Source: an optimization exercise on an open RTL-to-GDS flow (aim: small area). Production flows keep margins and buffers that such runs may drop.
RTL that was checked went through simulation tests only; none was proved equivalent to the original.
Not every run is shown, and edits may drop behaviour that the tests do not exercise.
The RTL of runs 5 and 8 was laid out without a check of its function.
No activity file was given, so power comes from the tool's default toggle rates.

<file path="design.v">
module part2a_IRreg(input clk, input[7:0] I, input [1:0] FunSel, input LH, input enable, output reg [15:0] data_out);
    always @(posedge clk)
    begin
        if (enable == 0)
            data_out <= data_out;
        else
            if(FunSel == 2'b00) data_out <= 16'b000000000000000;
            else if(FunSel == 2'b01) begin
                if(LH == 0) data_out[7:0] <= I;
                else if(LH == 1) data_out[15:8] <= I;
            end
            else if(FunSel == 2'b10) data_out <= data_out - 1;
            else if(FunSel == 2'b11) data_out <= data_out + 1;
    end
endmodule
module part2b_RF (
    input clk,
    input [7:0] I,
    input [2:0] O1Sel,
    input [2:0] O2Sel,
    input [1:0] FunSel,
    input [3:0] RSel,
    input [3:0] TSel,
    output reg [7:0] O1,
    output reg [7:0] O2
);
    reg [7:0] R1;
    reg [7:0] R2;
    reg [7:0] R3;
    reg [7:0] R4;
    reg [7:0] T1;
    reg [7:0] T2;
    reg [7:0] T3;
    reg [7:0] T4;
    always @ (posedge clk) begin
        if(FunSel == 2'b00) begin
            if(RSel[0] == 1) 
                 R4 = 8'b00000000;
            if(RSel[1] == 1) 
                 R3 = 8'b00000000;
            if(RSel[2] == 1) 
                 R2 = 8'b00000000;
            if(RSel[3] == 1) 
                 R1 = 8'b00000000;
            if(TSel[0] == 1) 
                 T4 = 8'b00000000;
            if(TSel[1] == 1) 
                 T3 = 8'b00000000;
            if(TSel[2] == 1) 
                 T2 = 8'b00000000;
            if(TSel[3] == 1) 
                 T1 = 8'b00000000;
        end
        else if(FunSel == 2'b01) begin
            if(RSel[0])  R4 = I;
            if(RSel[1])  R3 = I;
            if(RSel[2])  R2 = I;
            if(RSel[3])  R1 = I;
            if(TSel[0])  T4 = I;
            if(TSel[1])  T3 = I;
            if(TSel[2])  T2 = I;
            if(TSel[3])  T1 = I;
        end
        else if(FunSel == 2'b10) begin
            if(RSel[0])  R4 = R4 - 1;
            if(RSel[1])  R3 = R3 - 1;
            if(RSel[2])  R2 = R2 - 1;
            if(RSel[3])  R1 = R1 - 1;
            if(TSel[0])  T4 = T4 - 1;
            if(TSel[1])  T3 = T3 - 1;
            if(TSel[2])  T2 = T2 - 1;
            if(TSel[3])  T1 = T1 - 1;
        end
        else if(FunSel == 2'b11) begin
            if(RSel[0])  R4 = R4 + 1;
            if(RSel[1])  R3 = R3 + 1;
            if(RSel[2])  R2 = R2 + 1;
            if(RSel[3])  R1 = R1 + 1;
            if(TSel[0])  T4 = T4 + 1;
            if(TSel[1])  T3 = T3 + 1;
            if(TSel[2])  T2 = T2 + 1;
            if(TSel[3])  T1 = T1 + 1;
        end
        if( O1Sel == 3'b000)  O1 <= T1;
        else if( O1Sel == 3'b001)  O1 <= T2;
        else if( O1Sel == 3'b010)  O1 <= T3;
        else if( O1Sel == 3'b011)  O1 <= T4;
        else if( O1Sel == 3'b100)  O1 <= R1;
        else if( O1Sel == 3'b101)  O1 <= R2;
        else if( O1Sel == 3'b110)  O1 <= R3;
        else if( O1Sel == 3'b111)  O1 <= R4;
        if( O2Sel == 3'b000)  O2 <= T1;
        else if( O2Sel == 3'b001)  O2 <= T2;
        else if( O2Sel == 3'b010)  O2 <= T3;
        else if( O2Sel == 3'b011)  O2 <= T4;
        else if( O2Sel == 3'b100)  O2 <= R1;
        else if( O2Sel == 3'b101)  O2 <= R2;
        else if( O2Sel == 3'b110)  O2 <= R3;
        else if( O2Sel == 3'b111)  O2 <= R4;
    end 
endmodule
module part2c_ARF(
    input clk,
    input [7:0] I,
    input [1:0] OutASel,
    input [1:0] OutBSel,
    input [1:0] FunSel,
    input [3:0] RSel,
    output reg [7:0] OutA,
    output reg [7:0] OutB
);
reg [7:0] PC;
reg [7:0] AR;
reg [7:0] SP;
reg [7:0] PCPast;
always @ (posedge clk) begin
    if(FunSel == 2'b00)
    begin
        if(RSel[3] == 1) 
            PC = 8'b00000000;
        if(RSel[2] == 1) 
            AR = 8'b00000000;
        if(RSel[1] == 1) 
            SP = 8'b00000000;
        if(RSel[0] == 1) 
            PCPast = 8'b00000000;
    end
    else if(FunSel == 2'b01)
    begin
        if(RSel[3] == 1) 
            PC = I;
        if(RSel[2] == 1) 
            AR = I;
        if(RSel[1] == 1) 
            SP = I;
        if(RSel[0] == 1)
            PCPast = I;
    end
    else if(FunSel == 2'b10)
    begin
        if(RSel[3] == 1) 
            PC = PC + 1;
        if(RSel[2] == 1) 
            AR = AR + 1;
        if(RSel[1] == 1) 
            SP = SP + 1;
        if(RSel[0] == 1)
            PCPast = PCPast + 1;
    end
    else if(FunSel == 2'b11)
    begin
        if(RSel[3] == 1) 
            PC = PC - 1;
        if(RSel[2] == 1) 
            AR = AR - 1;
        if(RSel[1] == 1) 
            SP = SP - 1;
        if(RSel[0] == 1)
            PCPast = PCPast - 1;
    end
    if(OutASel == 2'b00) OutA <= AR;
    else if(OutASel == 2'b01) OutA <= SP;
    else if(OutASel == 2'b10) OutA <= PCPast;
    else if(OutASel == 2'b11) OutA <= PC;
    if(OutBSel == 2'b00) OutB <= AR;
    else if(OutBSel == 2'b01) OutB <= SP;
    else if(OutBSel == 2'b10) OutB <= PCPast;
    else if(OutBSel == 2'b11) OutB <= PC;
end
endmodule
module part3_ALU (input clk, input [7:0] A, input [7:0] B, input [3:0] FunSel, output reg [7:0] OutALU, output reg [3:0] Flags);
    reg [7:0] B_neg;
    reg cout;
    reg [7:0] out_n;
    reg [3:0] flags_n;
    always @(posedge clk) begin
        B_neg = (~B) + 8'b00000001;  
        flags_n = Flags;
        cout = Flags[2];
        out_n = 8'b00000000;
        if(FunSel == 4'b0000)
            out_n = A;
        else if(FunSel == 4'b0001)
            out_n = B;
        else if(FunSel == 4'b0010)
            out_n = ~A;
        else if(FunSel == 4'b0011)
            out_n = ~B;
        else if(FunSel == 4'b0100) begin  
            {cout, out_n} = {1'b0, A} + {1'b0, B};
            if(cout == 1) flags_n[0] = 1;
            else flags_n[0] = 0;
        end
        else if(FunSel == 4'b0101)begin
            {cout, out_n} = {1'b0, A} + {1'b0, B_neg};
            if(cout != out_n[7]) flags_n[0] = 1;  
            else flags_n[0] = 0;
        end
        else if(FunSel == 4'b0110)
            begin
                if(A > B) out_n = A;
                else out_n = 0;
            end
        else if(FunSel == 4'b0111)
            out_n = A & B;
        else if(FunSel == 4'b1000)
            out_n = A | B;
        else if(FunSel == 4'b1001)
            out_n = ~(A & B);
        else if(FunSel == 4'b1010)
            out_n = (~A & B) | (A & ~B);
        else if(FunSel == 4'b1011) begin  
            cout = A[7];
            out_n = A << 1;
        end
        else if (FunSel == 4'b1100) begin  
            cout = A[0];
            out_n = A >> 1;
        end
        else if (FunSel == 4'b1101)  
            out_n = A << 1;
        else if (FunSel == 4'b1110)
            out_n = {A[7], A[7:1]}; 
        else if (FunSel == 4'b1111) begin  
            cout = A[0];
            out_n = {Flags[2], A[7:1]};
        end
        if (out_n == 8'b00000000) flags_n[3] = 1;  
        else flags_n[3] = 0;
        flags_n[2] = cout;  
        if (out_n[7] == 1) flags_n[1] = 1;  
        else flags_n[1] = 0;
        OutALU <= out_n;
        Flags <= flags_n;
    end
endmodule
module mux_2to1(
    input clk,
    input sel,
    input [7:0] in0,
    input [7:0] in1,
    output reg [7:0] out
);
    always @(posedge clk) begin
        if(sel == 1'b0) out <= in0;
        if(sel == 1'b1) out <= in1;
    end
endmodule
module mux_4to1(
    input clk,
    input [1:0] sel,
    input [7:0] in0,
    input [7:0] in1,
    input [7:0] in2,
    input [7:0] in3,
    output reg [7:0] out
);
    always @(posedge clk) begin
        if(sel == 2'b00) out <= in0;
        if(sel == 2'b01) out <= in1;
        if(sel == 2'b10) out <= in2;
        if(sel == 2'b11) out <= in3;
    end
endmodule
module ALUSystem(
input[2:0] RF_O1Sel, 
input[2:0] RF_O2Sel, 
input[1:0] RF_FunSel,
input[3:0] RF_RSel,
input[3:0] RF_TSel,
input[3:0] ALU_FunSel,
input[1:0] ARF_OutASel, 
input[1:0] ARF_OutBSel,
input[1:0] ARF_FunSel,
input[3:0] ARF_RSel,
input      IR_LH,
input      IR_Enable,
input[1:0] IR_FunSel,
input      Mem_WR,
input      Mem_CS,
input[1:0] MuxASel,
input[1:0] MuxBSel,
input      MuxCSel,
input      Clock,
input [7:0] Mem_RData,
output [7:0] RF_O1,
output [7:0] RF_O2,
output [7:0] ALU_Out,
output [3:0] ALU_FlagOut,
output [7:0] ARF_OutA,
output [7:0] ARF_OutB,
output [15:0] IR_Out,
output [7:0] MuxAOut,
output [7:0] MuxBOut,
output [7:0] MuxCOut
);
    wire [7:0] MemOut;
    wire [7:0] temp;
    part2c_ARF ARF(Clock, MuxBOut, ARF_OutASel, ARF_OutBSel, ARF_FunSel, ARF_RSel, ARF_OutA, ARF_OutB);
    part2b_RF RF(Clock, MuxAOut, RF_O1Sel, RF_O2Sel, RF_FunSel, RF_RSel, RF_TSel, RF_O1, RF_O2);
    mux_2to1 MuxC(Clock, MuxCSel, RF_O1, ARF_OutA, MuxCOut);
    part3_ALU ALU(Clock, MuxCOut, RF_O2, ALU_FunSel, ALU_Out, ALU_FlagOut);
    assign MemOut = (~Mem_WR && ~Mem_CS) ? Mem_RData : 8'h00;
    part2a_IRreg IR(Clock, MemOut, IR_FunSel, IR_LH, IR_Enable, IR_Out);
    assign temp = IR_Out[7:0];
    mux_4to1 MuxA(Clock, MuxASel, ALU_Out, MemOut, temp, ARF_OutA, MuxAOut);
    mux_4to1 MuxB(Clock, MuxBSel, ALU_Out, MemOut, temp, ARF_OutA, MuxBOut);
endmodule
</file>
<file path="run.sh">
#!/bin/bash
# synth_recipe.tcl (not shown) runs the flow's synth.tcl, then flattens the netlist and writes it again
# the make line also repeats each setting of config.mk as NAME=value (left out here)
make -C /OpenROAD-flow-scripts/flow DESIGN_CONFIG=/design/flow/config.mk WORK_HOME=/design/flow/orfs CLKGATE_MAP_FILE= SYNTH_SCRIPT=/design/flow/synth_recipe.tcl finish
</file>
<file path="config.mk">
export PLATFORM = sky130hd
export DESIGN_NAME = ALUSystem
export DESIGN_NICKNAME = ALUSystem
export VERILOG_FILES = /design/flow/design.v
export SDC_FILE = /design/flow/constraint.sdc
export NUM_CORES = 4
export LEC_CHECK = 0
export CAP_MARGIN = 20
export CORE_MARGIN = 2
export CORE_UTILIZATION = 40
export SLEW_MARGIN = 20
</file>
<file path="constraint.sdc">
create_clock -name core_clock -period 4.5 [get_ports {Clock}]
set_input_delay 0.9000 -clock core_clock [delete_from_list [all_inputs] [get_ports {Clock}]]
set_output_delay 0.9000 -clock core_clock [all_outputs]
set_load 0.01 [all_outputs]
</file>
Figure 1. Clock wiring as the flow saved it (run 1).
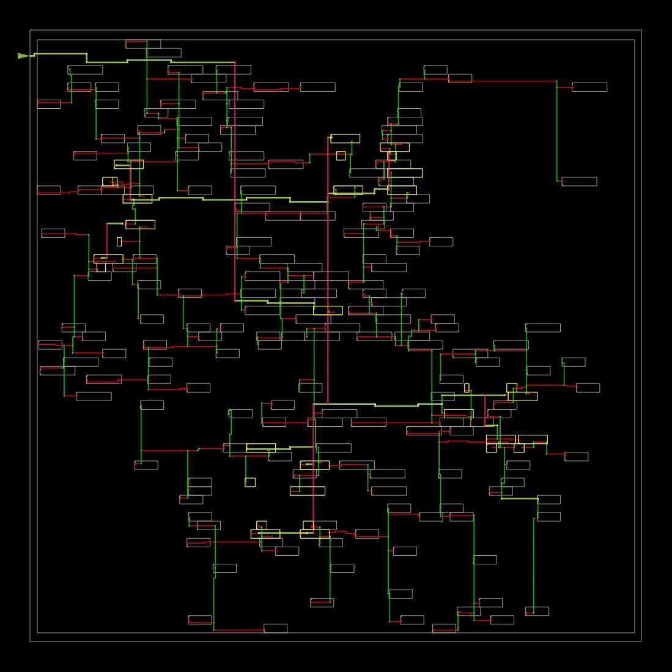
clock-net power: 1550 uW
Worst-Skew Late Latency: 460 ps
number of buffers added by the clock tree synthesis step: 17
clock buf count: 18

Figure 2. Placement density heat map (run 1).
Scale: 2 px per um. 19 x 19 tiles, from black (low) to pale yellow (high), 0 to 100% covered.
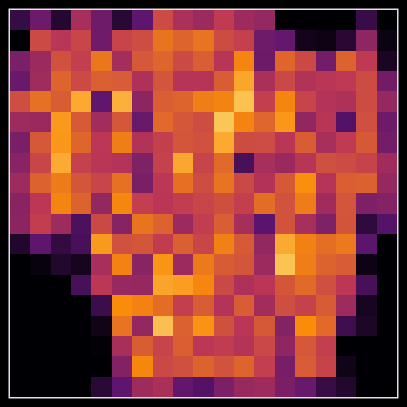
tiles over 75% full: 5.5%
nearly empty tiles: 12%
fullest tile: 88%
mean over tiles: 44%
emptiest ninth of the die: south-west
final cell utilization of the core: 47.6%
initial core utilization: 40.5%
area of the core region: 35500 um^2

Figure 3. Port wiring (run 1).
Scale: 2 px per um.
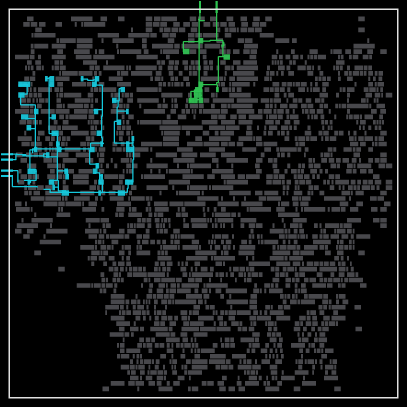
legend:
  IR_FunSel:
    colour: green
    direction: input
    end_cells: 12
    buffers: 3
    wire: 154 um
  ARF_RSel:
    colour: cyan
    direction: input
    end_cells: 48
    buffers: 4
    wire: 494 um
I/O pin count: 134
Port-buffer cells: 133

Figure 4. Cell sizes after repair (run 1).
Scale: 3 px per um.
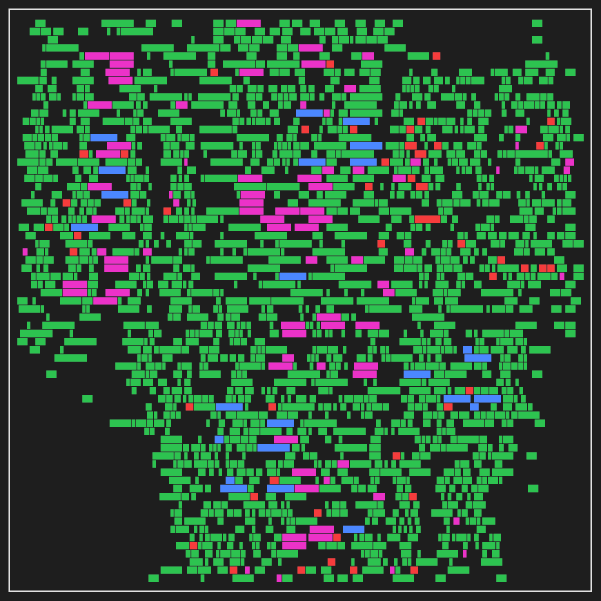
legend:
  x3 and x4:
    colour: red
    cells: 48
    most_used: buf_4
  x1 and smaller:
    colour: green
    cells: 1652
    most_used: nand2_1
  x6 and larger:
    colour: blue
    cells: 24
    most_used: clkbuf_16
  x2:
    colour: magenta
    cells: 83
    most_used: mux4_2
post-synthesis to final-layout area growth: 17.6%
minimum setup slack in the final design: 755 ps
number of signal-net buffers in the layout: 172
final std cell area, no fill: 16900 um^2

==> flow_summary.ini, run 1 <==
[run_status]
outcome = timing/DRC/antenna clean

[sta]
hold_viol_final = 0
final-setup-viol-count = 0
max-slew-margin-rel_pct = 39.4
layout_worst_path_cycle_share_pct = 83.2
final_max_slew_violation_count = 0

[final_layout]
final_cell_mix = 138 x nand2_1, 128 x clkdlybuf4s50_1, 113 x dfxtp_1, 111 x a21oi_1, 103 x nor2_1
largest_register_ff_count = 16
registers.top_by_ff_count = IR.data_out
final_layout_size_suffix_gt1_share_pct = 8.58
multiInputGateArea_um2 = 9490
clockNetworkAreaShare_pct = 3.44

[pwr]
p_int_uw = 3800
total_switching_power_uw = 2330
powerComb_uw = 2210
power.share.sequential_pct = 38.8
comb_power_share_pct = 35.9

[synth]
synthXorXnorAreaFrac_pct = 4.09
synth-edff-count = 66
synth-async-reset-ratio_pct = 0
synthTopCellsByCount = 138 x nand2_1, 113 x dfxtp_1, 111 x a21oi_1, 103 x nor2_1, 93 x inv_1
synth-warning-count = 6
yosys.cell_count.top_type = nand2_1

[route]
route.vias.total = 13800
route.detailed.wl_per_inst_um = 21.6
post_drt_via_cell_ratio = 6.09
routed_wirelength_um = 49000

[grt]
grt_first_pass_wirelength_um = 75500
global_route.overflow_total = 0

[clocking]
ctsResizeCount = 0
post_cts_hold_buffer_count = 0

[worst_setup_path]
cp_cell_sequence = inv_1, ha_1, or4_4, nor4b_4, a211oi_1, o21ai_0, a221oi_1, or4b_1, nor4_2
setup.worst_path.start = RF.O2[6]
worst-setup-path-type = reg -> reg
maximum_cell_stage_delay_along_the_critical_path_ps = 610
crit_fanout = 8

[floorplan]
floorplan.die.width_um = 194
tap-cell-count = 461

[hold_path]
min-delay-start = RF.O1[0]

[placement]
routabilityCongestion = 0.952
[run 1: routing by layer]
metal | routed length [um] | share of wire, % | track usage [%]
met1 | 21400 | 44 | 34.4
met2 | 22500 | 46 | 41.4
met5 | 0 | 0 | 0
met4 | 1840 | 3.8 | 10.2
met3 | 3270 | 6.7 | 3.63
[run 1: through the flow]
| step | hold slack, ps | instances | util [%] | total power (uW) |
|---|---|---|---|---|
| 2_1_floorplan | 505 | 1714 | - | 3720 |
| 3_3_place_gp | 499 | 2236 | 46.0 | 4550 |
| 3_5_place_dp | 521 | 2236 | 46.0 | 4570 |
| 4_1_cts | 534 | 2268 | 47.6 | 6130 |
| 5_1_grt | 567 | 2269 | 47.6 | 6460 |
| 6_report | 527 | 2269 | 47.6 | 6140 |
[run 1: path summary, 6_finish.rpt]
kind | end | slack [ps] | cells past startpoint
setup / recovery | ALU.Flags[3] | 750 | 9
setup reg to reg | ALU.Flags[3] | 750 | 9
hold reg to reg | MuxC.out[0] | 530 | 1
hold / removal | MuxC.out[0] | 530 | 1
==> run 2: a larger rewrite; changed files in full <==
==> design.v <==
module ALUSystem(
input[2:0] RF_O1Sel,
input[2:0] RF_O2Sel,
input[1:0] RF_FunSel,
input[3:0] RF_RSel,
input[3:0] RF_TSel,
input[3:0] ALU_FunSel,
input[1:0] ARF_OutASel,
input[1:0] ARF_OutBSel,
input[1:0] ARF_FunSel,
input[3:0] ARF_RSel,
input      IR_LH,
input      IR_Enable,
input[1:0] IR_FunSel,
input      Mem_WR,
input      Mem_CS,
input[1:0] MuxASel,
input[1:0] MuxBSel,
input      MuxCSel,
input      Clock,
input [7:0] Mem_RData,
output [7:0] RF_O1,
output [7:0] RF_O2,
output [7:0] ALU_Out,
output [3:0] ALU_FlagOut,
output [7:0] ARF_OutA,
output [7:0] ARF_OutB,
output [15:0] IR_Out,
output [7:0] MuxAOut,
output [7:0] MuxBOut,
output [7:0] MuxCOut
);
    function [7:0] nxt8(input [7:0] q, input ld, input [7:0] ldv, input cnt, input dn);
        reg [7:0] x, t;
        integer i;
        begin
            x = q ^ {8{dn}};
            t[0] = cnt;
            for (i = 1; i < 8; i = i + 1) t[i] = t[i-1] & x[i-1];
            nxt8 = ld ? ldv : (q ^ t);
        end
    endfunction
    wire [7:0] MemOut = (~Mem_WR & ~Mem_CS) ? Mem_RData : 8'h00;
    reg [7:0] ma, mb, mc;
    reg [7:0] alu;
    reg fc, fo;
    reg [7:0] T1, T2, T3, T4, R1, R2, R3, R4;
    reg [2:0] o1s, o2s;
    wire rf_dn = ~RF_FunSel[0];
    wire [7:0] rf_ldv = ma & {8{RF_FunSel[0]}};
    always @(posedge Clock) begin
        T1 <= nxt8(T1, RF_TSel[3] & ~RF_FunSel[1], rf_ldv, RF_TSel[3] & RF_FunSel[1], rf_dn);
        T2 <= nxt8(T2, RF_TSel[2] & ~RF_FunSel[1], rf_ldv, RF_TSel[2] & RF_FunSel[1], rf_dn);
        T3 <= nxt8(T3, RF_TSel[1] & ~RF_FunSel[1], rf_ldv, RF_TSel[1] & RF_FunSel[1], rf_dn);
        T4 <= nxt8(T4, RF_TSel[0] & ~RF_FunSel[1], rf_ldv, RF_TSel[0] & RF_FunSel[1], rf_dn);
        R1 <= nxt8(R1, RF_RSel[3] & ~RF_FunSel[1], rf_ldv, RF_RSel[3] & RF_FunSel[1], rf_dn);
        R2 <= nxt8(R2, RF_RSel[2] & ~RF_FunSel[1], rf_ldv, RF_RSel[2] & RF_FunSel[1], rf_dn);
        R3 <= nxt8(R3, RF_RSel[1] & ~RF_FunSel[1], rf_ldv, RF_RSel[1] & RF_FunSel[1], rf_dn);
        R4 <= nxt8(R4, RF_RSel[0] & ~RF_FunSel[1], rf_ldv, RF_RSel[0] & RF_FunSel[1], rf_dn);
        o1s <= RF_O1Sel;
        o2s <= RF_O2Sel;
    end
    wire [7:0] o1h = 8'd1 << o1s;
    wire [7:0] o2h = 8'd1 << o2s;
    wire [7:0] rf_o1 = (T1 & {8{o1h[0]}}) | (T2 & {8{o1h[1]}}) | (T3 & {8{o1h[2]}}) | (T4 & {8{o1h[3]}})
                     | (R1 & {8{o1h[4]}}) | (R2 & {8{o1h[5]}}) | (R3 & {8{o1h[6]}}) | (R4 & {8{o1h[7]}});
    wire [7:0] rf_o2 = (T1 & {8{o2h[0]}}) | (T2 & {8{o2h[1]}}) | (T3 & {8{o2h[2]}}) | (T4 & {8{o2h[3]}})
                     | (R1 & {8{o2h[4]}}) | (R2 & {8{o2h[5]}}) | (R3 & {8{o2h[6]}}) | (R4 & {8{o2h[7]}});
    reg [7:0] AR, SP, PCP, PC;
    reg [1:0] oas, obs;
    wire arf_dn = ARF_FunSel[0];
    wire [7:0] arf_ldv = mb & {8{ARF_FunSel[0]}};
    always @(posedge Clock) begin
        PC  <= nxt8(PC,  ARF_RSel[3] & ~ARF_FunSel[1], arf_ldv, ARF_RSel[3] & ARF_FunSel[1], arf_dn);
        AR  <= nxt8(AR,  ARF_RSel[2] & ~ARF_FunSel[1], arf_ldv, ARF_RSel[2] & ARF_FunSel[1], arf_dn);
        SP  <= nxt8(SP,  ARF_RSel[1] & ~ARF_FunSel[1], arf_ldv, ARF_RSel[1] & ARF_FunSel[1], arf_dn);
        PCP <= nxt8(PCP, ARF_RSel[0] & ~ARF_FunSel[1], arf_ldv, ARF_RSel[0] & ARF_FunSel[1], arf_dn);
        oas <= ARF_OutASel;
        obs <= ARF_OutBSel;
    end
    wire [3:0] oah = 4'd1 << oas;
    wire [3:0] obh = 4'd1 << obs;
    wire [7:0] arf_a = (AR & {8{oah[0]}}) | (SP & {8{oah[1]}}) | (PCP & {8{oah[2]}}) | (PC & {8{oah[3]}});
    wire [7:0] arf_b = (AR & {8{obh[0]}}) | (SP & {8{obh[1]}}) | (PCP & {8{obh[2]}}) | (PC & {8{obh[3]}});
    reg [15:0] ir;
    reg [15:0] ir_t, ir_x;
    integer k;
    wire ir_cnt = IR_Enable & IR_FunSel[1];
    wire ir_ldl = IR_Enable & ~IR_FunSel[1] & ~(IR_FunSel[0] & IR_LH);
    wire ir_ldh = IR_Enable & ~IR_FunSel[1] & ~(IR_FunSel[0] & ~IR_LH);
    wire [7:0] ir_ldv = MemOut & {8{IR_FunSel[0]}};
    always @* begin
        ir_x = ir ^ {16{~IR_FunSel[0]}};
        ir_t[0] = ir_cnt;
        for (k = 1; k < 16; k = k + 1) ir_t[k] = ir_t[k-1] & ir_x[k-1];
    end
    always @(posedge Clock) begin
        ir[7:0] <= ir_ldl ? ir_ldv : (ir[7:0] ^ ir_t[7:0]);
        ir[15:8] <= ir_ldh ? ir_ldv : (ir[15:8] ^ ir_t[15:8]);
    end
    always @(posedge Clock) begin
        case (MuxASel)
            2'd0: ma <= alu; 2'd1: ma <= MemOut; 2'd2: ma <= ir[7:0]; default: ma <= arf_a;
        endcase
        case (MuxBSel)
            2'd0: mb <= alu; 2'd1: mb <= MemOut; 2'd2: mb <= ir[7:0]; default: mb <= arf_a;
        endcase
        mc <= MuxCSel ? arf_a : rf_o1;
    end
    wire [7:0] A = mc;
    wire [7:0] B = rf_o2;
    wire [3:0] F = ALU_FunSel;
    reg [3:0] lut;
    always @* begin
        case (F)
            4'b0000: lut = 4'b1100;  
            4'b0001: lut = 4'b1010;  
            4'b0010: lut = 4'b0011;  
            4'b0011: lut = 4'b0101;  
            4'b0100: lut = 4'b0110;  
            4'b0101: lut = 4'b1001;  
            4'b0110: lut = 4'b1001;  
            4'b0111: lut = 4'b1000;  
            4'b1000: lut = 4'b1110;  
            4'b1001: lut = 4'b0111;  
            4'b1010: lut = 4'b0110;  
            default: lut = 4'b0000;
        endcase
    end
    wire [7:0] lu;
    wire [8:0] cy;
    assign cy[0] = F[0];
    genvar g;
    generate for (g = 0; g < 8; g = g + 1) begin : gbit
        assign lu[g] = lut[{A[g], B[g]}];
        assign cy[g+1] = lu[g] ? cy[g] : A[g];
    end endgenerate
    wire [7:0] sum = lu ^ cy[7:0];
    wire [7:0] shl = {A[6:0], 1'b0};
    wire [7:0] shr = {(F == 4'b1110) ? A[7] : (F == 4'b1111) ? fc : 1'b0, A[7:1]};
    reg [7:0] r;
    reg c, o;
    always @* begin
        c = fc;
        o = fo;
        case (F)
            4'b0100: begin r = sum; c = cy[8]; o = cy[8]; end
            4'b0101: begin r = sum; c = cy[8] & (|B); o = c ^ sum[7]; end
            4'b0110: r = cy[8] ? A : 8'h00;
            4'b1011: begin r = shl; c = A[7]; end
            4'b1100: begin r = shr; c = A[0]; end
            4'b1101: r = shl;
            4'b1110: r = shr;
            4'b1111: begin r = shr; c = A[0]; end
            default: r = lu;
        endcase
    end
    always @(posedge Clock) begin
        alu <= r;
        fc <= c;
        fo <= o;
    end
    assign RF_O1 = rf_o1;
    assign RF_O2 = rf_o2;
    assign ALU_Out = alu;
    assign ALU_FlagOut = {~|alu, fc, alu[7], fo};
    assign ARF_OutA = arf_a;
    assign ARF_OutB = arf_b;
    assign IR_Out = ir;
    assign MuxAOut = ma;
    assign MuxBOut = mb;
    assign MuxCOut = mc;
endmodule
==> config.mk <==
export PLATFORM = sky130hd
export DESIGN_NAME = ALUSystem
export DESIGN_NICKNAME = ALUSystem
export VERILOG_FILES = /design/flow/design.v
export SDC_FILE = /design/flow/constraint.sdc
export NUM_CORES = 4
export LEC_CHECK = 0
export ABC_AREA = 1
export CAP_MARGIN = 20
export CORE_MARGIN = 2
export CORE_UTILIZATION = 40
export CTS_BUF_LIST = sky130_fd_sc_hd__clkbuf_4 sky130_fd_sc_hd__clkbuf_8
export SLEW_MARGIN = 20
Figure 5. Port wiring (run 2).
Scale: 3 px per um.
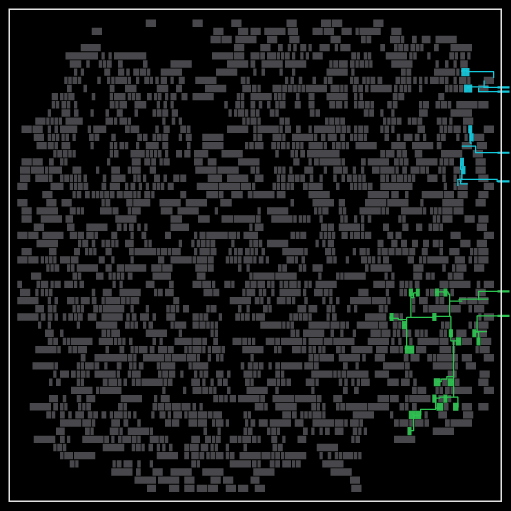
legend:
  ARF_RSel:
    colour: cyan
    direction: input
    end_cells: 8
    buffers: 4
    wire: 84.8 um
  IR_FunSel:
    colour: green
    direction: input
    end_cells: 22
    buffers: 3
    wire: 177 um

Figure 6. Selected gate families (run 2).
Scale: 3 px per um.
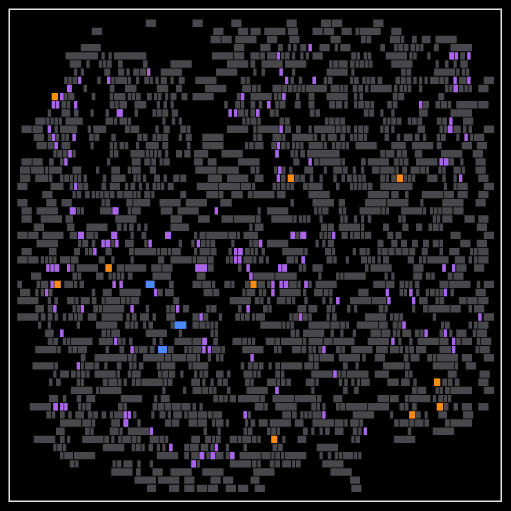
legend:
  and/or cells:
    colour: orange
    cells: 10
    most_used: or2_2
  nor cells:
    colour: purple
    cells: 135
    most_used: nor2_1
    where: spread over the die
  non-inverting ao/oa cells:
    colour: blue
    cells: 3
    most_used: o22a_1
fraction of standard cell area in multi-input logic: 48.9%
Non-Filler Instances: 2035
most common cell after layout, fill and taps aside: nand2_1

==> flow_summary.ini, run 2 <==
[worst_setup_path]
cp_num_cells = 5
rr_worst_depth = 26
setup.worst_path.start = oas[0]
crit_path_end = ARF_OutA[5]
timing.reg2reg.setup_slack_ps = 1360
r2r_end = fo
crit_fanout = 5
cp_cell_sequence = inv_1, nor2_1, inv_1, o21ai_0, clkdlybuf4s50_1
maximum_cell_stage_delay_along_the_critical_path_ps = 770

[synth]
synth-warning-count = 1
yosys.cell_count.top_type = nand2_1
avgSynthCellArea_um2 = 6.50
flip_flop_and_latch_count_after_synthesis = 156
synthXorXnorAreaFrac_pct = 8.00
synthTopCellsByCount = 422 x nand2_1, 206 x inv_1, 172 x o21ai_0, 154 x dfxtp_1, 109 x nor2_1
synth-edff-count = 2
synth-async-reset-ratio_pct = 0
yosys-mux-area-fraction_pct = 1.33

[route]
highest_layer = met4
routed_met2_length_um = 14300
route.detailed.wl_per_inst_um = 16.5
met3RoutedLength_um = 2540
initialDrtViolationCount = 1000
route.layer.met1.wl_um = 16000
post_drt_via_cell_ratio = 5.26
routed_wirelength_um = 33500
route.vias.total = 10700

[pwr]
fin_total_pwr_uw = 5450

[clocking]
cts_inserted_buffers = 17
ctsResizeCount = 0
post_cts_hold_buffer_count = 0
clock_insertion_delay_worst_skew_ps = 490

[floorplan]
core_area_um2 = 25100
initial_core_util_pct = 40.5
design.portCount = 134
floorplan.die.width_um = 164

[grt]
grt_first_pass_wirelength_um = 51900
grt_busiest_layer = met2
global_route.overflow_total = 0
groute.layer.met3.usage_pct = 4.39
grt.met1_usage_pct = 36.0

[sta]
final_max_slew_violation_count = 0
hold_viol_final = 0
layout_worst_path_cycle_share_pct = 87.0
final-setup-viol-count = 0
max-slew-margin-rel_pct = 35.0

[placement]
routabilityCongestion = 0.899
io_buffers = 133

[final_layout]
multiInputGateArea_um2 = 6010
largest_register_ff_count = 16
sequential_cell_area_um2 = 3140
final_layout_size_suffix_gt1_share_pct = 7.51
registers.top_by_ff_count = ir

[hold_path]
hold-path-endpoint = PCP[5]
min-delay-start = PCP[5]

[run_status]
outcome = timing/DRC/antenna clean
Figure 7. Clock wiring as the flow saved it (run 2).
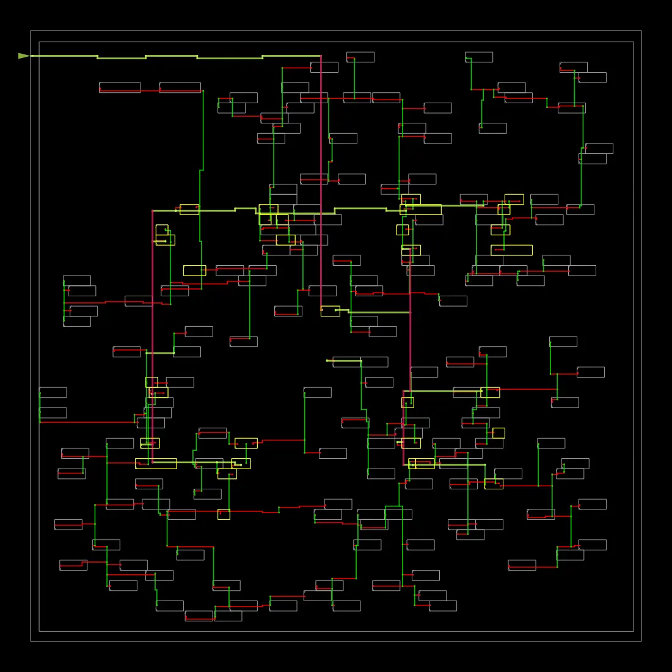
clock buf count: 17
sequential cell count: 156
clock-net power: 1200 uW

Figure 8. Cell sizes after repair (run 2).
Scale: 4 px per um.
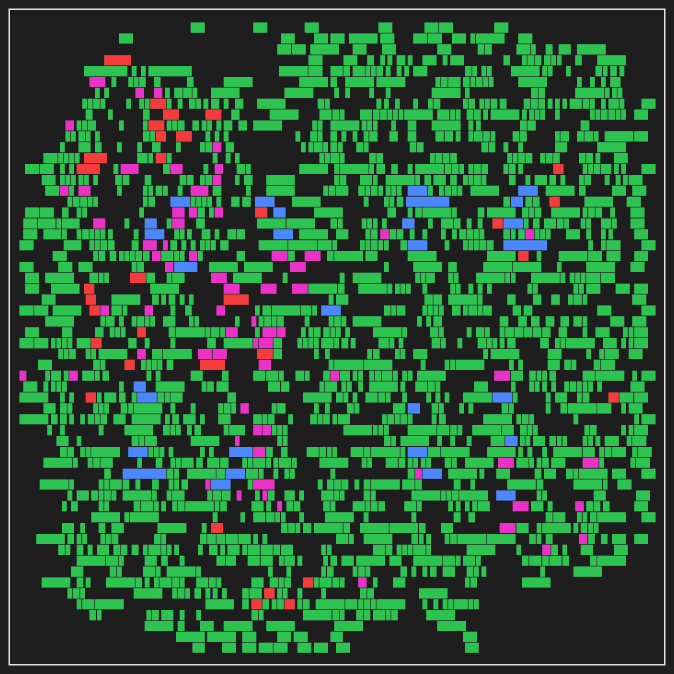
legend:
  x3 and x4:
    colour: red
    cells: 32
    most_used: buf_4
  x2:
    colour: magenta
    cells: 67
    most_used: nand2_2
  x6 and larger:
    colour: blue
    cells: 29
    most_used: clkbuf_8
  x1 and smaller:
    colour: green
    cells: 1577
    most_used: nand2_1
post-synthesis to final-layout area growth: 20.8%
minimum setup slack in the final design: 586 ps
number of signal-net buffers in the layout: 150
final std cell area, no fill: 12300 um^2

run 2: through the flow:
stage | instance area, um^2 | worst slack (ps) | instances | hold WS, ps | utilization (%)
4_1_cts | 12300 | 698 | 2035 | 511 | 49.0
5_1_grt | 12300 | 552 | 2035 | 541 | 49.0
3_3_place_gp | 11900 | 433 | 2003 | 484 | 47.2
3_5_place_dp | 11900 | 356 | 2003 | 493 | 47.2
2_1_floorplan | 10200 | 1290 | 1565 | 469 | -
6_report | 12300 | 586 | 2035 | 516 | 49.0
run 2: worst reg2reg max path: cells and delay by family (launching register included):
| kind | cells | cell delay, ps |
|---|---|---|
| AND/OR/NAND/NOR | 20 | 1940 |
| AO/OA/AOI/OAI | 2 | 190 |
| flip-flops | 1 | 310 |
| buffers and inverters | 4 | 460 |
run 2: layout make-up:
class                      instances  share of cell area [%]
timing repair buffer             150                    11.8
clock buffer                      17                    1.90
tap                              330                    3.36
clock inverter                    15                    1.68
sequential                       156                    25.6
multi-input combinational       1147                    48.9
inverter                         220                    6.74
run 2: power breakdown:
part	switching [uW]	internal [uW]	total [uW]	leakage [uW]
Sequential	443	1730	2170	0.00130
Combinational	1180	892	2070	0.00368
Clock	634	571	1200	0.000222
## Run 3: what changed since run 2
==> flow/run.sh (new file) <==
#!/bin/bash
# Own layout flow: the standard layout (standard.sh), changed in three ways:
#  - synthesis maps the logic with an area-oriented ABC script (flow/abc_area.script);
#    everything else in synthesis, registers included, is the standard synthesis;
#  - every input and output port gets a buffer of the smallest buffer cell, buf_1;
#  - the clock tree uses small clock buffers and no dummy loads.
# Each tool's full output goes to a log file of its own in this folder.
set -euo pipefail
W=$PWD

# Synthesis: the standard scripts, with only the ABC area script replaced.
rm -rf "$W/own_scripts"
cp -r "$FLOW_HOME/scripts" "$W/own_scripts"
cp "$W/flow/abc_area.script" "$W/own_scripts/abc_area.script"
bash standard.sh SCRIPTS_DIR="$W/own_scripts" ABC_AREA=1 synth > "$W/synth.log" 2>&1

# The rest of the standard layout.
bash standard.sh \
  "BUFFER_PORTS_ARGS=-buffer_cell sky130_fd_sc_hd__buf_1" \
  "CTS_ARGS=-sink_clustering_enable -repair_clock_nets -dont_use_dummy_load -buf_list {sky130_fd_sc_hd__clkbuf_8}" \
  finish > "$W/layout.log" 2>&1
==> flow/abc_area.script (new file) <==
strash
&get -n
&fraig -x
&put
scorr
dc2
strash
&get -n
&dch -f
&nf -R 1000
&put
&get -n
&dch -f
&nf -R 1000
&put
&get -n
&dch -f
&nf -R 1000
&put
&get -n
&dch -f
&nf -R 1000
&put
&get -n
&dch -f
&nf -R 1000
&put
&get -n
&dch -f
&nf -R 1000
&put
&get -n
&dch -f
&nf -R 1000
&put
&get -n
&dch -f
&nf -R 1000
&put
==> standard.sh (new file) <==
#!/bin/bash
# synth_recipe.tcl (not shown) runs the flow's synth.tcl, then flattens the netlist and writes it again
# the make line also repeats each setting of config.mk as NAME=value (left out here)
make -C /OpenROAD-flow-scripts/flow DESIGN_CONFIG=/design/flow/config.mk WORK_HOME=/design/flow/orfs CLKGATE_MAP_FILE= SYNTH_SCRIPT=/design/flow/synth_recipe.tcl "${@:-finish}"
--- a/config.mk
+++ b/config.mk
@@ -11,3 +11,3 @@
 export CORE_UTILIZATION = 40
-export CTS_BUF_LIST = sky130_fd_sc_hd__clkbuf_4 sky130_fd_sc_hd__clkbuf_8
+export GPL_TIMING_DRIVEN = 0
 export SLEW_MARGIN = 20
removed: run.sh
Figure 9. Placement density heat map (run 3).
Scale: 2 px per um. 15 x 15 tiles, from black (low) to pale yellow (high), 0 to 100% covered.
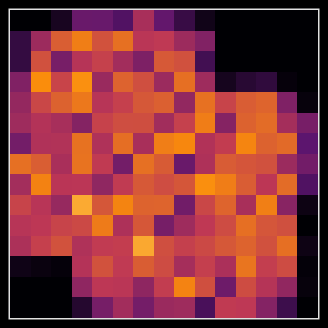
mean over tiles: 42%
emptiest ninth of the die: north-east
nearly empty tiles: 14%
densest ninth of the die: centre
fullest tile: 81%
area of the core region: 22000 um^2
initial core utilization: 41.0%
final cell utilization of the core: 46.9%

Figure 10. Clock wiring as the flow saved it (run 3).
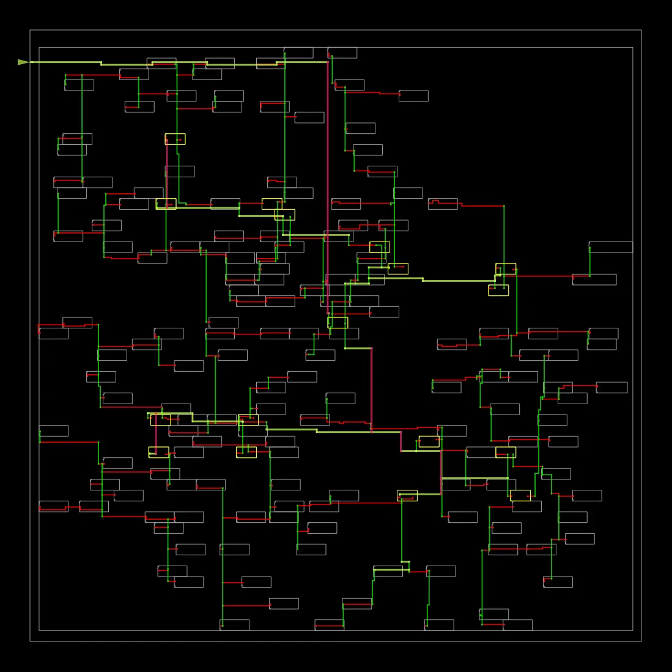
Setup Skew: 40.6 ps
clock-net power: 821 uW

==> flow_summary.ini, run 3 <==
[sta]
layout_worst_path_cycle_share_pct = 94.7
hold_viol_final = 0
final_max_slew_violation_count = 0
hold_slack_ps = 506
max-slew-margin-rel_pct = 24.7

[hold_path]
min-delay-start = ARF_OutASel[0]
min_delay_path_depth = 1

[route]
initialDrtViolationCount = 1245
post_drt_via_cell_ratio = 5.86
route.detailed.wl_per_inst_um = 18.4
route.vias.total = 9248

[clocking]
post_cts_hold_buffer_count = 0
clock_insertion_delay_worst_skew_ps = 470

[grt]
groute.layer.met3.usage_pct = 5.83
grt_busiest_layer = met2
groute.layer.met2.usage_pct = 36.0

[final_layout]
registers.top_by_ff_count = ir
largest_register_ff_count = 16
final_cell_mix = 211 x nand2_1, 153 x dfxtp_1, 130 x buf_1, 125 x a21oi_1, 121 x o21ai_0
finish.instance_area_um2 = 10300
layout_commonest_cell = nand2_1
final_layout_size_suffix_gt1_share_pct = 3.93

[run_status]
outcome = timing/DRC/antenna clean

[synth]
avgSynthCellArea_um2 = 7.91
yosys-mux-area-fraction_pct = 3.13
yosys.cell_count.top_type = nand2_1
synthTopCellsByCount = 211 x nand2_1, 154 x dfxtp_1, 128 x o21ai_0, 127 x a21oi_1, 76 x nor2_1

[worst_setup_path]
cp_num_cells = 19
rr_worst_depth = 19
timing.reg2reg.setup_slack_ps = 240
crit_path_end = alu[6]
crit_fanout = 8
setup.worst_path.start = o2s[1]
cp_cell_sequence = and3b_1, a222oi_1, nand3_2, mux2i_1, nor2_1, a21o_1, nor2_1, o21ai_1, o21ai_1, a21o_1, a21oi_2, nor2b_1, o21ai_1, o21ai_0, and2_0, nor2_2, and3_4, a22oi_1, nand2_1

[placement]
detailed_place.area_um2 = 9930
routabilityCongestion = 0.925
io_buffers = 133
placed_cells = 1556

[floorplan]
design.portCount = 134
floorplan.die.width_um = 154
Figure 11. Placed standard cells (run 3).
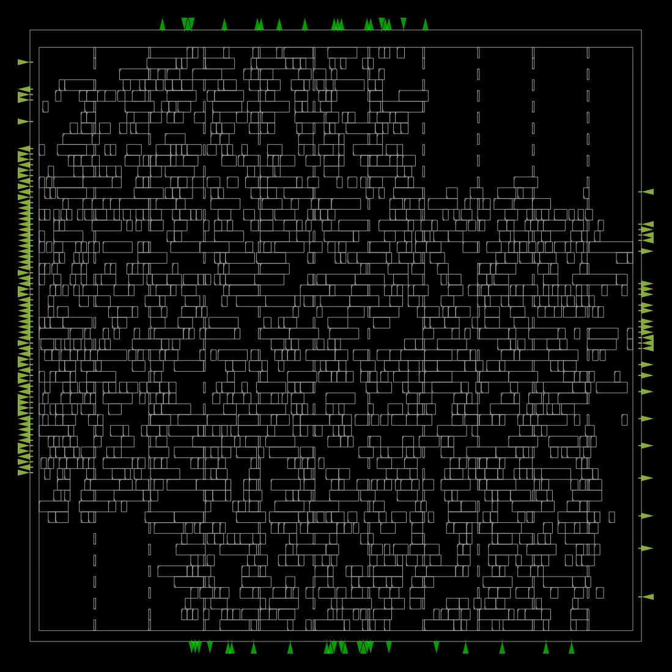
Non-Filler Instances: 1577
Fill cells: 2244
sequential fraction of total cell area: 30.6%
tap cell count: 280

Figure 12. Selected gate families (run 3).
Scale: 4 px per um.
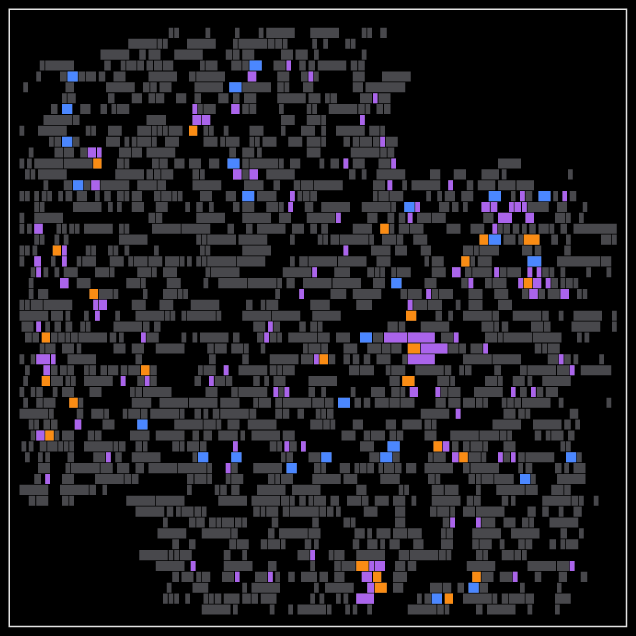
legend:
  non-inverting ao/oa cells:
    colour: blue
    cells: 27
    most_used: a21o_1
    where: spread over the die
  and/or cells:
    colour: orange
    cells: 25
    most_used: and3_1
  nor cells:
    colour: purple
    cells: 110
    most_used: nor2_1
    where: spread over the die
fraction of standard cell area in multi-input logic: 57.0%

## run 3: stage by stage
step / setup TNS (ps) / worst slack, ps
6_report: 0 / 236
5_1_grt: -17.5 / -17.5
4_1_cts: 0 / 4.57
3_5_place_dp: -9090 / -1040
3_3_place_gp: -103420 / -2240
2_1_floorplan: 0 / 150
## run 3: cell type report
cell class | instances | area [um^2]
Fill cell | 2244 | 11700
Multi-Input combinational cell | 959 | 5860
Sequential cell | 156 | 3140
Timing Repair Buffer | 142 | 601
Tap cell | 280 | 350
Clock buffer | 17 | 234
Inverter | 20 | 76.3
Buffer | 3 | 22.5
## run 3: what timing repair did
| item | CTS | global route |
|---|---|---|
| endpoints found under the setup margin | 10 | 10 |
| endpoints found under the hold margin | 0 | 0 |
| resized for setup | 21 | 7 |
| buffers inserted | 2 | 2 |
| pin swaps | 1 | 1 |
## run 3: power breakdown
part,switching (uW),leakage (uW),internal [uW]
clock network,487,0.000122,334
registers,686,0.00130,1800
logic,1050,0.00252,807
## run 3: per-layer routing
metal	share of wire, %	vias to the layer above
met2	42	458
met3	10	39
met5	0	-
li1	-	4485
met1	46	4266
met4	1.5	0
## Run 4: what changed since run 3
--- a/flow/run.sh
+++ b/flow/run.sh
@@ -19,3 +19,3 @@
   "BUFFER_PORTS_ARGS=-buffer_cell sky130_fd_sc_hd__buf_1" \
-  "CTS_ARGS=-sink_clustering_enable -repair_clock_nets -dont_use_dummy_load -buf_list {sky130_fd_sc_hd__clkbuf_8}" \
+  "CTS_ARGS=-sink_clustering_enable -repair_clock_nets -dont_use_dummy_load -buf_list {sky130_fd_sc_hd__clkbuf_4 sky130_fd_sc_hd__clkbuf_8}" \
   finish > "$W/layout.log" 2>&1
--- a/config.mk
+++ b/config.mk
@@ -11,3 +11,2 @@
 export CORE_UTILIZATION = 40
-export GPL_TIMING_DRIVEN = 0
 export SLEW_MARGIN = 20
Figure 13. Placement density heat map (run 4).
Scale: 2 px per um. 15 x 15 tiles, from black (low) to pale yellow (high), 0 to 100% covered.
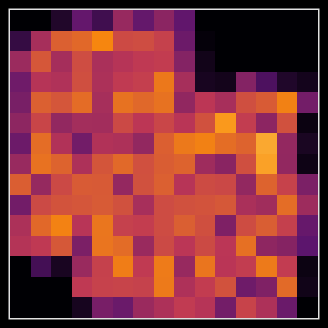
emptiest ninth of the die: north-east
mean over tiles: 42%
tiles over 75% full: 1.3%
nearly empty tiles: 12%
final cell utilization of the core: 46.8%

Figure 14. Selected gate families (run 4).
Scale: 4 px per um.
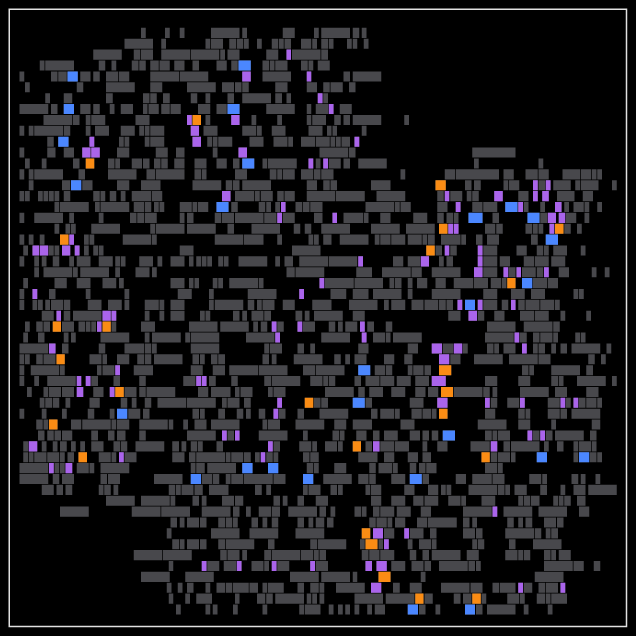
legend:
  nor cells:
    colour: purple
    cells: 110
    most_used: nor2_1
    where: spread over the die
  and/or cells:
    colour: orange
    cells: 25
    most_used: and3_1
  non-inverting ao/oa cells:
    colour: blue
    cells: 27
    most_used: a21o_1
    where: spread over the die
Non-Filler Instances: 1594
fraction of standard cell area in multi-input logic: 56.0%

==> flow_summary.ini, run 4 <==
[pwr]
netSwitchingFraction_pct = 42.9
comb_power_share_pct = 36.0
powerComb_uw = 1870
p_clk_share_pct = 15.4
total_switching_power_uw = 2230
powerSeq_uw = 2520
power_leader = sequential cells
p_int_uw = 2960

[worst_setup_path]
maximum_cell_stage_delay_along_the_critical_path_ps = 560
crit_path_end = fo
cp_num_cells = 20
crit_fanout = 8
worst-setup-path-type = reg -> reg
rr_worst_depth = 20

[final_layout]
final_cell_mix = 211 x nand2_1, 154 x dfxtp_1, 131 x buf_1, 127 x o21ai_0, 127 x a21oi_1
finish.instance_area_um2 = 10300
registers.top_by_ff_count = ir
largest_register_ff_count = 16
layout_commonest_cell = nand2_1

[clocking]
setup_buffers_after_cts = 0
ctsResizeCount = 0
cts_inserted_buffers = 17
post_cts_hold_buffer_count = 0
clock_insertion_delay_worst_skew_ps = 460

[floorplan]
design.portCount = 134
floorplan.die.width_um = 154

[synth]
avgSynthCellArea_um2 = 7.91
synth-edff-count = 2
flip_flop_and_latch_count_after_synthesis = 156
synth-warning-count = 1

[route]
route.vias.total = 9268
route.detailed.wl_per_inst_um = 18.3
initialDrtViolationCount = 1150
post_drt_via_cell_ratio = 5.81

[sta]
tns_ps = 0
final_critical_path_setup_slack_ps = 372
hold_slack_ps = 529
layout_worst_path_cycle_share_pct = 91.7
setup_skew_ps = 33.0
final_max_slew_violation_count = 0

[placement]
io_buffers = 133
placed_cells = 1577
dp_worst_setup_slack_ps = 30.4

[grt]
global_route.overflow_total = 0
grt_first_pass_wirelength_um = 46200

[hold_path]
hold-path-endpoint = oas[1]
min-delay-start = ARF_OutASel[1]

[run_status]
outcome = timing/DRC/antenna clean
Figure 15. Port wiring (run 4).
Scale: 3 px per um.
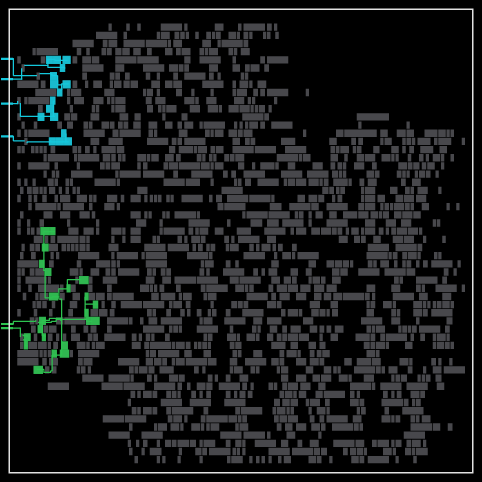
legend:
  ARF_RSel:
    colour: cyan
    direction: input
    end_cells: 16
    buffers: 4
    wire: 109 um
  IR_FunSel:
    colour: green
    direction: input
    end_cells: 22
    buffers: 3
    wire: 147 um

Figure 16. Placed standard cells (run 4).
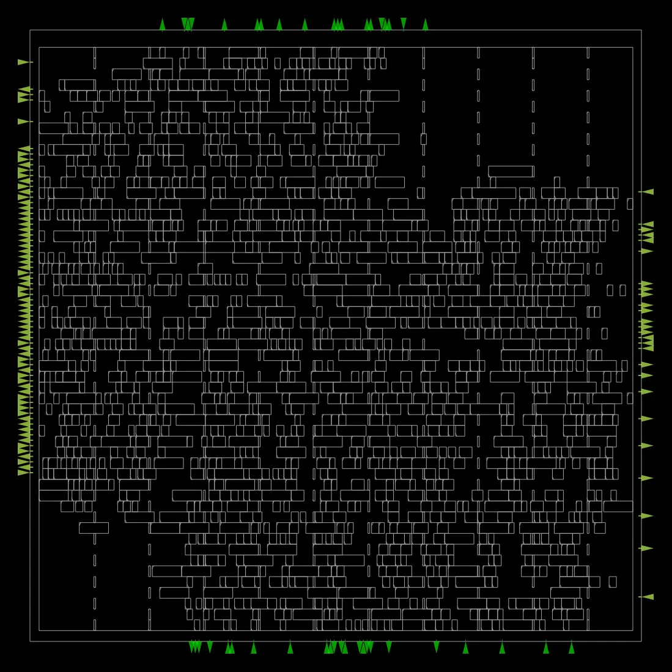
sequential fraction of total cell area: 30.6%
standard-cell row count: 54
Fill cells: 2269

run 4: stage by stage:
stage	util [%]	total power (uW)
6_report	46.8	5190
3_5_place_dp	45.7	4370
4_1_cts	46.8	5170
3_3_place_gp	45.7	4350
2_1_floorplan	-	3570
5_1_grt	46.8	5540
run 4: cell type report:
type / count / area [um^2] / share of cell area [%]
flip-flops and latches: 156 / 3140 / 30.6
well taps: 280 / 350 / 3.41
repair buffers: 162 / 719 / 6.99
multi-input cells: 959 / 5770 / 56.0
clock buffers: 17 / 234 / 2.27
inverters: 20 / 75.1 / 0.730
run 4: metal layers:
layer	wire, um	GRT usage [%]	vias to the layer above	share of wire, %
met5	0	0	-	0
met4	457	6.32	0	1.6
met3	2880	5.38	39	9.9
met2	12300	37.0	455	42
met1	13600	35.4	4256	46
li1	-	-	4518	-
run 4: cell families (layout without fill, tap and decap cells):
kind of cell	count (synthesis)	count (layout)	synth area share, %
and+or+nand+nor	397	397	19.5
adders and majority gates	4	4	0.556
DFF	156	156	34.9
muxes	27	27	3.13
xor gates and xnor gates	131	131	12.8
buffers and inverters	23	199	1.08
AOI/OAI and AO/OA	400	400	28.0
## Run 5: files that changed since run 4, shown whole
==> design.v <==
module ALUSystem(
input[2:0] RF_O1Sel,
input[2:0] RF_O2Sel,
input[1:0] RF_FunSel,
input[3:0] RF_RSel,
input[3:0] RF_TSel,
input[3:0] ALU_FunSel,
input[1:0] ARF_OutASel,
input[1:0] ARF_OutBSel,
input[1:0] ARF_FunSel,
input[3:0] ARF_RSel,
input      IR_LH,
input      IR_Enable,
input[1:0] IR_FunSel,
input      Mem_WR,
input      Mem_CS,
input[1:0] MuxASel,
input[1:0] MuxBSel,
input      MuxCSel,
input      Clock,
input [7:0] Mem_RData,
output [7:0] RF_O1,
output [7:0] RF_O2,
output [7:0] ALU_Out,
output [3:0] ALU_FlagOut,
output [7:0] ARF_OutA,
output [7:0] ARF_OutB,
output [15:0] IR_Out,
output [7:0] MuxAOut,
output [7:0] MuxBOut,
output [7:0] MuxCOut
);
    wire [7:0] MemOut = (~Mem_WR & ~Mem_CS) ? Mem_RData : 8'h00;
    reg [7:0] ma, mb, mc;
    reg [7:0] alu;
    reg fc, fo;
    reg [7:0] T1, T2, T3, T4, R1, R2, R3, R4;
    reg [2:0] o1s, o2s;
    wire [7:0] rf_ldv = ma & {8{RF_FunSel[0]}};
    wire [7:0] T1_d;
    cnt8 c_T1(.q(T1), .cnt(RF_TSel[3] & RF_FunSel[1]), .ld(RF_TSel[3] & ~RF_FunSel[1]), .up(RF_FunSel[0]), .v(rf_ldv), .d(T1_d));
    wire [7:0] T2_d;
    cnt8 c_T2(.q(T2), .cnt(RF_TSel[2] & RF_FunSel[1]), .ld(RF_TSel[2] & ~RF_FunSel[1]), .up(RF_FunSel[0]), .v(rf_ldv), .d(T2_d));
    wire [7:0] T3_d;
    cnt8 c_T3(.q(T3), .cnt(RF_TSel[1] & RF_FunSel[1]), .ld(RF_TSel[1] & ~RF_FunSel[1]), .up(RF_FunSel[0]), .v(rf_ldv), .d(T3_d));
    wire [7:0] T4_d;
    cnt8 c_T4(.q(T4), .cnt(RF_TSel[0] & RF_FunSel[1]), .ld(RF_TSel[0] & ~RF_FunSel[1]), .up(RF_FunSel[0]), .v(rf_ldv), .d(T4_d));
    wire [7:0] R1_d;
    cnt8 c_R1(.q(R1), .cnt(RF_RSel[3] & RF_FunSel[1]), .ld(RF_RSel[3] & ~RF_FunSel[1]), .up(RF_FunSel[0]), .v(rf_ldv), .d(R1_d));
    wire [7:0] R2_d;
    cnt8 c_R2(.q(R2), .cnt(RF_RSel[2] & RF_FunSel[1]), .ld(RF_RSel[2] & ~RF_FunSel[1]), .up(RF_FunSel[0]), .v(rf_ldv), .d(R2_d));
    wire [7:0] R3_d;
    cnt8 c_R3(.q(R3), .cnt(RF_RSel[1] & RF_FunSel[1]), .ld(RF_RSel[1] & ~RF_FunSel[1]), .up(RF_FunSel[0]), .v(rf_ldv), .d(R3_d));
    wire [7:0] R4_d;
    cnt8 c_R4(.q(R4), .cnt(RF_RSel[0] & RF_FunSel[1]), .ld(RF_RSel[0] & ~RF_FunSel[1]), .up(RF_FunSel[0]), .v(rf_ldv), .d(R4_d));
    always @(posedge Clock) begin
        T1 <= T1_d;
        T2 <= T2_d;
        T3 <= T3_d;
        T4 <= T4_d;
        R1 <= R1_d;
        R2 <= R2_d;
        R3 <= R3_d;
        R4 <= R4_d;
        o1s <= RF_O1Sel;
        o2s <= RF_O2Sel;
    end
    wire [7:0] o1h = 8'd1 << o1s;
    wire [7:0] o2h = 8'd1 << o2s;
    wire [7:0] rf_o1 = (T1 & {8{o1h[0]}}) | (T2 & {8{o1h[1]}}) | (T3 & {8{o1h[2]}}) | (T4 & {8{o1h[3]}})
                     | (R1 & {8{o1h[4]}}) | (R2 & {8{o1h[5]}}) | (R3 & {8{o1h[6]}}) | (R4 & {8{o1h[7]}});
    wire [7:0] rf_o2 = (T1 & {8{o2h[0]}}) | (T2 & {8{o2h[1]}}) | (T3 & {8{o2h[2]}}) | (T4 & {8{o2h[3]}})
                     | (R1 & {8{o2h[4]}}) | (R2 & {8{o2h[5]}}) | (R3 & {8{o2h[6]}}) | (R4 & {8{o2h[7]}});
    reg [7:0] AR, SP, PCP, PC;
    reg [1:0] oas, obs;
    wire [7:0] arf_ldv = mb & {8{ARF_FunSel[0]}};
    wire [7:0] PC_d;
    cnt8 c_PC(.q(PC), .cnt(ARF_RSel[3] & ARF_FunSel[1]), .ld(ARF_RSel[3] & ~ARF_FunSel[1]), .up(~ARF_FunSel[0]), .v(arf_ldv), .d(PC_d));
    wire [7:0] AR_d;
    cnt8 c_AR(.q(AR), .cnt(ARF_RSel[2] & ARF_FunSel[1]), .ld(ARF_RSel[2] & ~ARF_FunSel[1]), .up(~ARF_FunSel[0]), .v(arf_ldv), .d(AR_d));
    wire [7:0] SP_d;
    cnt8 c_SP(.q(SP), .cnt(ARF_RSel[1] & ARF_FunSel[1]), .ld(ARF_RSel[1] & ~ARF_FunSel[1]), .up(~ARF_FunSel[0]), .v(arf_ldv), .d(SP_d));
    wire [7:0] PCP_d;
    cnt8 c_PCP(.q(PCP), .cnt(ARF_RSel[0] & ARF_FunSel[1]), .ld(ARF_RSel[0] & ~ARF_FunSel[1]), .up(~ARF_FunSel[0]), .v(arf_ldv), .d(PCP_d));
    always @(posedge Clock) begin
        PC <= PC_d;
        AR <= AR_d;
        SP <= SP_d;
        PCP <= PCP_d;
        oas <= ARF_OutASel;
        obs <= ARF_OutBSel;
    end
    wire [3:0] oah = 4'd1 << oas;
    wire [3:0] obh = 4'd1 << obs;
    wire [7:0] arf_a = (AR & {8{oah[0]}}) | (SP & {8{oah[1]}}) | (PCP & {8{oah[2]}}) | (PC & {8{oah[3]}});
    wire [7:0] arf_b = (AR & {8{obh[0]}}) | (SP & {8{obh[1]}}) | (PCP & {8{obh[2]}}) | (PC & {8{obh[3]}});
    reg [15:0] ir;
    wire ir_cnt = IR_Enable & IR_FunSel[1];
    wire ir_ldl = IR_Enable & ~IR_FunSel[1] & ~(IR_FunSel[0] & IR_LH);
    wire ir_ldh = IR_Enable & ~IR_FunSel[1] & ~(IR_FunSel[0] & ~IR_LH);
    wire [7:0] ir_ldv = MemOut & {8{IR_FunSel[0]}};
    wire [15:0] ir_d;
    wire ir_tl, ir_th;
    cnt8 c_irl(.q(ir[7:0]), .cnt(ir_cnt), .ld(ir_ldl), .up(IR_FunSel[0]), .v(ir_ldv), .d(ir_d[7:0]));
    assign ir_th = ir_cnt & (IR_FunSel[0] ? &ir[7:0] : ~|ir[7:0]);
    cnt8 c_irh(.q(ir[15:8]), .cnt(ir_th), .ld(ir_ldh), .up(IR_FunSel[0]), .v(ir_ldv), .d(ir_d[15:8]));
    always @(posedge Clock) ir <= ir_d;
    always @(posedge Clock) begin
        case (MuxASel)
            2'd0: ma <= alu; 2'd1: ma <= MemOut; 2'd2: ma <= ir[7:0]; default: ma <= arf_a;
        endcase
        case (MuxBSel)
            2'd0: mb <= alu; 2'd1: mb <= MemOut; 2'd2: mb <= ir[7:0]; default: mb <= arf_a;
        endcase
        mc <= MuxCSel ? arf_a : rf_o1;
    end
    wire [7:0] A = mc;
    wire [7:0] B = rf_o2;
    wire [3:0] F = ALU_FunSel;
    reg [3:0] lut;
    always @* begin
        case (F)
            4'b0000: lut = 4'b1100;  
            4'b0001: lut = 4'b1010;  
            4'b0010: lut = 4'b0011;  
            4'b0011: lut = 4'b0101;  
            4'b0100: lut = 4'b0110;  
            4'b0101: lut = 4'b1001;  
            4'b0110: lut = 4'b1001;  
            4'b0111: lut = 4'b1000;  
            4'b1000: lut = 4'b1110;  
            4'b1001: lut = 4'b0111;  
            4'b1010: lut = 4'b0110;  
            default: lut = 4'b0000;
        endcase
    end
    wire [7:0] lu;
    wire [8:0] cy;
    assign cy[0] = F[0];
    genvar g;
    generate for (g = 0; g < 8; g = g + 1) begin : gbit
        assign lu[g] = lut[{A[g], B[g]}];
        assign cy[g+1] = lu[g] ? cy[g] : A[g];
    end endgenerate
    wire [7:0] sum = lu ^ cy[7:0];
    wire [7:0] shl = {A[6:0], 1'b0};
    wire [7:0] shr = {(F == 4'b1110) ? A[7] : (F == 4'b1111) ? fc : 1'b0, A[7:1]};
    reg [7:0] r;
    reg c, o;
    always @* begin
        c = fc;
        o = fo;
        case (F)
            4'b0100: begin r = sum; c = cy[8]; o = cy[8]; end
            4'b0101: begin r = sum; c = cy[8] & (|B); o = c ^ sum[7]; end
            4'b0110: r = cy[8] ? A : 8'h00;
            4'b1011: begin r = shl; c = A[7]; end
            4'b1100: begin r = shr; c = A[0]; end
            4'b1101: r = shl;
            4'b1110: r = shr;
            4'b1111: begin r = shr; c = A[0]; end
            default: r = lu;
        endcase
    end
    always @(posedge Clock) begin
        alu <= r;
        fc <= c;
        fo <= o;
    end
    assign RF_O1 = rf_o1;
    assign RF_O2 = rf_o2;
    assign ALU_Out = alu;
    assign ALU_FlagOut = {~|alu, fc, alu[7], fo};
    assign ARF_OutA = arf_a;
    assign ARF_OutB = arf_b;
    assign IR_Out = ir;
    assign MuxAOut = ma;
    assign MuxBOut = mb;
    assign MuxCOut = mc;
endmodule
module cnt8(input [7:0] q, input cnt, input ld, input up, input [7:0] v, output [7:0] d);
    wire nld;
    wire [8:0] tc;       
    wire [7:0] mn;       
    assign tc[0] = cnt;
    g_inv u_nld(.a(ld), .y(nld));
    genvar i;
    generate for (i = 0; i < 8; i = i + 1) begin : b
        g_a22oi u_m(.a1(q[i]), .a2(nld), .b1(v[i]), .b2(ld), .y(mn[i]));
        if (i % 2 == 0) begin : ev
            wire x;
            g_xnor2 u_d(.a(mn[i]), .b(tc[i]), .y(d[i]));
            if (i < 7) begin : c
                g_xnor2 u_x(.a(q[i]), .b(up), .y(x));
                g_nand2 u_t(.a(tc[i]), .b(x), .y(tc[i+1]));
            end
        end else begin : od
            wire nx;
            g_xor2 u_d(.a(mn[i]), .b(tc[i]), .y(d[i]));
            if (i < 7) begin : c
                g_xor2 u_x(.a(q[i]), .b(up), .y(nx));
                g_nor2 u_t(.a(tc[i]), .b(nx), .y(tc[i+1]));
            end
        end
    end endgenerate
endmodule
module g_inv(input a, output y);
    assign y = ~a;
endmodule
module g_nand2(input a, input b, output y);
    assign y = ~(a & b);
endmodule
module g_nor2(input a, input b, output y);
    assign y = ~(a | b);
endmodule
module g_xor2(input a, input b, output y);
    assign y = a ^ b;
endmodule
module g_xnor2(input a, input b, output y);
    assign y = ~(a ^ b);
endmodule
module g_a22oi(input a1, input a2, input b1, input b2, output y);
    assign y = ~((a1 & a2) | (b1 & b2));
endmodule
==> config.mk <==
export PLATFORM = sky130hd
export DESIGN_NAME = ALUSystem
export DESIGN_NICKNAME = ALUSystem
export VERILOG_FILES = /design/flow/design.v
export SDC_FILE = /design/flow/constraint.sdc
export NUM_CORES = 4
export LEC_CHECK = 0
export ABC_AREA = 1
export CAP_MARGIN = 20
export CORE_MARGIN = 2
export CORE_UTILIZATION = 40
export SLEW_MARGIN = 20
export SYNTH_HIERARCHICAL = 1
export SYNTH_MINIMUM_KEEP_SIZE = 0
Figure 17. Placed standard cells (run 5).
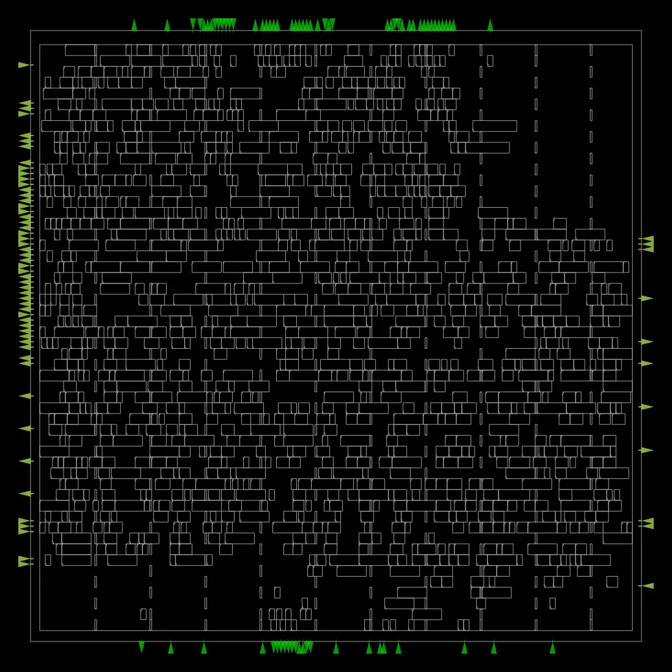
final cell utilization of the core: 47.1%
Non-Filler Instances: 1481
Fill cells: 2181
area of the core region: 21800 um^2

Figure 18. Port wiring (run 5).
Scale: 3 px per um.
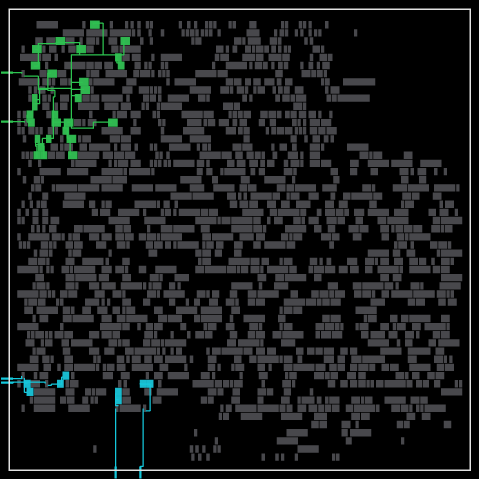
legend:
  ARF_RSel:
    colour: cyan
    direction: input
    end_cells: 8
    buffers: 4
    wire: 90.9 um
  IR_FunSel:
    colour: green
    direction: input
    end_cells: 28
    buffers: 3
    wire: 227 um

==> flow_summary.ini, run 5 <==
[run_status]
outcome = timing/DRC/antenna clean

[final_layout]
seqAreaFraction_pct = 30.6
sequential_cell_area_um2 = 3150
clkbuf_count = 17
registers.top_by_ff_count = ir
layout_commonest_cell = dfxtp_1
layout.sequential_cells = 156

[grt]
global_route.overflow_total = 0
groute.layer.met2.usage_pct = 40.8
groute.layer.met3.usage_pct = 4.22
grt_busiest_layer = met2
grt.met1_usage_pct = 31.5

[worst_setup_path]
rr_worst_depth = 20
worst-setup-path-type = in -> reg

[sta]
hold_viol_final = 0
final_max_slew_violation_count = 0
tns_ps = 0

[route]
initialDrtViolationCount = 785
route.detailed.wl_per_inst_um = 19.4
post_drt_via_cell_ratio = 5.82
routed_wirelength_um = 28800

[synth]
synth-compound-area-share_pct = 23.1
flip_flop_and_latch_count_after_synthesis = 156
avgSynthCellArea_um2 = 8.77
synth-edff-count = 2
synthXorXnorAreaFrac_pct = 21.1

[placement]
io_buffers = 133
placed_cells = 1464

[pwr]
powerSeq_uw = 2420
comb_power_share_pct = 37.9
p_int_uw = 3070
p_clk_share_pct = 15.4

[hold_path]
min-delay-start = alu[5]

[floorplan]
floorplan.rows = 54
Figure 19. Cell sizes after repair (run 5).
Scale: 4 px per um.
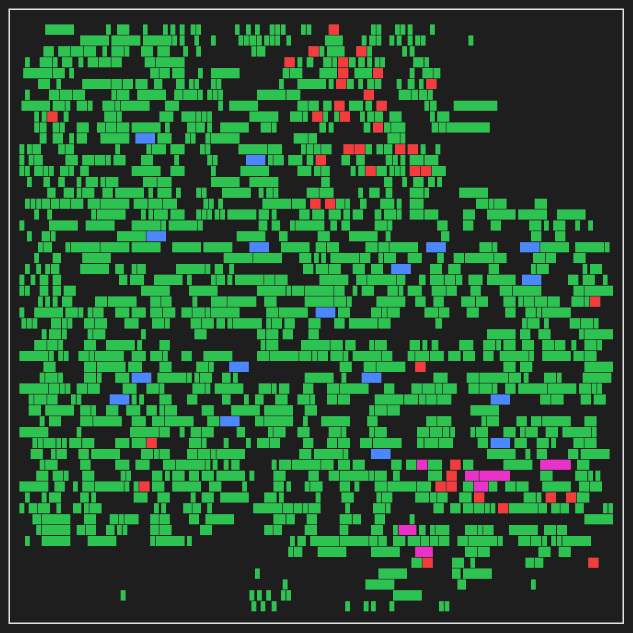
legend:
  x6 and larger:
    colour: blue
    cells: 17
    most_used: clkbuf_8
  x1 and smaller:
    colour: green
    cells: 1137
    most_used: dfxtp_1
  x3 and x4:
    colour: red
    cells: 40
    most_used: buf_4
  x2:
    colour: magenta
    cells: 7
post-synthesis to final-layout area growth: 15.5%
number of signal-net buffers in the layout: 172

Figure 20. Placement density heat map (run 5).
Scale: 2 px per um. 15 x 15 tiles, from black (low) to pale yellow (high), 0 to 100% covered.
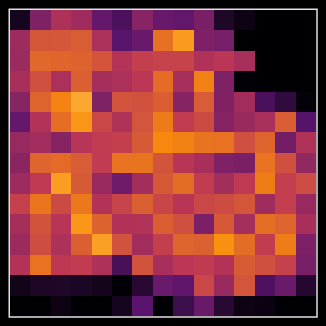
fullest tile: 81%
emptiest ninth of the die: north-east
tiles over 75% full: 3.1%
mean over tiles: 42%
initial core utilization: 40.8%

## run 5: cell count changes in the layout (fill, tap and decap cells not counted), sizes merged, moves of 8 or more
| cell | before | now |
|---|---|---|
| mux2 | 9 | 1 |
| a21oi | 127 | 15 |
| a21o | 15 | 1 |
| and2 | 6 | 37 |
| a22oi | 29 | 137 |
| o211ai | 9 | 1 |
| o21ai | 128 | 14 |
| nand2 | 211 | 149 |
| buf | 160 | 171 |
| mux2i | 18 | 8 |
| nand2b | 26 | 2 |
| xnor2 | 68 | 116 |
| xor2 | 63 | 98 |
## run 5: per-module statistics from Yosys (local to each module, per instance), excerpt
module / cells inside / area (um^2) / times used / flops+latches
g_xor2: 1 / 8.76 / 98 / 0
g_nand2: 1 / 3.75 / 56 / 0
g_inv: 1 / 3.75 / 14 / 0
ALUSystem: 581 / 5800 / 1 / 156
g_nor2: 1 / 3.75 / 42 / 0
g_a22oi: 1 / 7.51 / 112 / 0
g_xnor2: 1 / 8.76 / 112 / 0
## run 5: repair_timing
action                                 in CTS  in global routing
gates resized for setup                     0                  8
setup endpoints to repair                   0                 10
endpoints found under the hold margin       0                  0
buffers inserted                            0                  0
## Run 6: what changed since run 5
--- a/design.v
+++ b/design.v
@@ -67,8 +67,5 @@
     end
-    wire [7:0] o1h = 8'd1 << o1s;
-    wire [7:0] o2h = 8'd1 << o2s;
-    wire [7:0] rf_o1 = (T1 & {8{o1h[0]}}) | (T2 & {8{o1h[1]}}) | (T3 & {8{o1h[2]}}) | (T4 & {8{o1h[3]}})
-                     | (R1 & {8{o1h[4]}}) | (R2 & {8{o1h[5]}}) | (R3 & {8{o1h[6]}}) | (R4 & {8{o1h[7]}});
-    wire [7:0] rf_o2 = (T1 & {8{o2h[0]}}) | (T2 & {8{o2h[1]}}) | (T3 & {8{o2h[2]}}) | (T4 & {8{o2h[3]}})
-                     | (R1 & {8{o2h[4]}}) | (R2 & {8{o2h[5]}}) | (R3 & {8{o2h[6]}}) | (R4 & {8{o2h[7]}});
+    wire [7:0] rf_o1, rf_o2;
+    rfport p1(.s(o1s), .r0(T1), .r1(T2), .r2(T3), .r3(T4), .r4(R1), .r5(R2), .r6(R3), .r7(R4), .o(rf_o1));
+    rfport p2(.s(o2s), .r0(T1), .r1(T2), .r2(T3), .r3(T4), .r4(R1), .r5(R2), .r6(R3), .r7(R4), .o(rf_o2));
     reg [7:0] AR, SP, PCP, PC;
@@ -116,50 +113,5 @@
     end
-    wire [7:0] A = mc;
-    wire [7:0] B = rf_o2;
-    wire [3:0] F = ALU_FunSel;
-    reg [3:0] lut;
-    always @* begin
-        case (F)
-            4'b0000: lut = 4'b1100;  
-            4'b0001: lut = 4'b1010;  
-            4'b0010: lut = 4'b0011;  
-            4'b0011: lut = 4'b0101;  
-            4'b0100: lut = 4'b0110;  
-            4'b0101: lut = 4'b1001;  
-            4'b0110: lut = 4'b1001;  
-            4'b0111: lut = 4'b1000;  
-            4'b1000: lut = 4'b1110;  
-            4'b1001: lut = 4'b0111;  
-            4'b1010: lut = 4'b0110;  
-            default: lut = 4'b0000;
-        endcase
-    end
-    wire [7:0] lu;
-    wire [8:0] cy;
-    assign cy[0] = F[0];
-    genvar g;
-    generate for (g = 0; g < 8; g = g + 1) begin : gbit
-        assign lu[g] = lut[{A[g], B[g]}];
-        assign cy[g+1] = lu[g] ? cy[g] : A[g];
-    end endgenerate
-    wire [7:0] sum = lu ^ cy[7:0];
-    wire [7:0] shl = {A[6:0], 1'b0};
-    wire [7:0] shr = {(F == 4'b1110) ? A[7] : (F == 4'b1111) ? fc : 1'b0, A[7:1]};
-    reg [7:0] r;
-    reg c, o;
-    always @* begin
-        c = fc;
-        o = fo;
-        case (F)
-            4'b0100: begin r = sum; c = cy[8]; o = cy[8]; end
-            4'b0101: begin r = sum; c = cy[8] & (|B); o = c ^ sum[7]; end
-            4'b0110: r = cy[8] ? A : 8'h00;
-            4'b1011: begin r = shl; c = A[7]; end
-            4'b1100: begin r = shr; c = A[0]; end
-            4'b1101: r = shl;
-            4'b1110: r = shr;
-            4'b1111: begin r = shr; c = A[0]; end
-            default: r = lu;
-        endcase
-    end
+    wire [7:0] r;
+    wire c, o;
+    alu_dp ua(.A(mc), .B(rf_o2), .F(ALU_FunSel), .fc(fc), .fo(fo), .r(r), .c(c), .o(o));
     always @(posedge Clock) begin
@@ -224 +176,120 @@
 endmodule
+module rfport(input [2:0] s, input [7:0] r0, r1, r2, r3, r4, r5, r6, r7, output [7:0] o);
+    wire [2:0] ns;
+    wire [7:0] h;
+    g_inv u_i0(.a(s[0]), .y(ns[0]));
+    g_inv u_i1(.a(s[1]), .y(ns[1]));
+    g_inv u_i2(.a(s[2]), .y(ns[2]));
+    g_nor3 u_h0(.a(s[2]),  .b(s[1]),  .c(s[0]),  .y(h[0]));
+    g_nor3 u_h1(.a(s[2]),  .b(s[1]),  .c(ns[0]), .y(h[1]));
+    g_nor3 u_h2(.a(s[2]),  .b(ns[1]), .c(s[0]),  .y(h[2]));
+    g_nor3 u_h3(.a(s[2]),  .b(ns[1]), .c(ns[0]), .y(h[3]));
+    g_nor3 u_h4(.a(ns[2]), .b(s[1]),  .c(s[0]),  .y(h[4]));
+    g_nor3 u_h5(.a(ns[2]), .b(s[1]),  .c(ns[0]), .y(h[5]));
+    g_nor3 u_h6(.a(ns[2]), .b(ns[1]), .c(s[0]),  .y(h[6]));
+    g_nor3 u_h7(.a(ns[2]), .b(ns[1]), .c(ns[0]), .y(h[7]));
+    genvar i;
+    generate for (i = 0; i < 8; i = i + 1) begin : b
+        wire n0, n1, n2;
+        g_a222oi u_a(.a1(r0[i]), .a2(h[0]), .b1(r1[i]), .b2(h[1]), .c1(r2[i]), .c2(h[2]), .y(n0));
+        g_a222oi u_b(.a1(r3[i]), .a2(h[3]), .b1(r4[i]), .b2(h[4]), .c1(r5[i]), .c2(h[5]), .y(n1));
+        g_a22oi  u_c(.a1(r6[i]), .a2(h[6]), .b1(r7[i]), .b2(h[7]), .y(n2));
+        g_nand3  u_o(.a(n0), .b(n1), .c(n2), .y(o[i]));
+    end endgenerate
+endmodule
+module alu_dp(input [7:0] A, input [7:0] B, input [3:0] F, input fc, input fo,
+              output [7:0] r, output reg c, output reg o);
+    wire [3:0] k;
+    wire arith, narith, cmp, L, R;
+    alu_ctl u_ctl(.F(F), .k(k), .arith(arith), .narith(narith), .cmp(cmp), .L(L), .R(R));
+    wire msb = F[1] & (F[0] ? fc : A[7]);               
+    wire [7:0] lu, nbase, nshv;
+    wire [8:0] cy;      
+    wire G;
+    assign cy[0] = F[0];
+    genvar i;
+    generate for (i = 0; i < 8; i = i + 1) begin : b
+        g_mux4 u_lu(.d0(k[0]), .d1(k[1]), .d2(k[2]), .d3(k[3]), .s0(B[i]), .s1(A[i]), .y(lu[i]));
+        if (i % 2 == 0) begin : ev
+            wire nca;
+            g_mux2i u_c(.a0(A[i]), .a1(cy[i]), .s(lu[i]), .y(cy[i+1]));
+            g_nand2 u_ca(.a(cy[i]), .b(arith), .y(nca));
+            g_xor2 u_s(.a(lu[i]), .b(nca), .y(nbase[i]));
+        end else begin : od
+            wire na, ca;
+            g_inv u_na(.a(A[i]), .y(na));
+            g_mux2i u_c(.a0(na), .a1(cy[i]), .s(lu[i]), .y(cy[i+1]));
+            g_nor2 u_ca(.a(cy[i]), .b(narith), .y(ca));
+            g_xnor2 u_s(.a(lu[i]), .b(ca), .y(nbase[i]));
+        end
+        if (i == 0) begin : s0
+            g_a22oi u_sh(.a1(A[1]), .a2(R), .b1(A[0]), .b2(G), .y(nshv[0]));
+        end else if (i == 7) begin : s7
+            g_a222oi u_sh(.a1(A[6]), .a2(L), .b1(msb), .b2(R), .c1(A[7]), .c2(G), .y(nshv[7]));
+        end else begin : sm
+            g_a222oi u_sh(.a1(A[i-1]), .a2(L), .b1(A[i+1]), .b2(R), .c1(A[i]), .c2(G), .y(nshv[i]));
+        end
+        g_o21ai u_r(.a1(nbase[i]), .a2(cmp), .b1(nshv[i]), .y(r[i]));
+    end endgenerate
+    wire co = cy[8];
+    assign G = cmp & co;
+    always @* begin
+        c = fc;
+        o = fo;
+        case (F)
+            4'b0100: begin c = co; o = co; end
+            4'b0101: begin c = co & (|B); o = c ^ r[7]; end
+            4'b1011: c = A[7];
+            4'b1100: c = A[0];
+            4'b1111: c = A[0];
+            default: ;
+        endcase
+    end
+endmodule
+module alu_ctl(input [3:0] F, output [3:0] k, output arith, output narith, output cmp, output L, output R);
+    reg [7:0] t;
+    always @* begin
+        case (F)
+            4'b0000: t = 8'b1100_0000;  
+            4'b0001: t = 8'b1010_0000;  
+            4'b0010: t = 8'b0011_0000;  
+            4'b0011: t = 8'b0101_0000;  
+            4'b0100: t = 8'b0110_1000;  
+            4'b0101: t = 8'b1001_1000;  
+            4'b0110: t = 8'b1001_0100;  
+            4'b0111: t = 8'b1000_0000;  
+            4'b1000: t = 8'b1110_0000;  
+            4'b1001: t = 8'b0111_0000;  
+            4'b1010: t = 8'b0110_0000;  
+            4'b1011: t = 8'b0000_0010;  
+            4'b1100: t = 8'b0000_0001;  
+            4'b1101: t = 8'b0000_0010;  
+            4'b1110: t = 8'b0000_0001;  
+            default: t = 8'b0000_0001;  
+        endcase
+    end
+    assign k = t[7:4];
+    assign arith = t[3];
+    assign narith = ~t[3];
+    assign cmp = t[2];
+    assign L = t[1];
+    assign R = t[0];
+endmodule
+module g_nor3(input a, input b, input c, output y);
+    assign y = ~(a | b | c);
+endmodule
+module g_nand3(input a, input b, input c, output y);
+    assign y = ~(a & b & c);
+endmodule
+module g_a222oi(input a1, input a2, input b1, input b2, input c1, input c2, output y);
+    assign y = ~((a1 & a2) | (b1 & b2) | (c1 & c2));
+endmodule
+module g_o21ai(input a1, input a2, input b1, output y);
+    assign y = ~((a1 | a2) & b1);
+endmodule
+module g_mux2i(input a0, input a1, input s, output y);
+    assign y = ~(s ? a1 : a0);
+endmodule
+module g_mux4(input d0, input d1, input d2, input d3, input s0, input s1, output y);
+    assign y = s1 ? (s0 ? d3 : d2) : (s0 ? d1 : d0);
+endmodule
==> flow/run.sh (replaced) <==
#!/bin/bash
# Own layout flow: the standard layout (standard.sh), changed in these ways:
#  - synthesis maps the logic with an area-oriented ABC script (flow/abc_area.script),
#    and leaves adders to it rather than to the half- and full-adder cells;
#    everything else in synthesis, registers included, is the standard synthesis;
#  - every input and output port gets a buffer of the smallest buffer cell, buf_1;
#  - the clock tree uses small clock buffers and no dummy loads;
#  - after global routing, cells on paths with slack to spare are downsized
#    (RECOVER_POWER).
# Each tool's full output goes to a log file of its own in this folder.
set -euo pipefail
W=$PWD

# Synthesis: the standard scripts, with only the ABC area script replaced.
rm -rf "$W/own_scripts"
cp -r "$FLOW_HOME/scripts" "$W/own_scripts"
cp "$W/flow/abc_area.script" "$W/own_scripts/abc_area.script"
bash standard.sh SCRIPTS_DIR="$W/own_scripts" ABC_AREA=1 ADDER_MAP_FILE= synth > "$W/synth.log" 2>&1

# The rest of the standard layout.
bash standard.sh \
  "BUFFER_PORTS_ARGS=-buffer_cell sky130_fd_sc_hd__buf_1" \
  "CTS_ARGS=-sink_clustering_enable -repair_clock_nets -dont_use_dummy_load -buf_list {sky130_fd_sc_hd__clkbuf_4 sky130_fd_sc_hd__clkbuf_8}" \
  RECOVER_POWER=100 \
  finish > "$W/layout.log" 2>&1
Figure 21. Placed standard cells (run 6).
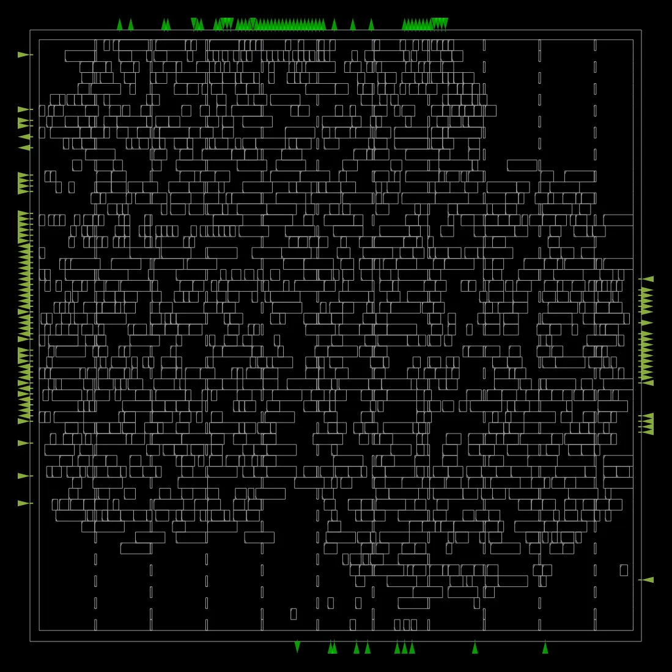
Non-Filler Instances: 1433
area of the core region: 21700 um^2
sequential fraction of total cell area: 31.1%
final cell utilization of the core: 46.4%

Figure 22. Placement density heat map (run 6).
Scale: 2 px per um. 15 x 15 tiles, from black (low) to pale yellow (high), 0 to 100% covered.
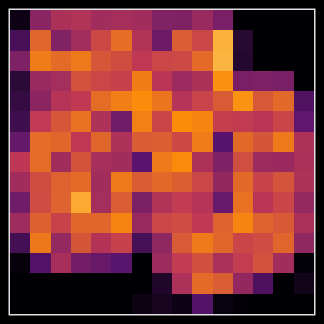
nearly empty tiles: 14%
fullest tile: 84%
mean over tiles: 42%
tiles over 75% full: 2.2%
initial core utilization: 40.4%

==> flow_summary.ini, run 6 <==
[route]
met3RoutedLength_um = 2150
highest_layer = met4
route.detailed.wl_per_inst_um = 19.2
routed_wirelength_um = 27600
post_drt_via_cell_ratio = 5.75
route.vias.total = 8246

[worst_setup_path]
crit_fanout = 5
timing.reg2reg.setup_slack_ps = 290
worst-setup-path-type = reg -> reg
r2r_end = fo

[clocking]
setup_buffers_after_cts = 0
cts_inserted_buffers = 17

[hold_path]
min-delay-start = fo

[pwr]
p_int_uw = 3050
powerSeq_uw = 2450
netSwitchingFraction_pct = 41.0

[final_layout]
num-multi-input-gates = 788
final_cell_mix = 153 x dfxtp_1, 131 x nand2_1, 130 x buf_1, 129 x a22oi_1, 118 x xnor2_1
layout.sequential_cells = 156
layout.nonclk_buf_share_pct = 6.91
multi_input_area_share_pct = 55.1
biggestCellCategory = multi-input combinational cells
clockNetworkAreaShare_pct = 2.32
fillers = 2181
largest_register_ff_count = 16

[placement]
detailed_place.area_um2 = 9800
io_buffers = 133

[synth]
synth-async-reset-ratio_pct = 0
avgSynthCellArea_um2 = 8.96
synthTopCellsByCount = 156 x dfxtp_1, 131 x nand2_1, 129 x a22oi_1, 118 x xnor2_1, 102 x xor2_1

[grt]
grt_first_pass_wirelength_um = 43300
groute.layer.met2.usage_pct = 36.4
global_route.overflow_total = 0
groute.layer.met3.usage_pct = 4.85

[run_status]
so_faults = capacitance limit, slew limit
outcome = complete, but fails checks

[floorplan]
floorplan.rows = 54

[sta]
final_max_slew_violation_count = 29
hold_viol_final = 0

[job]
timing.max_cap.violations = 1
Figure 23. Clock wiring as the flow saved it (run 6).
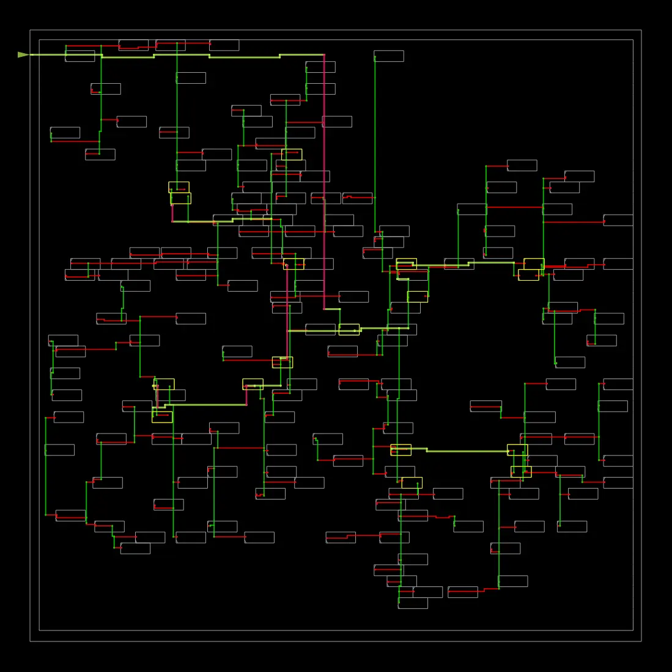
Worst-Skew Late Latency: 450 ps
Setup Skew: 37.4 ps
clock-net power: 803 uW
clock sink count: 156

Figure 24. Cell sizes after repair (run 6).
Scale: 4 px per um.
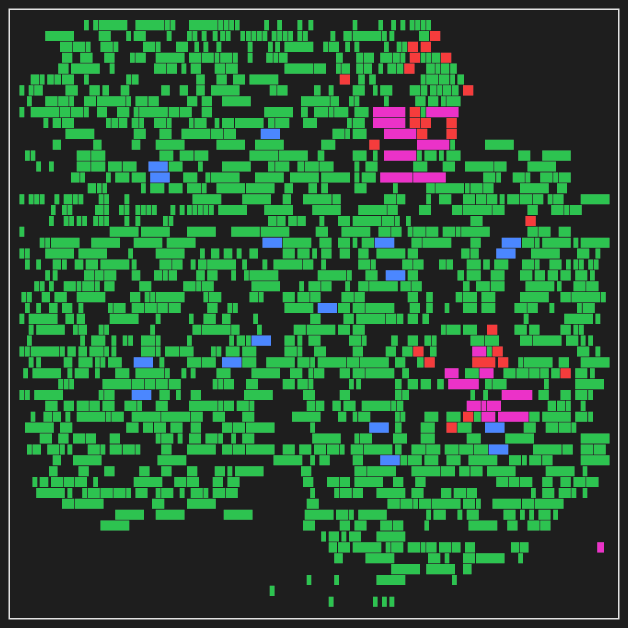
legend:
  x6 and larger:
    colour: blue
    cells: 17
    most_used: clkbuf_8
  x3 and x4:
    colour: red
    cells: 25
    most_used: buf_4
  x1 and smaller:
    colour: green
    cells: 1092
    most_used: dfxtp_1
  x2:
    colour: magenta
    cells: 19
    most_used: mux4_2
number of signal-net buffers in the layout: 161
minimum setup slack in the final design: 291 ps
post-synthesis to final-layout area growth: 14.9%
final std cell area, no fill: 10100 um^2

-- run 6: through the flow --
step | setup TNS [ps] | utilization [%] | total power, uW | setup slack (ps) | hold slack (ps)
6_report | 0 | 46.4 | 5160 | 291 | 500
2_1_floorplan | 0 | - | 3610 | 271 | 464
3_3_place_gp | 0 | 45.2 | 4330 | 93.9 | 480
4_1_cts | 0 | 46.3 | 5150 | 221 | 505
5_1_grt | 0 | 46.4 | 5470 | 2.31 | 525
3_5_place_dp | -83.5 | 45.2 | 4350 | -83.5 | 491
-- run 6: worst max-delay path: cells and delay by family (launching register included) --
family,cells,cell delay (ps)
AOI/OAI and AO/OA,4,720
xor gates and xnor gates,1,180
buffers and inverters,1,180
DFF,1,410
muxes,9,1900
and+or+nand+nor,4,700
-- run 6: modules after synthesis (local to each module, per instance), excerpt --
module     cell area [um^2]  times used  cells inside
g_nand3                5.00          16             1
g_a222oi               10.0          39             1
g_nor3                 5.00          16             1
ALUSystem              4280           1           357
g_xor2                 8.76         102             1
g_inv                  3.75          24             1
g_mux2i                10.0           8             1
g_xnor2                8.76         116             1
g_mux4                 22.5           8             1
## Run 7: what changed since run 6
--- a/flow/run.sh
+++ b/flow/run.sh
@@ -1,3 +1,3 @@
 #!/bin/bash
-# Own layout flow: the standard layout (standard.sh), changed in these ways:
+# Own layout flow: the standard layout (standard.sh), changed in three ways:
 #  - synthesis maps the logic with an area-oriented ABC script (flow/abc_area.script),
@@ -6,5 +6,3 @@
 #  - every input and output port gets a buffer of the smallest buffer cell, buf_1;
-#  - the clock tree uses small clock buffers and no dummy loads;
-#  - after global routing, cells on paths with slack to spare are downsized
-#    (RECOVER_POWER).
+#  - the clock tree uses small clock buffers and no dummy loads.
 # Each tool's full output goes to a log file of its own in this folder.
@@ -23,3 +21,2 @@
   "CTS_ARGS=-sink_clustering_enable -repair_clock_nets -dont_use_dummy_load -buf_list {sky130_fd_sc_hd__clkbuf_4 sky130_fd_sc_hd__clkbuf_8}" \
-  RECOVER_POWER=100 \
   finish > "$W/layout.log" 2>&1
Figure 25. Placed standard cells (run 7).
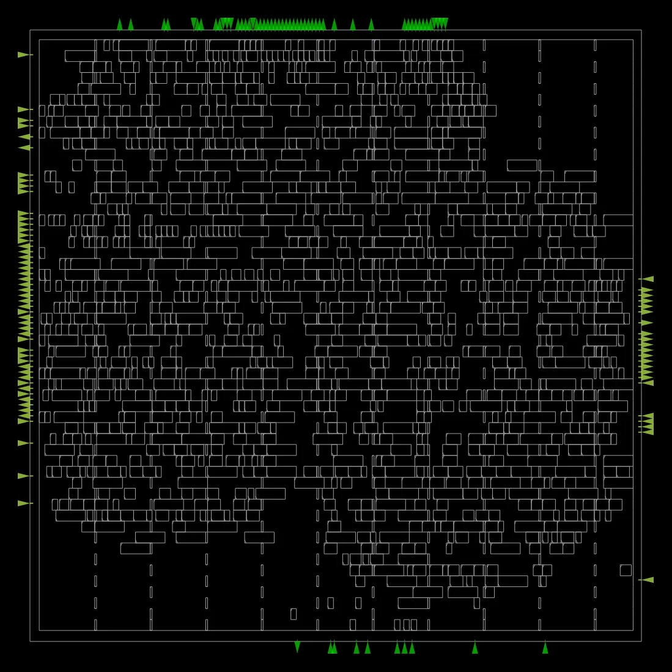
final cell utilization of the core: 46.5%
Fill cells: 2177
sequential fraction of total cell area: 31.0%

Figure 26. Clock wiring as the flow saved it (run 7).
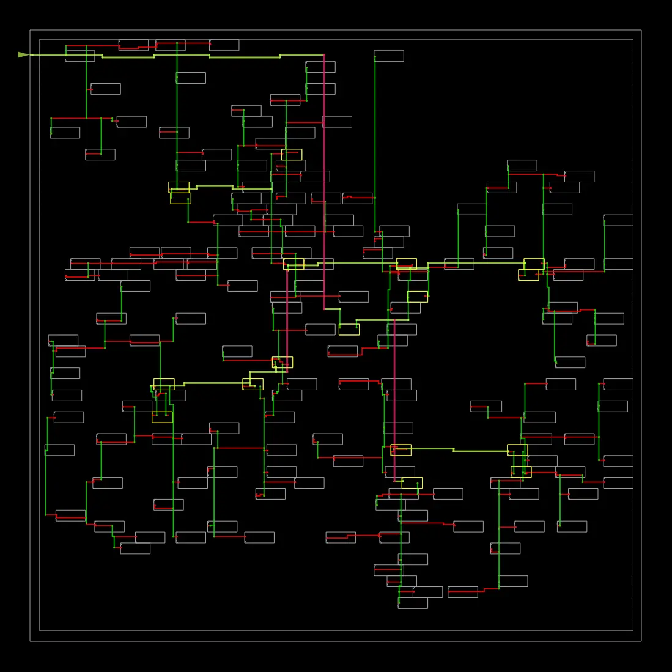
clock-net power: 800 uW
Setup Skew: 36.8 ps
Worst-Skew Late Latency: 460 ps

==> flow_summary.ini, run 7 <==
[route]
route.detailed.wl_per_inst_um = 19.2
post_drt_via_cell_ratio = 5.78
met3RoutedLength_um = 2000
initialDrtViolationCount = 989
highest_layer = met4
routed_wirelength_um = 27500
routed_met2_length_um = 12200

[job]
timing.max_cap.violations = 0

[final_layout]
final_layout_size_suffix_gt1_share_pct = 5.64
registers.top_by_ff_count = ir
post_layout_nonfiller_instances = 1433

[sta]
max-slew-margin-rel_pct = 34.4
final-setup-viol-count = 0

[pwr]
p_int_uw = 3050
total_switching_power_uw = 2110
comb_power_share_pct = 37.0
power_leader = sequential cells

[synth]
synth-edff-count = 0
yosys.cell_count.top_type = dfxtp_1
synth-warning-count = 9
avgSynthCellArea_um2 = 8.96

[placement]
detailed_place.area_um2 = 9800
dp_worst_setup_slack_ps = -83.5
placed_cells = 1416
routabilityCongestion = 0.905

[clocking]
setup_buffers_after_cts = 0

[run_status]
outcome = timing/DRC/antenna clean

[floorplan]
design.portCount = 134
floorplan.rows = 54

[grt]
global_route.overflow_total = 0
groute.layer.met3.usage_pct = 4.85
grt_busiest_layer = met2
Figure 27. Port wiring (run 7).
Scale: 3 px per um.
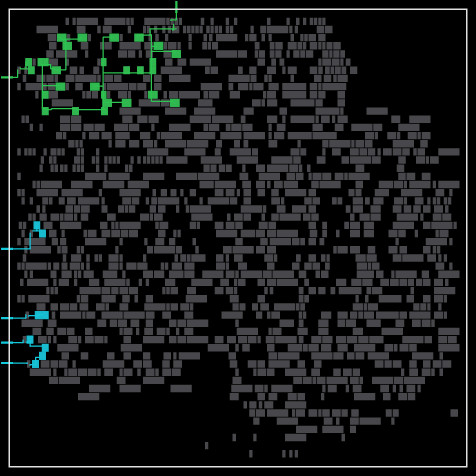
legend:
  IR_FunSel:
    colour: green
    direction: input
    end_cells: 28
    buffers: 3
    wire: 203 um
  ARF_RSel:
    colour: cyan
    direction: input
    end_cells: 8
    buffers: 4
    wire: 50.8 um

Figure 28. Placement density heat map (run 7).
Scale: 2 px per um. 15 x 15 tiles, from black (low) to pale yellow (high), 0 to 100% covered.
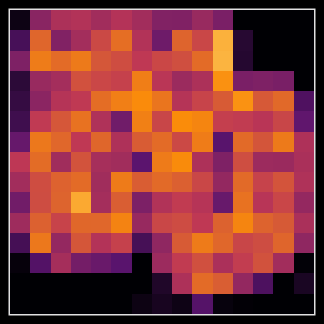
mean over tiles: 42%
tiles over 75% full: 2.2%
nearly empty tiles: 14%

[run 7: cell counts after synthesis]
No cell type changed its count.
[run 7: logic make-up after synthesis]
family / synth area share, %
simple gates: 16.3
compound gates: 21.5
xor+xnor: 22.0
flops: 35.6
buf+inv: 1.58
mux: 2.97
[run 7: layout make-up]
cell class              instances  area [um^2]
fillers                      2177        11600
repair buffers                161          713
flip-flops and latches        156         3130
clock buffers                  17          234
well taps                     280          350
multi-input cells             788         5540
inverters                      31          116
[run 7: what timing repair did]
item	4_1_cts	5_1_grt
gates resized for setup	1	12
pin swaps	0	1
endpoints found under the setup margin	1	1
[run 7: critical path, stage by stage (launching register included)]
cell and delay (ps):
dfxtp_2 410, clkinv_1 190, nor3_1 290, a222oi_1 160, nand3_2 150, mux4_2 540
mux2i_1 220, mux2i_1 130, mux2i_1 230, mux2i_1 130, mux2i_1 190, mux2i_1 130
mux2i_1 200, mux2i_1 130, and2_0 170, a222oi_1 270, o21ai_0 190, xnor2_1 180
nand3_1 80, o211ai_1 80
[run 7: worst paths after layout]
check             to  slack, ps  depth (start not counted)
setup / recovery  fo        310                         19
setup reg to reg  fo        310                         19
hold reg to reg   fo        500                          2
hold / removal    fo        500                          2
## Run 8: what changed since run 7
--- a/design.v
+++ b/design.v
@@ -99,5 +99,4 @@
     wire [15:0] ir_d;
-    wire ir_tl, ir_th;
-    cnt8 c_irl(.q(ir[7:0]), .cnt(ir_cnt), .ld(ir_ldl), .up(IR_FunSel[0]), .v(ir_ldv), .d(ir_d[7:0]));
-    assign ir_th = ir_cnt & (IR_FunSel[0] ? &ir[7:0] : ~|ir[7:0]);
+    wire ir_th;
+    cnt8c c_irl(.q(ir[7:0]), .cnt(ir_cnt), .ld(ir_ldl), .up(IR_FunSel[0]), .v(ir_ldv), .d(ir_d[7:0]), .co(ir_th));
     cnt8 c_irh(.q(ir[15:8]), .cnt(ir_th), .ld(ir_ldh), .up(IR_FunSel[0]), .v(ir_ldv), .d(ir_d[15:8]));
@@ -158,2 +157,27 @@
 endmodule
+module cnt8c(input [7:0] q, input cnt, input ld, input up, input [7:0] v, output [7:0] d, output co);
+    wire nld;
+    wire [8:0] tc;       
+    wire [7:0] mn;       
+    assign tc[0] = cnt;
+    g_inv u_nld(.a(ld), .y(nld));
+    genvar i;
+    generate for (i = 0; i < 8; i = i + 1) begin : b
+        g_a22oi u_m(.a1(q[i]), .a2(nld), .b1(v[i]), .b2(ld), .y(mn[i]));
+        if (i % 2 == 0) begin : ev
+            wire x;
+            g_xnor2 u_d(.a(mn[i]), .b(tc[i]), .y(d[i]));
+            if (i < 7) begin : c
+                g_xnor2 u_x(.a(q[i]), .b(up), .y(x));
+                g_nand2 u_t(.a(tc[i]), .b(x), .y(tc[i+1]));
+            end
+        end else begin : od
+            wire nx;
+            g_xor2 u_d(.a(mn[i]), .b(tc[i]), .y(d[i]));
+            g_xor2 u_x(.a(q[i]), .b(up), .y(nx));
+            g_nor2 u_t(.a(tc[i]), .b(nx), .y(tc[i+1]));
+        end
+    end endgenerate
+    assign co = tc[8];
+endmodule
 module g_inv(input a, output y);
@@ -211,3 +235,3 @@
     generate for (i = 0; i < 8; i = i + 1) begin : b
-        g_mux4 u_lu(.d0(k[0]), .d1(k[1]), .d2(k[2]), .d3(k[3]), .s0(B[i]), .s1(A[i]), .y(lu[i]));
+        g_mux4 u_lu(.d0(k[0]), .d1(k[2]), .d2(k[1]), .d3(k[3]), .s0(A[i]), .s1(B[i]), .y(lu[i]));
         if (i % 2 == 0) begin : ev
@@ -240,3 +264,3 @@
             4'b0100: begin c = co; o = co; end
-            4'b0101: begin c = co & (|B); o = c ^ r[7]; end
+            4'b0101: begin c = co & (|B); o = c ^ ~nbase[7]; end
             4'b1011: c = A[7];
Figure 29. Clock wiring as the flow saved it (run 8).
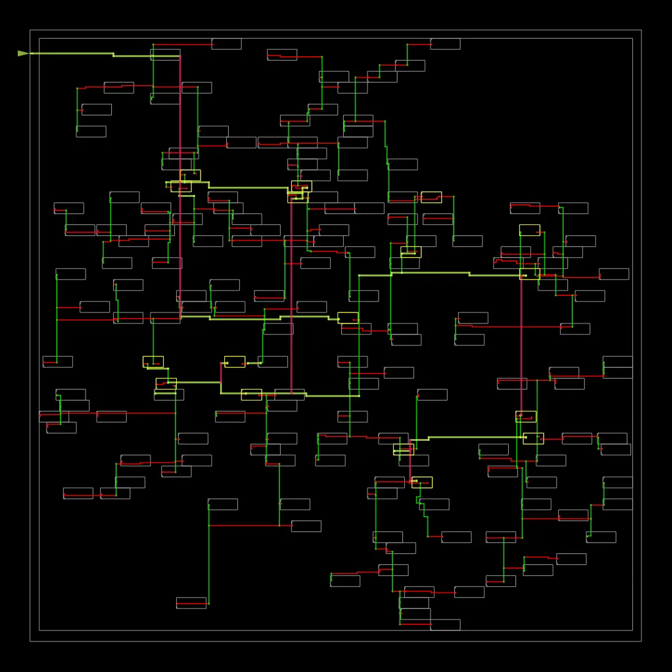
clock-net power: 807 uW
Worst-Skew Late Latency: 470 ps
Setup Skew: 34.3 ps

Figure 30. Port wiring (run 8).
Scale: 3 px per um.
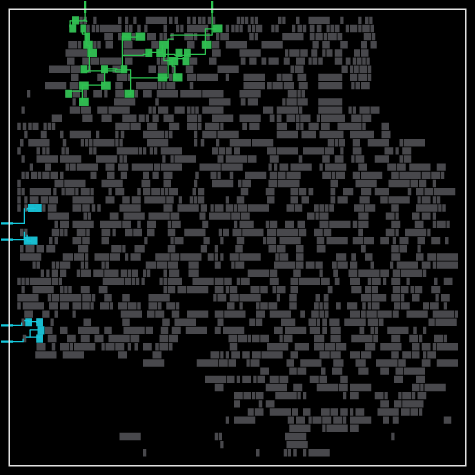
legend:
  IR_FunSel:
    colour: green
    direction: input
    end_cells: 27
    buffers: 3
    wire: 215 um
  ARF_RSel:
    colour: cyan
    direction: input
    end_cells: 8
    buffers: 4
    wire: 47.0 um

==> flow_summary.ini, run 8 <==
[synth]
synth-warning-count = 9
yosys.cell_count.top_type = dfxtp_1
avgSynthCellArea_um2 = 8.99

[worst_setup_path]
crit_fanout = 8
cp_cell_sequence = clkinv_1, nor3_2, a222oi_1, nand3_1, mux4_2, mux2i_1, mux2i_1, mux2i_1, mux2i_1, mux2i_1, mux2i_1, mux2i_1, mux2i_1, and2_0, a222oi_1, o21ai_0
maximum_cell_stage_delay_along_the_critical_path_ps = 510
worst-setup-path-type = reg -> reg
timing.reg2reg.setup_slack_ps = 330

[clocking]
setup_buffers_after_cts = 0
cts_inserted_buffers = 17
clock_sink_count = 156

[sta]
tns_ps = 0
final_max_slew_violation_count = 0

[final_layout]
final_cell_mix = 156 x dfxtp_1, 132 x buf_1, 131 x nand2_1, 129 x a22oi_1, 117 x xnor2_1
final_layout_size_suffix_gt1_share_pct = 3.98
layout_commonest_cell = dfxtp_1
multiInputGateArea_um2 = 5490
finish.instance_area_um2 = 9920
largest_register_ff_count = 16
registers.top_by_ff_count = ir

[pwr]
powerComb_uw = 1840
comb_power_share_pct = 36.4
fin_total_pwr_uw = 5060
power.share.sequential_pct = 47.7
total_switching_power_uw = 2070
p_clk_share_pct = 15.9
netSwitchingFraction_pct = 40.9

[grt]
grt_busiest_layer = met2
grt_first_pass_wirelength_um = 42000
groute.layer.met3.usage_pct = 4.22
global_route.overflow_total = 0
grt.met1_usage_pct = 34.3

[floorplan]
floorplan.rows = 54
initial_core_util_pct = 40.3
core_area_um2 = 21600

[placement]
io_buffers = 133
dp_worst_setup_slack_ps = -68.5
detailed_place.area_um2 = 9660

[route]
routed_wirelength_um = 27500
initialDrtViolationCount = 930
highest_layer = met4
route.vias.total = 8190

[run_status]
outcome = timing/DRC/antenna clean
Figure 31. Placed standard cells (run 8).
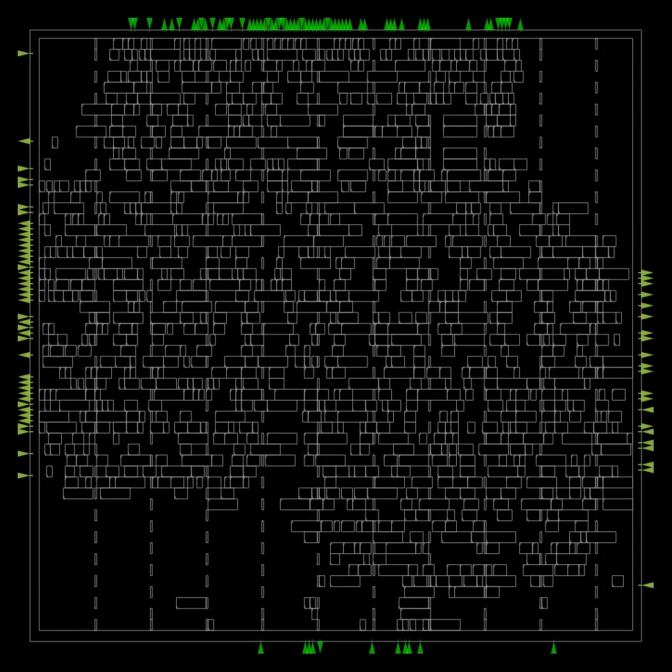
sequential fraction of total cell area: 31.5%
Non-Filler Instances: 1411
Fill cells: 2192
final cell utilization of the core: 45.9%

Figure 32. Cell sizes after repair (run 8).
Scale: 4 px per um.
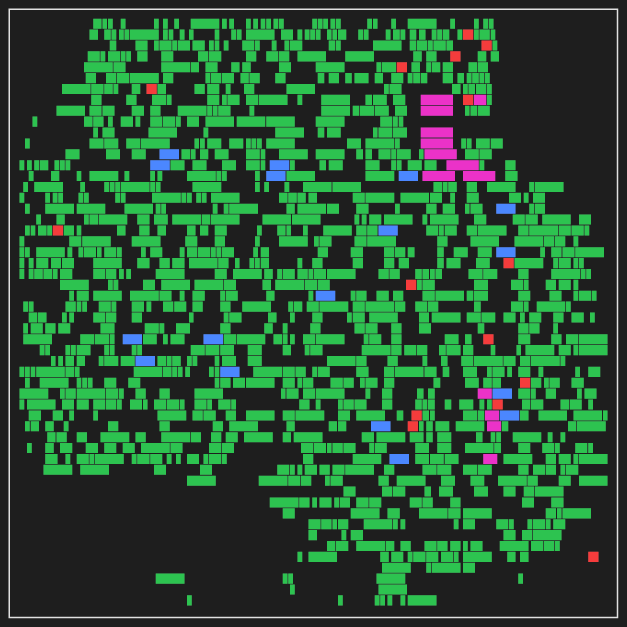
legend:
  x1 and smaller:
    colour: green
    cells: 1086
    most_used: dfxtp_1
  x2:
    colour: magenta
    cells: 13
    most_used: mux4_2
  x6 and larger:
    colour: blue
    cells: 17
    most_used: clkbuf_8
  x3 and x4:
    colour: red
    cells: 15
    most_used: buf_4
number of signal-net buffers in the layout: 147
minimum setup slack in the final design: 331 ps
post-synthesis to final-layout area growth: 13.7%

[run 8: worst paths after layout]
kind	to	cells after the start	start
max	alu[5]	16	o2s[1]
min	fo	2	fo
max reg2reg	alu[5]	16	o2s[1]
min reg2reg	fo	2	fo
[run 8: timing repair]
item                       CTS  global route
hold buffers                 0             0
setup endpoints to repair    0             9
gates resized for setup      0             5
[run 8: area by class of cell]
cell class                 instances  share of cell area (%)
multi-input combinational        780                    55.3
sequential                       156                    31.5
timing repair buffer             147                    6.13
tap                              280                    3.53
clock buffer                      17                    2.36
inverter                          31                    1.17
[run 8: worst max-delay path: cells and delay by family, from the launching register on]
kind                   cells  cell delay [ps]
muxes                      9             1680
AOI/OAI and AO/OA          3              670
and+or+nand+nor            3             1040
DFF                        1              440
buffers and inverters      1              190
[run 8: cells by family (layout without fill, tap and decap cells)]
kind of cell | Yosys count | in the layout | share of synthesized area [%]
buf+inv | 34 | 195 | 1.59
xor+xnor | 221 | 221 | 22.2
compound gates | 235 | 235 | 21.6
mux | 16 | 16 | 2.98
flops | 156 | 156 | 35.8
simple gates | 308 | 308 | 15.8
## Run 9: what changed since run 8
--- a/design.v
+++ b/design.v
@@ -38,19 +38,19 @@
     reg [2:0] o1s, o2s;
-    wire [7:0] rf_ldv = ma & {8{RF_FunSel[0]}};
+    wire rf_ld = ~RF_FunSel[1] & RF_FunSel[0];     
     wire [7:0] T1_d;
-    cnt8 c_T1(.q(T1), .cnt(RF_TSel[3] & RF_FunSel[1]), .ld(RF_TSel[3] & ~RF_FunSel[1]), .up(RF_FunSel[0]), .v(rf_ldv), .d(T1_d));
+    cnt8 c_T1(.q(T1), .cnt(RF_TSel[3] & RF_FunSel[1]), .nld(~(RF_TSel[3] & ~RF_FunSel[1])), .ldd(RF_TSel[3] & rf_ld), .up(RF_FunSel[0]), .v(ma), .d(T1_d));
     wire [7:0] T2_d;
-    cnt8 c_T2(.q(T2), .cnt(RF_TSel[2] & RF_FunSel[1]), .ld(RF_TSel[2] & ~RF_FunSel[1]), .up(RF_FunSel[0]), .v(rf_ldv), .d(T2_d));
+    cnt8 c_T2(.q(T2), .cnt(RF_TSel[2] & RF_FunSel[1]), .nld(~(RF_TSel[2] & ~RF_FunSel[1])), .ldd(RF_TSel[2] & rf_ld), .up(RF_FunSel[0]), .v(ma), .d(T2_d));
     wire [7:0] T3_d;
-    cnt8 c_T3(.q(T3), .cnt(RF_TSel[1] & RF_FunSel[1]), .ld(RF_TSel[1] & ~RF_FunSel[1]), .up(RF_FunSel[0]), .v(rf_ldv), .d(T3_d));
+    cnt8 c_T3(.q(T3), .cnt(RF_TSel[1] & RF_FunSel[1]), .nld(~(RF_TSel[1] & ~RF_FunSel[1])), .ldd(RF_TSel[1] & rf_ld), .up(RF_FunSel[0]), .v(ma), .d(T3_d));
     wire [7:0] T4_d;
-    cnt8 c_T4(.q(T4), .cnt(RF_TSel[0] & RF_FunSel[1]), .ld(RF_TSel[0] & ~RF_FunSel[1]), .up(RF_FunSel[0]), .v(rf_ldv), .d(T4_d));
+    cnt8 c_T4(.q(T4), .cnt(RF_TSel[0] & RF_FunSel[1]), .nld(~(RF_TSel[0] & ~RF_FunSel[1])), .ldd(RF_TSel[0] & rf_ld), .up(RF_FunSel[0]), .v(ma), .d(T4_d));
     wire [7:0] R1_d;
-    cnt8 c_R1(.q(R1), .cnt(RF_RSel[3] & RF_FunSel[1]), .ld(RF_RSel[3] & ~RF_FunSel[1]), .up(RF_FunSel[0]), .v(rf_ldv), .d(R1_d));
+    cnt8 c_R1(.q(R1), .cnt(RF_RSel[3] & RF_FunSel[1]), .nld(~(RF_RSel[3] & ~RF_FunSel[1])), .ldd(RF_RSel[3] & rf_ld), .up(RF_FunSel[0]), .v(ma), .d(R1_d));
     wire [7:0] R2_d;
-    cnt8 c_R2(.q(R2), .cnt(RF_RSel[2] & RF_FunSel[1]), .ld(RF_RSel[2] & ~RF_FunSel[1]), .up(RF_FunSel[0]), .v(rf_ldv), .d(R2_d));
+    cnt8 c_R2(.q(R2), .cnt(RF_RSel[2] & RF_FunSel[1]), .nld(~(RF_RSel[2] & ~RF_FunSel[1])), .ldd(RF_RSel[2] & rf_ld), .up(RF_FunSel[0]), .v(ma), .d(R2_d));
     wire [7:0] R3_d;
-    cnt8 c_R3(.q(R3), .cnt(RF_RSel[1] & RF_FunSel[1]), .ld(RF_RSel[1] & ~RF_FunSel[1]), .up(RF_FunSel[0]), .v(rf_ldv), .d(R3_d));
+    cnt8 c_R3(.q(R3), .cnt(RF_RSel[1] & RF_FunSel[1]), .nld(~(RF_RSel[1] & ~RF_FunSel[1])), .ldd(RF_RSel[1] & rf_ld), .up(RF_FunSel[0]), .v(ma), .d(R3_d));
     wire [7:0] R4_d;
-    cnt8 c_R4(.q(R4), .cnt(RF_RSel[0] & RF_FunSel[1]), .ld(RF_RSel[0] & ~RF_FunSel[1]), .up(RF_FunSel[0]), .v(rf_ldv), .d(R4_d));
+    cnt8 c_R4(.q(R4), .cnt(RF_RSel[0] & RF_FunSel[1]), .nld(~(RF_RSel[0] & ~RF_FunSel[1])), .ldd(RF_RSel[0] & rf_ld), .up(RF_FunSel[0]), .v(ma), .d(R4_d));
     always @(posedge Clock) begin
@@ -72,11 +72,11 @@
     reg [1:0] oas, obs;
-    wire [7:0] arf_ldv = mb & {8{ARF_FunSel[0]}};
+    wire arf_ld = ~ARF_FunSel[1] & ARF_FunSel[0];   
     wire [7:0] PC_d;
-    cnt8 c_PC(.q(PC), .cnt(ARF_RSel[3] & ARF_FunSel[1]), .ld(ARF_RSel[3] & ~ARF_FunSel[1]), .up(~ARF_FunSel[0]), .v(arf_ldv), .d(PC_d));
+    cnt8 c_PC(.q(PC), .cnt(ARF_RSel[3] & ARF_FunSel[1]), .nld(~(ARF_RSel[3] & ~ARF_FunSel[1])), .ldd(ARF_RSel[3] & arf_ld), .up(~ARF_FunSel[0]), .v(mb), .d(PC_d));
     wire [7:0] AR_d;
-    cnt8 c_AR(.q(AR), .cnt(ARF_RSel[2] & ARF_FunSel[1]), .ld(ARF_RSel[2] & ~ARF_FunSel[1]), .up(~ARF_FunSel[0]), .v(arf_ldv), .d(AR_d));
+    cnt8 c_AR(.q(AR), .cnt(ARF_RSel[2] & ARF_FunSel[1]), .nld(~(ARF_RSel[2] & ~ARF_FunSel[1])), .ldd(ARF_RSel[2] & arf_ld), .up(~ARF_FunSel[0]), .v(mb), .d(AR_d));
     wire [7:0] SP_d;
-    cnt8 c_SP(.q(SP), .cnt(ARF_RSel[1] & ARF_FunSel[1]), .ld(ARF_RSel[1] & ~ARF_FunSel[1]), .up(~ARF_FunSel[0]), .v(arf_ldv), .d(SP_d));
+    cnt8 c_SP(.q(SP), .cnt(ARF_RSel[1] & ARF_FunSel[1]), .nld(~(ARF_RSel[1] & ~ARF_FunSel[1])), .ldd(ARF_RSel[1] & arf_ld), .up(~ARF_FunSel[0]), .v(mb), .d(SP_d));
     wire [7:0] PCP_d;
-    cnt8 c_PCP(.q(PCP), .cnt(ARF_RSel[0] & ARF_FunSel[1]), .ld(ARF_RSel[0] & ~ARF_FunSel[1]), .up(~ARF_FunSel[0]), .v(arf_ldv), .d(PCP_d));
+    cnt8 c_PCP(.q(PCP), .cnt(ARF_RSel[0] & ARF_FunSel[1]), .nld(~(ARF_RSel[0] & ~ARF_FunSel[1])), .ldd(ARF_RSel[0] & arf_ld), .up(~ARF_FunSel[0]), .v(mb), .d(PCP_d));
     always @(posedge Clock) begin
@@ -97,7 +97,7 @@
     wire ir_ldh = IR_Enable & ~IR_FunSel[1] & ~(IR_FunSel[0] & ~IR_LH);
-    wire [7:0] ir_ldv = MemOut & {8{IR_FunSel[0]}};
+    wire ir_rd = IR_FunSel[0] & ~Mem_WR & ~Mem_CS;    
     wire [15:0] ir_d;
     wire ir_th;
-    cnt8c c_irl(.q(ir[7:0]), .cnt(ir_cnt), .ld(ir_ldl), .up(IR_FunSel[0]), .v(ir_ldv), .d(ir_d[7:0]), .co(ir_th));
-    cnt8 c_irh(.q(ir[15:8]), .cnt(ir_th), .ld(ir_ldh), .up(IR_FunSel[0]), .v(ir_ldv), .d(ir_d[15:8]));
+    cnt8c c_irl(.q(ir[7:0]), .cnt(ir_cnt), .nld(~ir_ldl), .ldd(ir_ldl & ir_rd), .up(IR_FunSel[0]), .v(Mem_RData), .d(ir_d[7:0]), .co(ir_th));
+    cnt8 c_irh(.q(ir[15:8]), .cnt(ir_th), .nld(~ir_ldh), .ldd(ir_ldh & ir_rd), .up(IR_FunSel[0]), .v(Mem_RData), .d(ir_d[15:8]));
     always @(posedge Clock) ir <= ir_d;
@@ -131,4 +131,3 @@
 endmodule
-module cnt8(input [7:0] q, input cnt, input ld, input up, input [7:0] v, output [7:0] d);
-    wire nld;
+module cnt8(input [7:0] q, input cnt, input nld, input ldd, input up, input [7:0] v, output [7:0] d);
     wire [8:0] tc;       
@@ -136,6 +135,5 @@
     assign tc[0] = cnt;
-    g_inv u_nld(.a(ld), .y(nld));
     genvar i;
     generate for (i = 0; i < 8; i = i + 1) begin : b
-        g_a22oi u_m(.a1(q[i]), .a2(nld), .b1(v[i]), .b2(ld), .y(mn[i]));
+        g_a22oi u_m(.a1(q[i]), .a2(nld), .b1(v[i]), .b2(ldd), .y(mn[i]));
         if (i % 2 == 0) begin : ev
@@ -157,4 +155,3 @@
 endmodule
-module cnt8c(input [7:0] q, input cnt, input ld, input up, input [7:0] v, output [7:0] d, output co);
-    wire nld;
+module cnt8c(input [7:0] q, input cnt, input nld, input ldd, input up, input [7:0] v, output [7:0] d, output co);
     wire [8:0] tc;       
@@ -162,6 +159,5 @@
     assign tc[0] = cnt;
-    g_inv u_nld(.a(ld), .y(nld));
     genvar i;
     generate for (i = 0; i < 8; i = i + 1) begin : b
-        g_a22oi u_m(.a1(q[i]), .a2(nld), .b1(v[i]), .b2(ld), .y(mn[i]));
+        g_a22oi u_m(.a1(q[i]), .a2(nld), .b1(v[i]), .b2(ldd), .y(mn[i]));
         if (i % 2 == 0) begin : ev
Figure 33. Placement density heat map (run 9).
Scale: 2 px per um. 15 x 15 tiles, from black (low) to pale yellow (high), 0 to 100% covered.
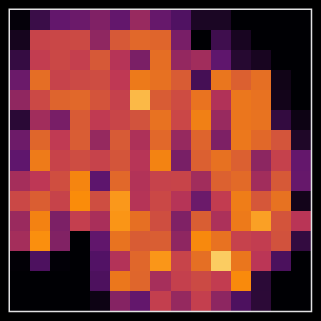
mean over tiles: 42%
fullest tile: 89%
tiles over 75% full: 3.1%
nearly empty tiles: 13%
final cell utilization of the core: 46.7%
area of the core region: 21000 um^2
initial core utilization: 40.8%

Figure 34. Selected gate families (run 9).
Scale: 4 px per um.
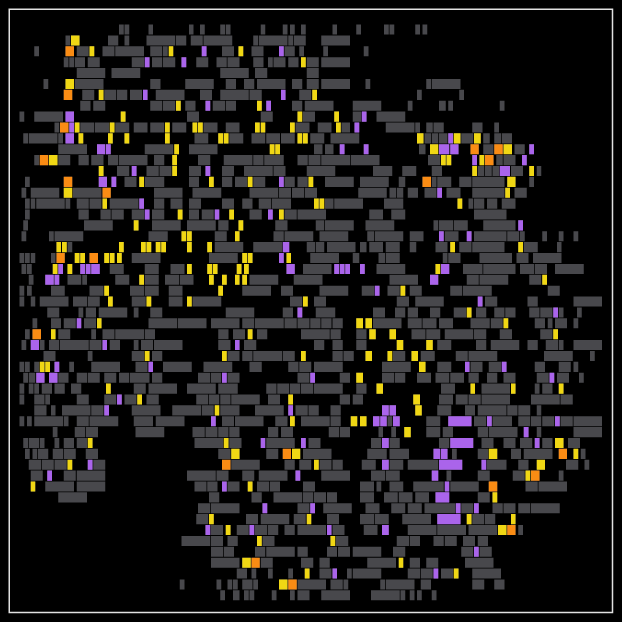
legend:
  nor cells:
    colour: purple
    cells: 111
    most_used: nor2_1
    where: spread over the die
  and/or cells:
    colour: orange
    cells: 21
    most_used: and2_0
    where: spread over the die
  nand cells:
    colour: yellow
    cells: 169
    most_used: nand2_1
most common cell after layout, fill and taps aside: dfxtp_1
Non-Filler Instances: 1384
fraction of standard cell area in multi-input logic: 55.2%

==> flow_summary.ini, run 9 <==
[final_layout]
biggestCellCategory = multi-input combinational cells
final_layout_size_suffix_gt1_share_pct = 4.69
num-multi-input-gates = 771
registers.top_by_ff_count = ir
seqAreaFraction_pct = 31.9
clkbuf_count = 17
sequential_cell_area_um2 = 3130
num-nonclk-inverters = 16
fillers = 2072

[grt]
grt_first_pass_wirelength_um = 41400
global_route.overflow_total = 0

[pwr]
powerSeq_uw = 2500
fin_total_pwr_uw = 5040
power.share.sequential_pct = 49.6
netSwitchingFraction_pct = 41.1
power_leader = sequential cells
total_switching_power_uw = 2070
p_clk_share_pct = 16.0

[worst_setup_path]
rr_worst_depth = 17
setup.worst_path.start = o2s[2]
maximum_cell_stage_delay_along_the_critical_path_ps = 450
crit-reg2reg-launch = o2s[2]
cp_num_cells = 17
cp_cell_sequence = clkinv_1, nor3_1, buf_4, a22oi_1, nand3_1, mux4_2, mux2i_1, mux2i_1, mux2i_1, mux2i_1, mux2i_1, mux2i_1, mux2i_1, mux2i_1, and2_0, a222oi_1, o21ai_0
worst-setup-path-type = reg -> reg
slowest_stage = dfxtp_2

[synth]
largest_family_of_logic_cells_by_synthesized_area = XOR/XNOR gates
avgSynthCellArea_um2 = 9.06
synth-warning-count = 9
synth-compound-area-share_pct = 21.8
synthTopCellsByCount = 156 x dfxtp_1, 135 x nand2_1, 129 x a22oi_1, 117 x xnor2_1, 104 x xor2_1
post_synth_fa_ha_maj_area_fraction_pct = 0

[job]
timing.max_cap.violations = 0

[sta]
layout_worst_path_cycle_share_pct = 93.9
final_max_slew_violation_count = 0
final-setup-viol-count = 0
max-slew-margin-rel_pct = 37.1
tns_ps = 0
hold_slack_ps = 468

[placement]
detailed_place.area_um2 = 9520
dp_worst_setup_slack_ps = -9.60

[floorplan]
floorplan.rows = 53
floorplan.die.width_um = 150
design.portCount = 134

[run_status]
outcome = timing/DRC/antenna clean

[route]
post_drt_via_cell_ratio = 5.90
route.detailed.wl_per_inst_um = 19.4
initialDrtViolationCount = 1236
route.vias.total = 8162

[clocking]
cts_inserted_buffers = 17
post_cts_hold_buffer_count = 0
Figure 35. Cell sizes after repair (run 9).
Scale: 4 px per um.
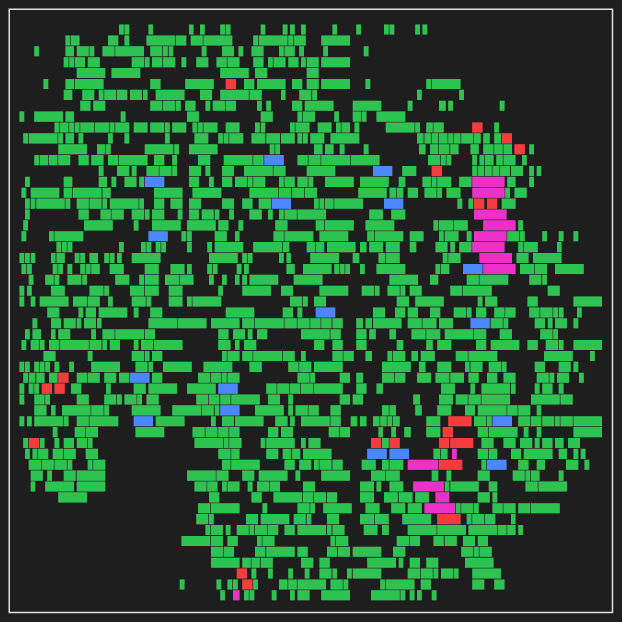
legend:
  x1 and smaller:
    colour: green
    cells: 1057
    most_used: dfxtp_1
  x2:
    colour: magenta
    cells: 14
    most_used: mux4_2
  x3 and x4:
    colour: red
    cells: 21
    most_used: buf_4
  x6 and larger:
    colour: blue
    cells: 17
    most_used: clkbuf_8
number of signal-net buffers in the layout: 149
minimum setup slack in the final design: 276 ps
post-synthesis to final-layout area growth: 14.4%
final std cell area, no fill: 9810 um^2

Figure 36. Clock wiring as the flow saved it (run 9).
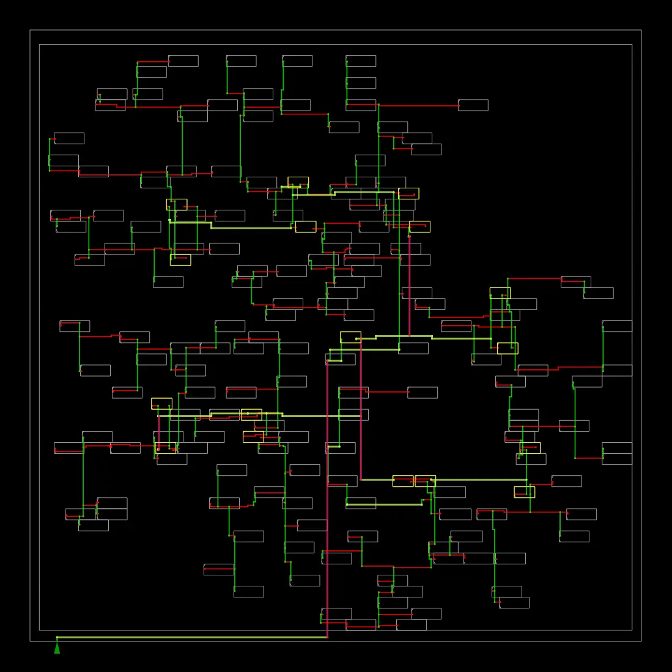
Worst-Skew Late Latency: 460 ps
Setup Skew: 33.7 ps
clock-net power: 806 uW

-- run 9: cell count changes after synthesis, sizes merged, moves of 2 or more --
cell / delta
clkinv: -15
and2: -16
o21ai: +3
and3: -7
nor2: +10
a21oi: -2
nand2: +4
nor2b: -11
nand2b: +10
nor4: +2
-- run 9: tightest hold or removal path, cell delays in order (launching register included) --
cell,delay [ps]
dfxtp_1,310
clkinv_1,40
o21ai_0,70
-- run 9: repair_timing --
| action | in CTS | in global routing |
|---|---|---|
| setup endpoints to repair | 0 | 10 |
| endpoints found under the hold margin | 0 | 0 |
| resized for setup | 0 | 14 |
-- run 9: worst min path at each step --
stage,startpoint,end,slack (ps),cells past startpoint
final,fo,fo,470,2
after global routing,ARF_OutBSel[0],obs[0],500,1
after CTS,fo,fo,480,2
after detailed placement,fo,fo,460,2
after global placement,fo,fo,460,2
after floorplan,fo,fo,440,2
-- run 9: routing by layer --
metal / GRT usage (%) / part of all wire (%) / vias to the layer above
li1: - / - / 3846
met1: 35.1 / 45 / 3862
met2: 34.4 / 43 / 418
met4: 6.89 / 1.9 / 0
met5: 0 / 0 / -
met3: 5.55 / 11 / 36

## separate check: timing with driven ports
In the flow no input, the clock included, has a driving cell. The finished layouts below were timed again as built, in two steps. Step 1 sets driving cells, clkbuf_16 on the clock port and buf_2 on the other inputs (assumed; they add their load-dependent delay and slew). Step 2 also shifts input and output timing later by t, the mid clock arrival at the registers, as if the neighbouring blocks saw the same clock. a / b / c = ideal ports / drivers / drivers and shift; a / b = the first two.
run | shift t [ns] | slack for setup (ns) | slew at the worst register clock pin (ns) | cell pins on the clock port's net
run 1 | 0.497 | 0.755 / 0.755 / 0.658 | 0.08 / 0.08 | 1
run 2 | 0.516 | 0.586 / 0.544 / 0.366 | 0.11 / 0.11 | 1
run 3 | 0.497 | 0.236 / 0.236 / -0.150 | 0.10 / 0.10 | 1
run 4 | 0.484 | 0.372 / 0.372 / -0.024 | 0.09 / 0.09 | 1
run 5 | 0.489 | 0.470 / 0.473 / -0.002 | 0.09 / 0.09 | 1
run 6 | 0.477 | 0.291 / 0.291 / -0.087 | 0.10 / 0.10 | 1
run 7 | 0.480 | 0.312 / 0.312 / -0.076 | 0.10 / 0.10 | 1
run 8 | 0.496 | 0.331 / 0.331 / -0.047 | 0.09 / 0.09 | 1
run 9 | 0.484 | 0.276 / 0.276 / -0.113 | 0.10 / 0.10 | 1
The setup slack of run 5, which loses most, moves by +0.003 ns with the drivers and by -0.472 ns with both steps.
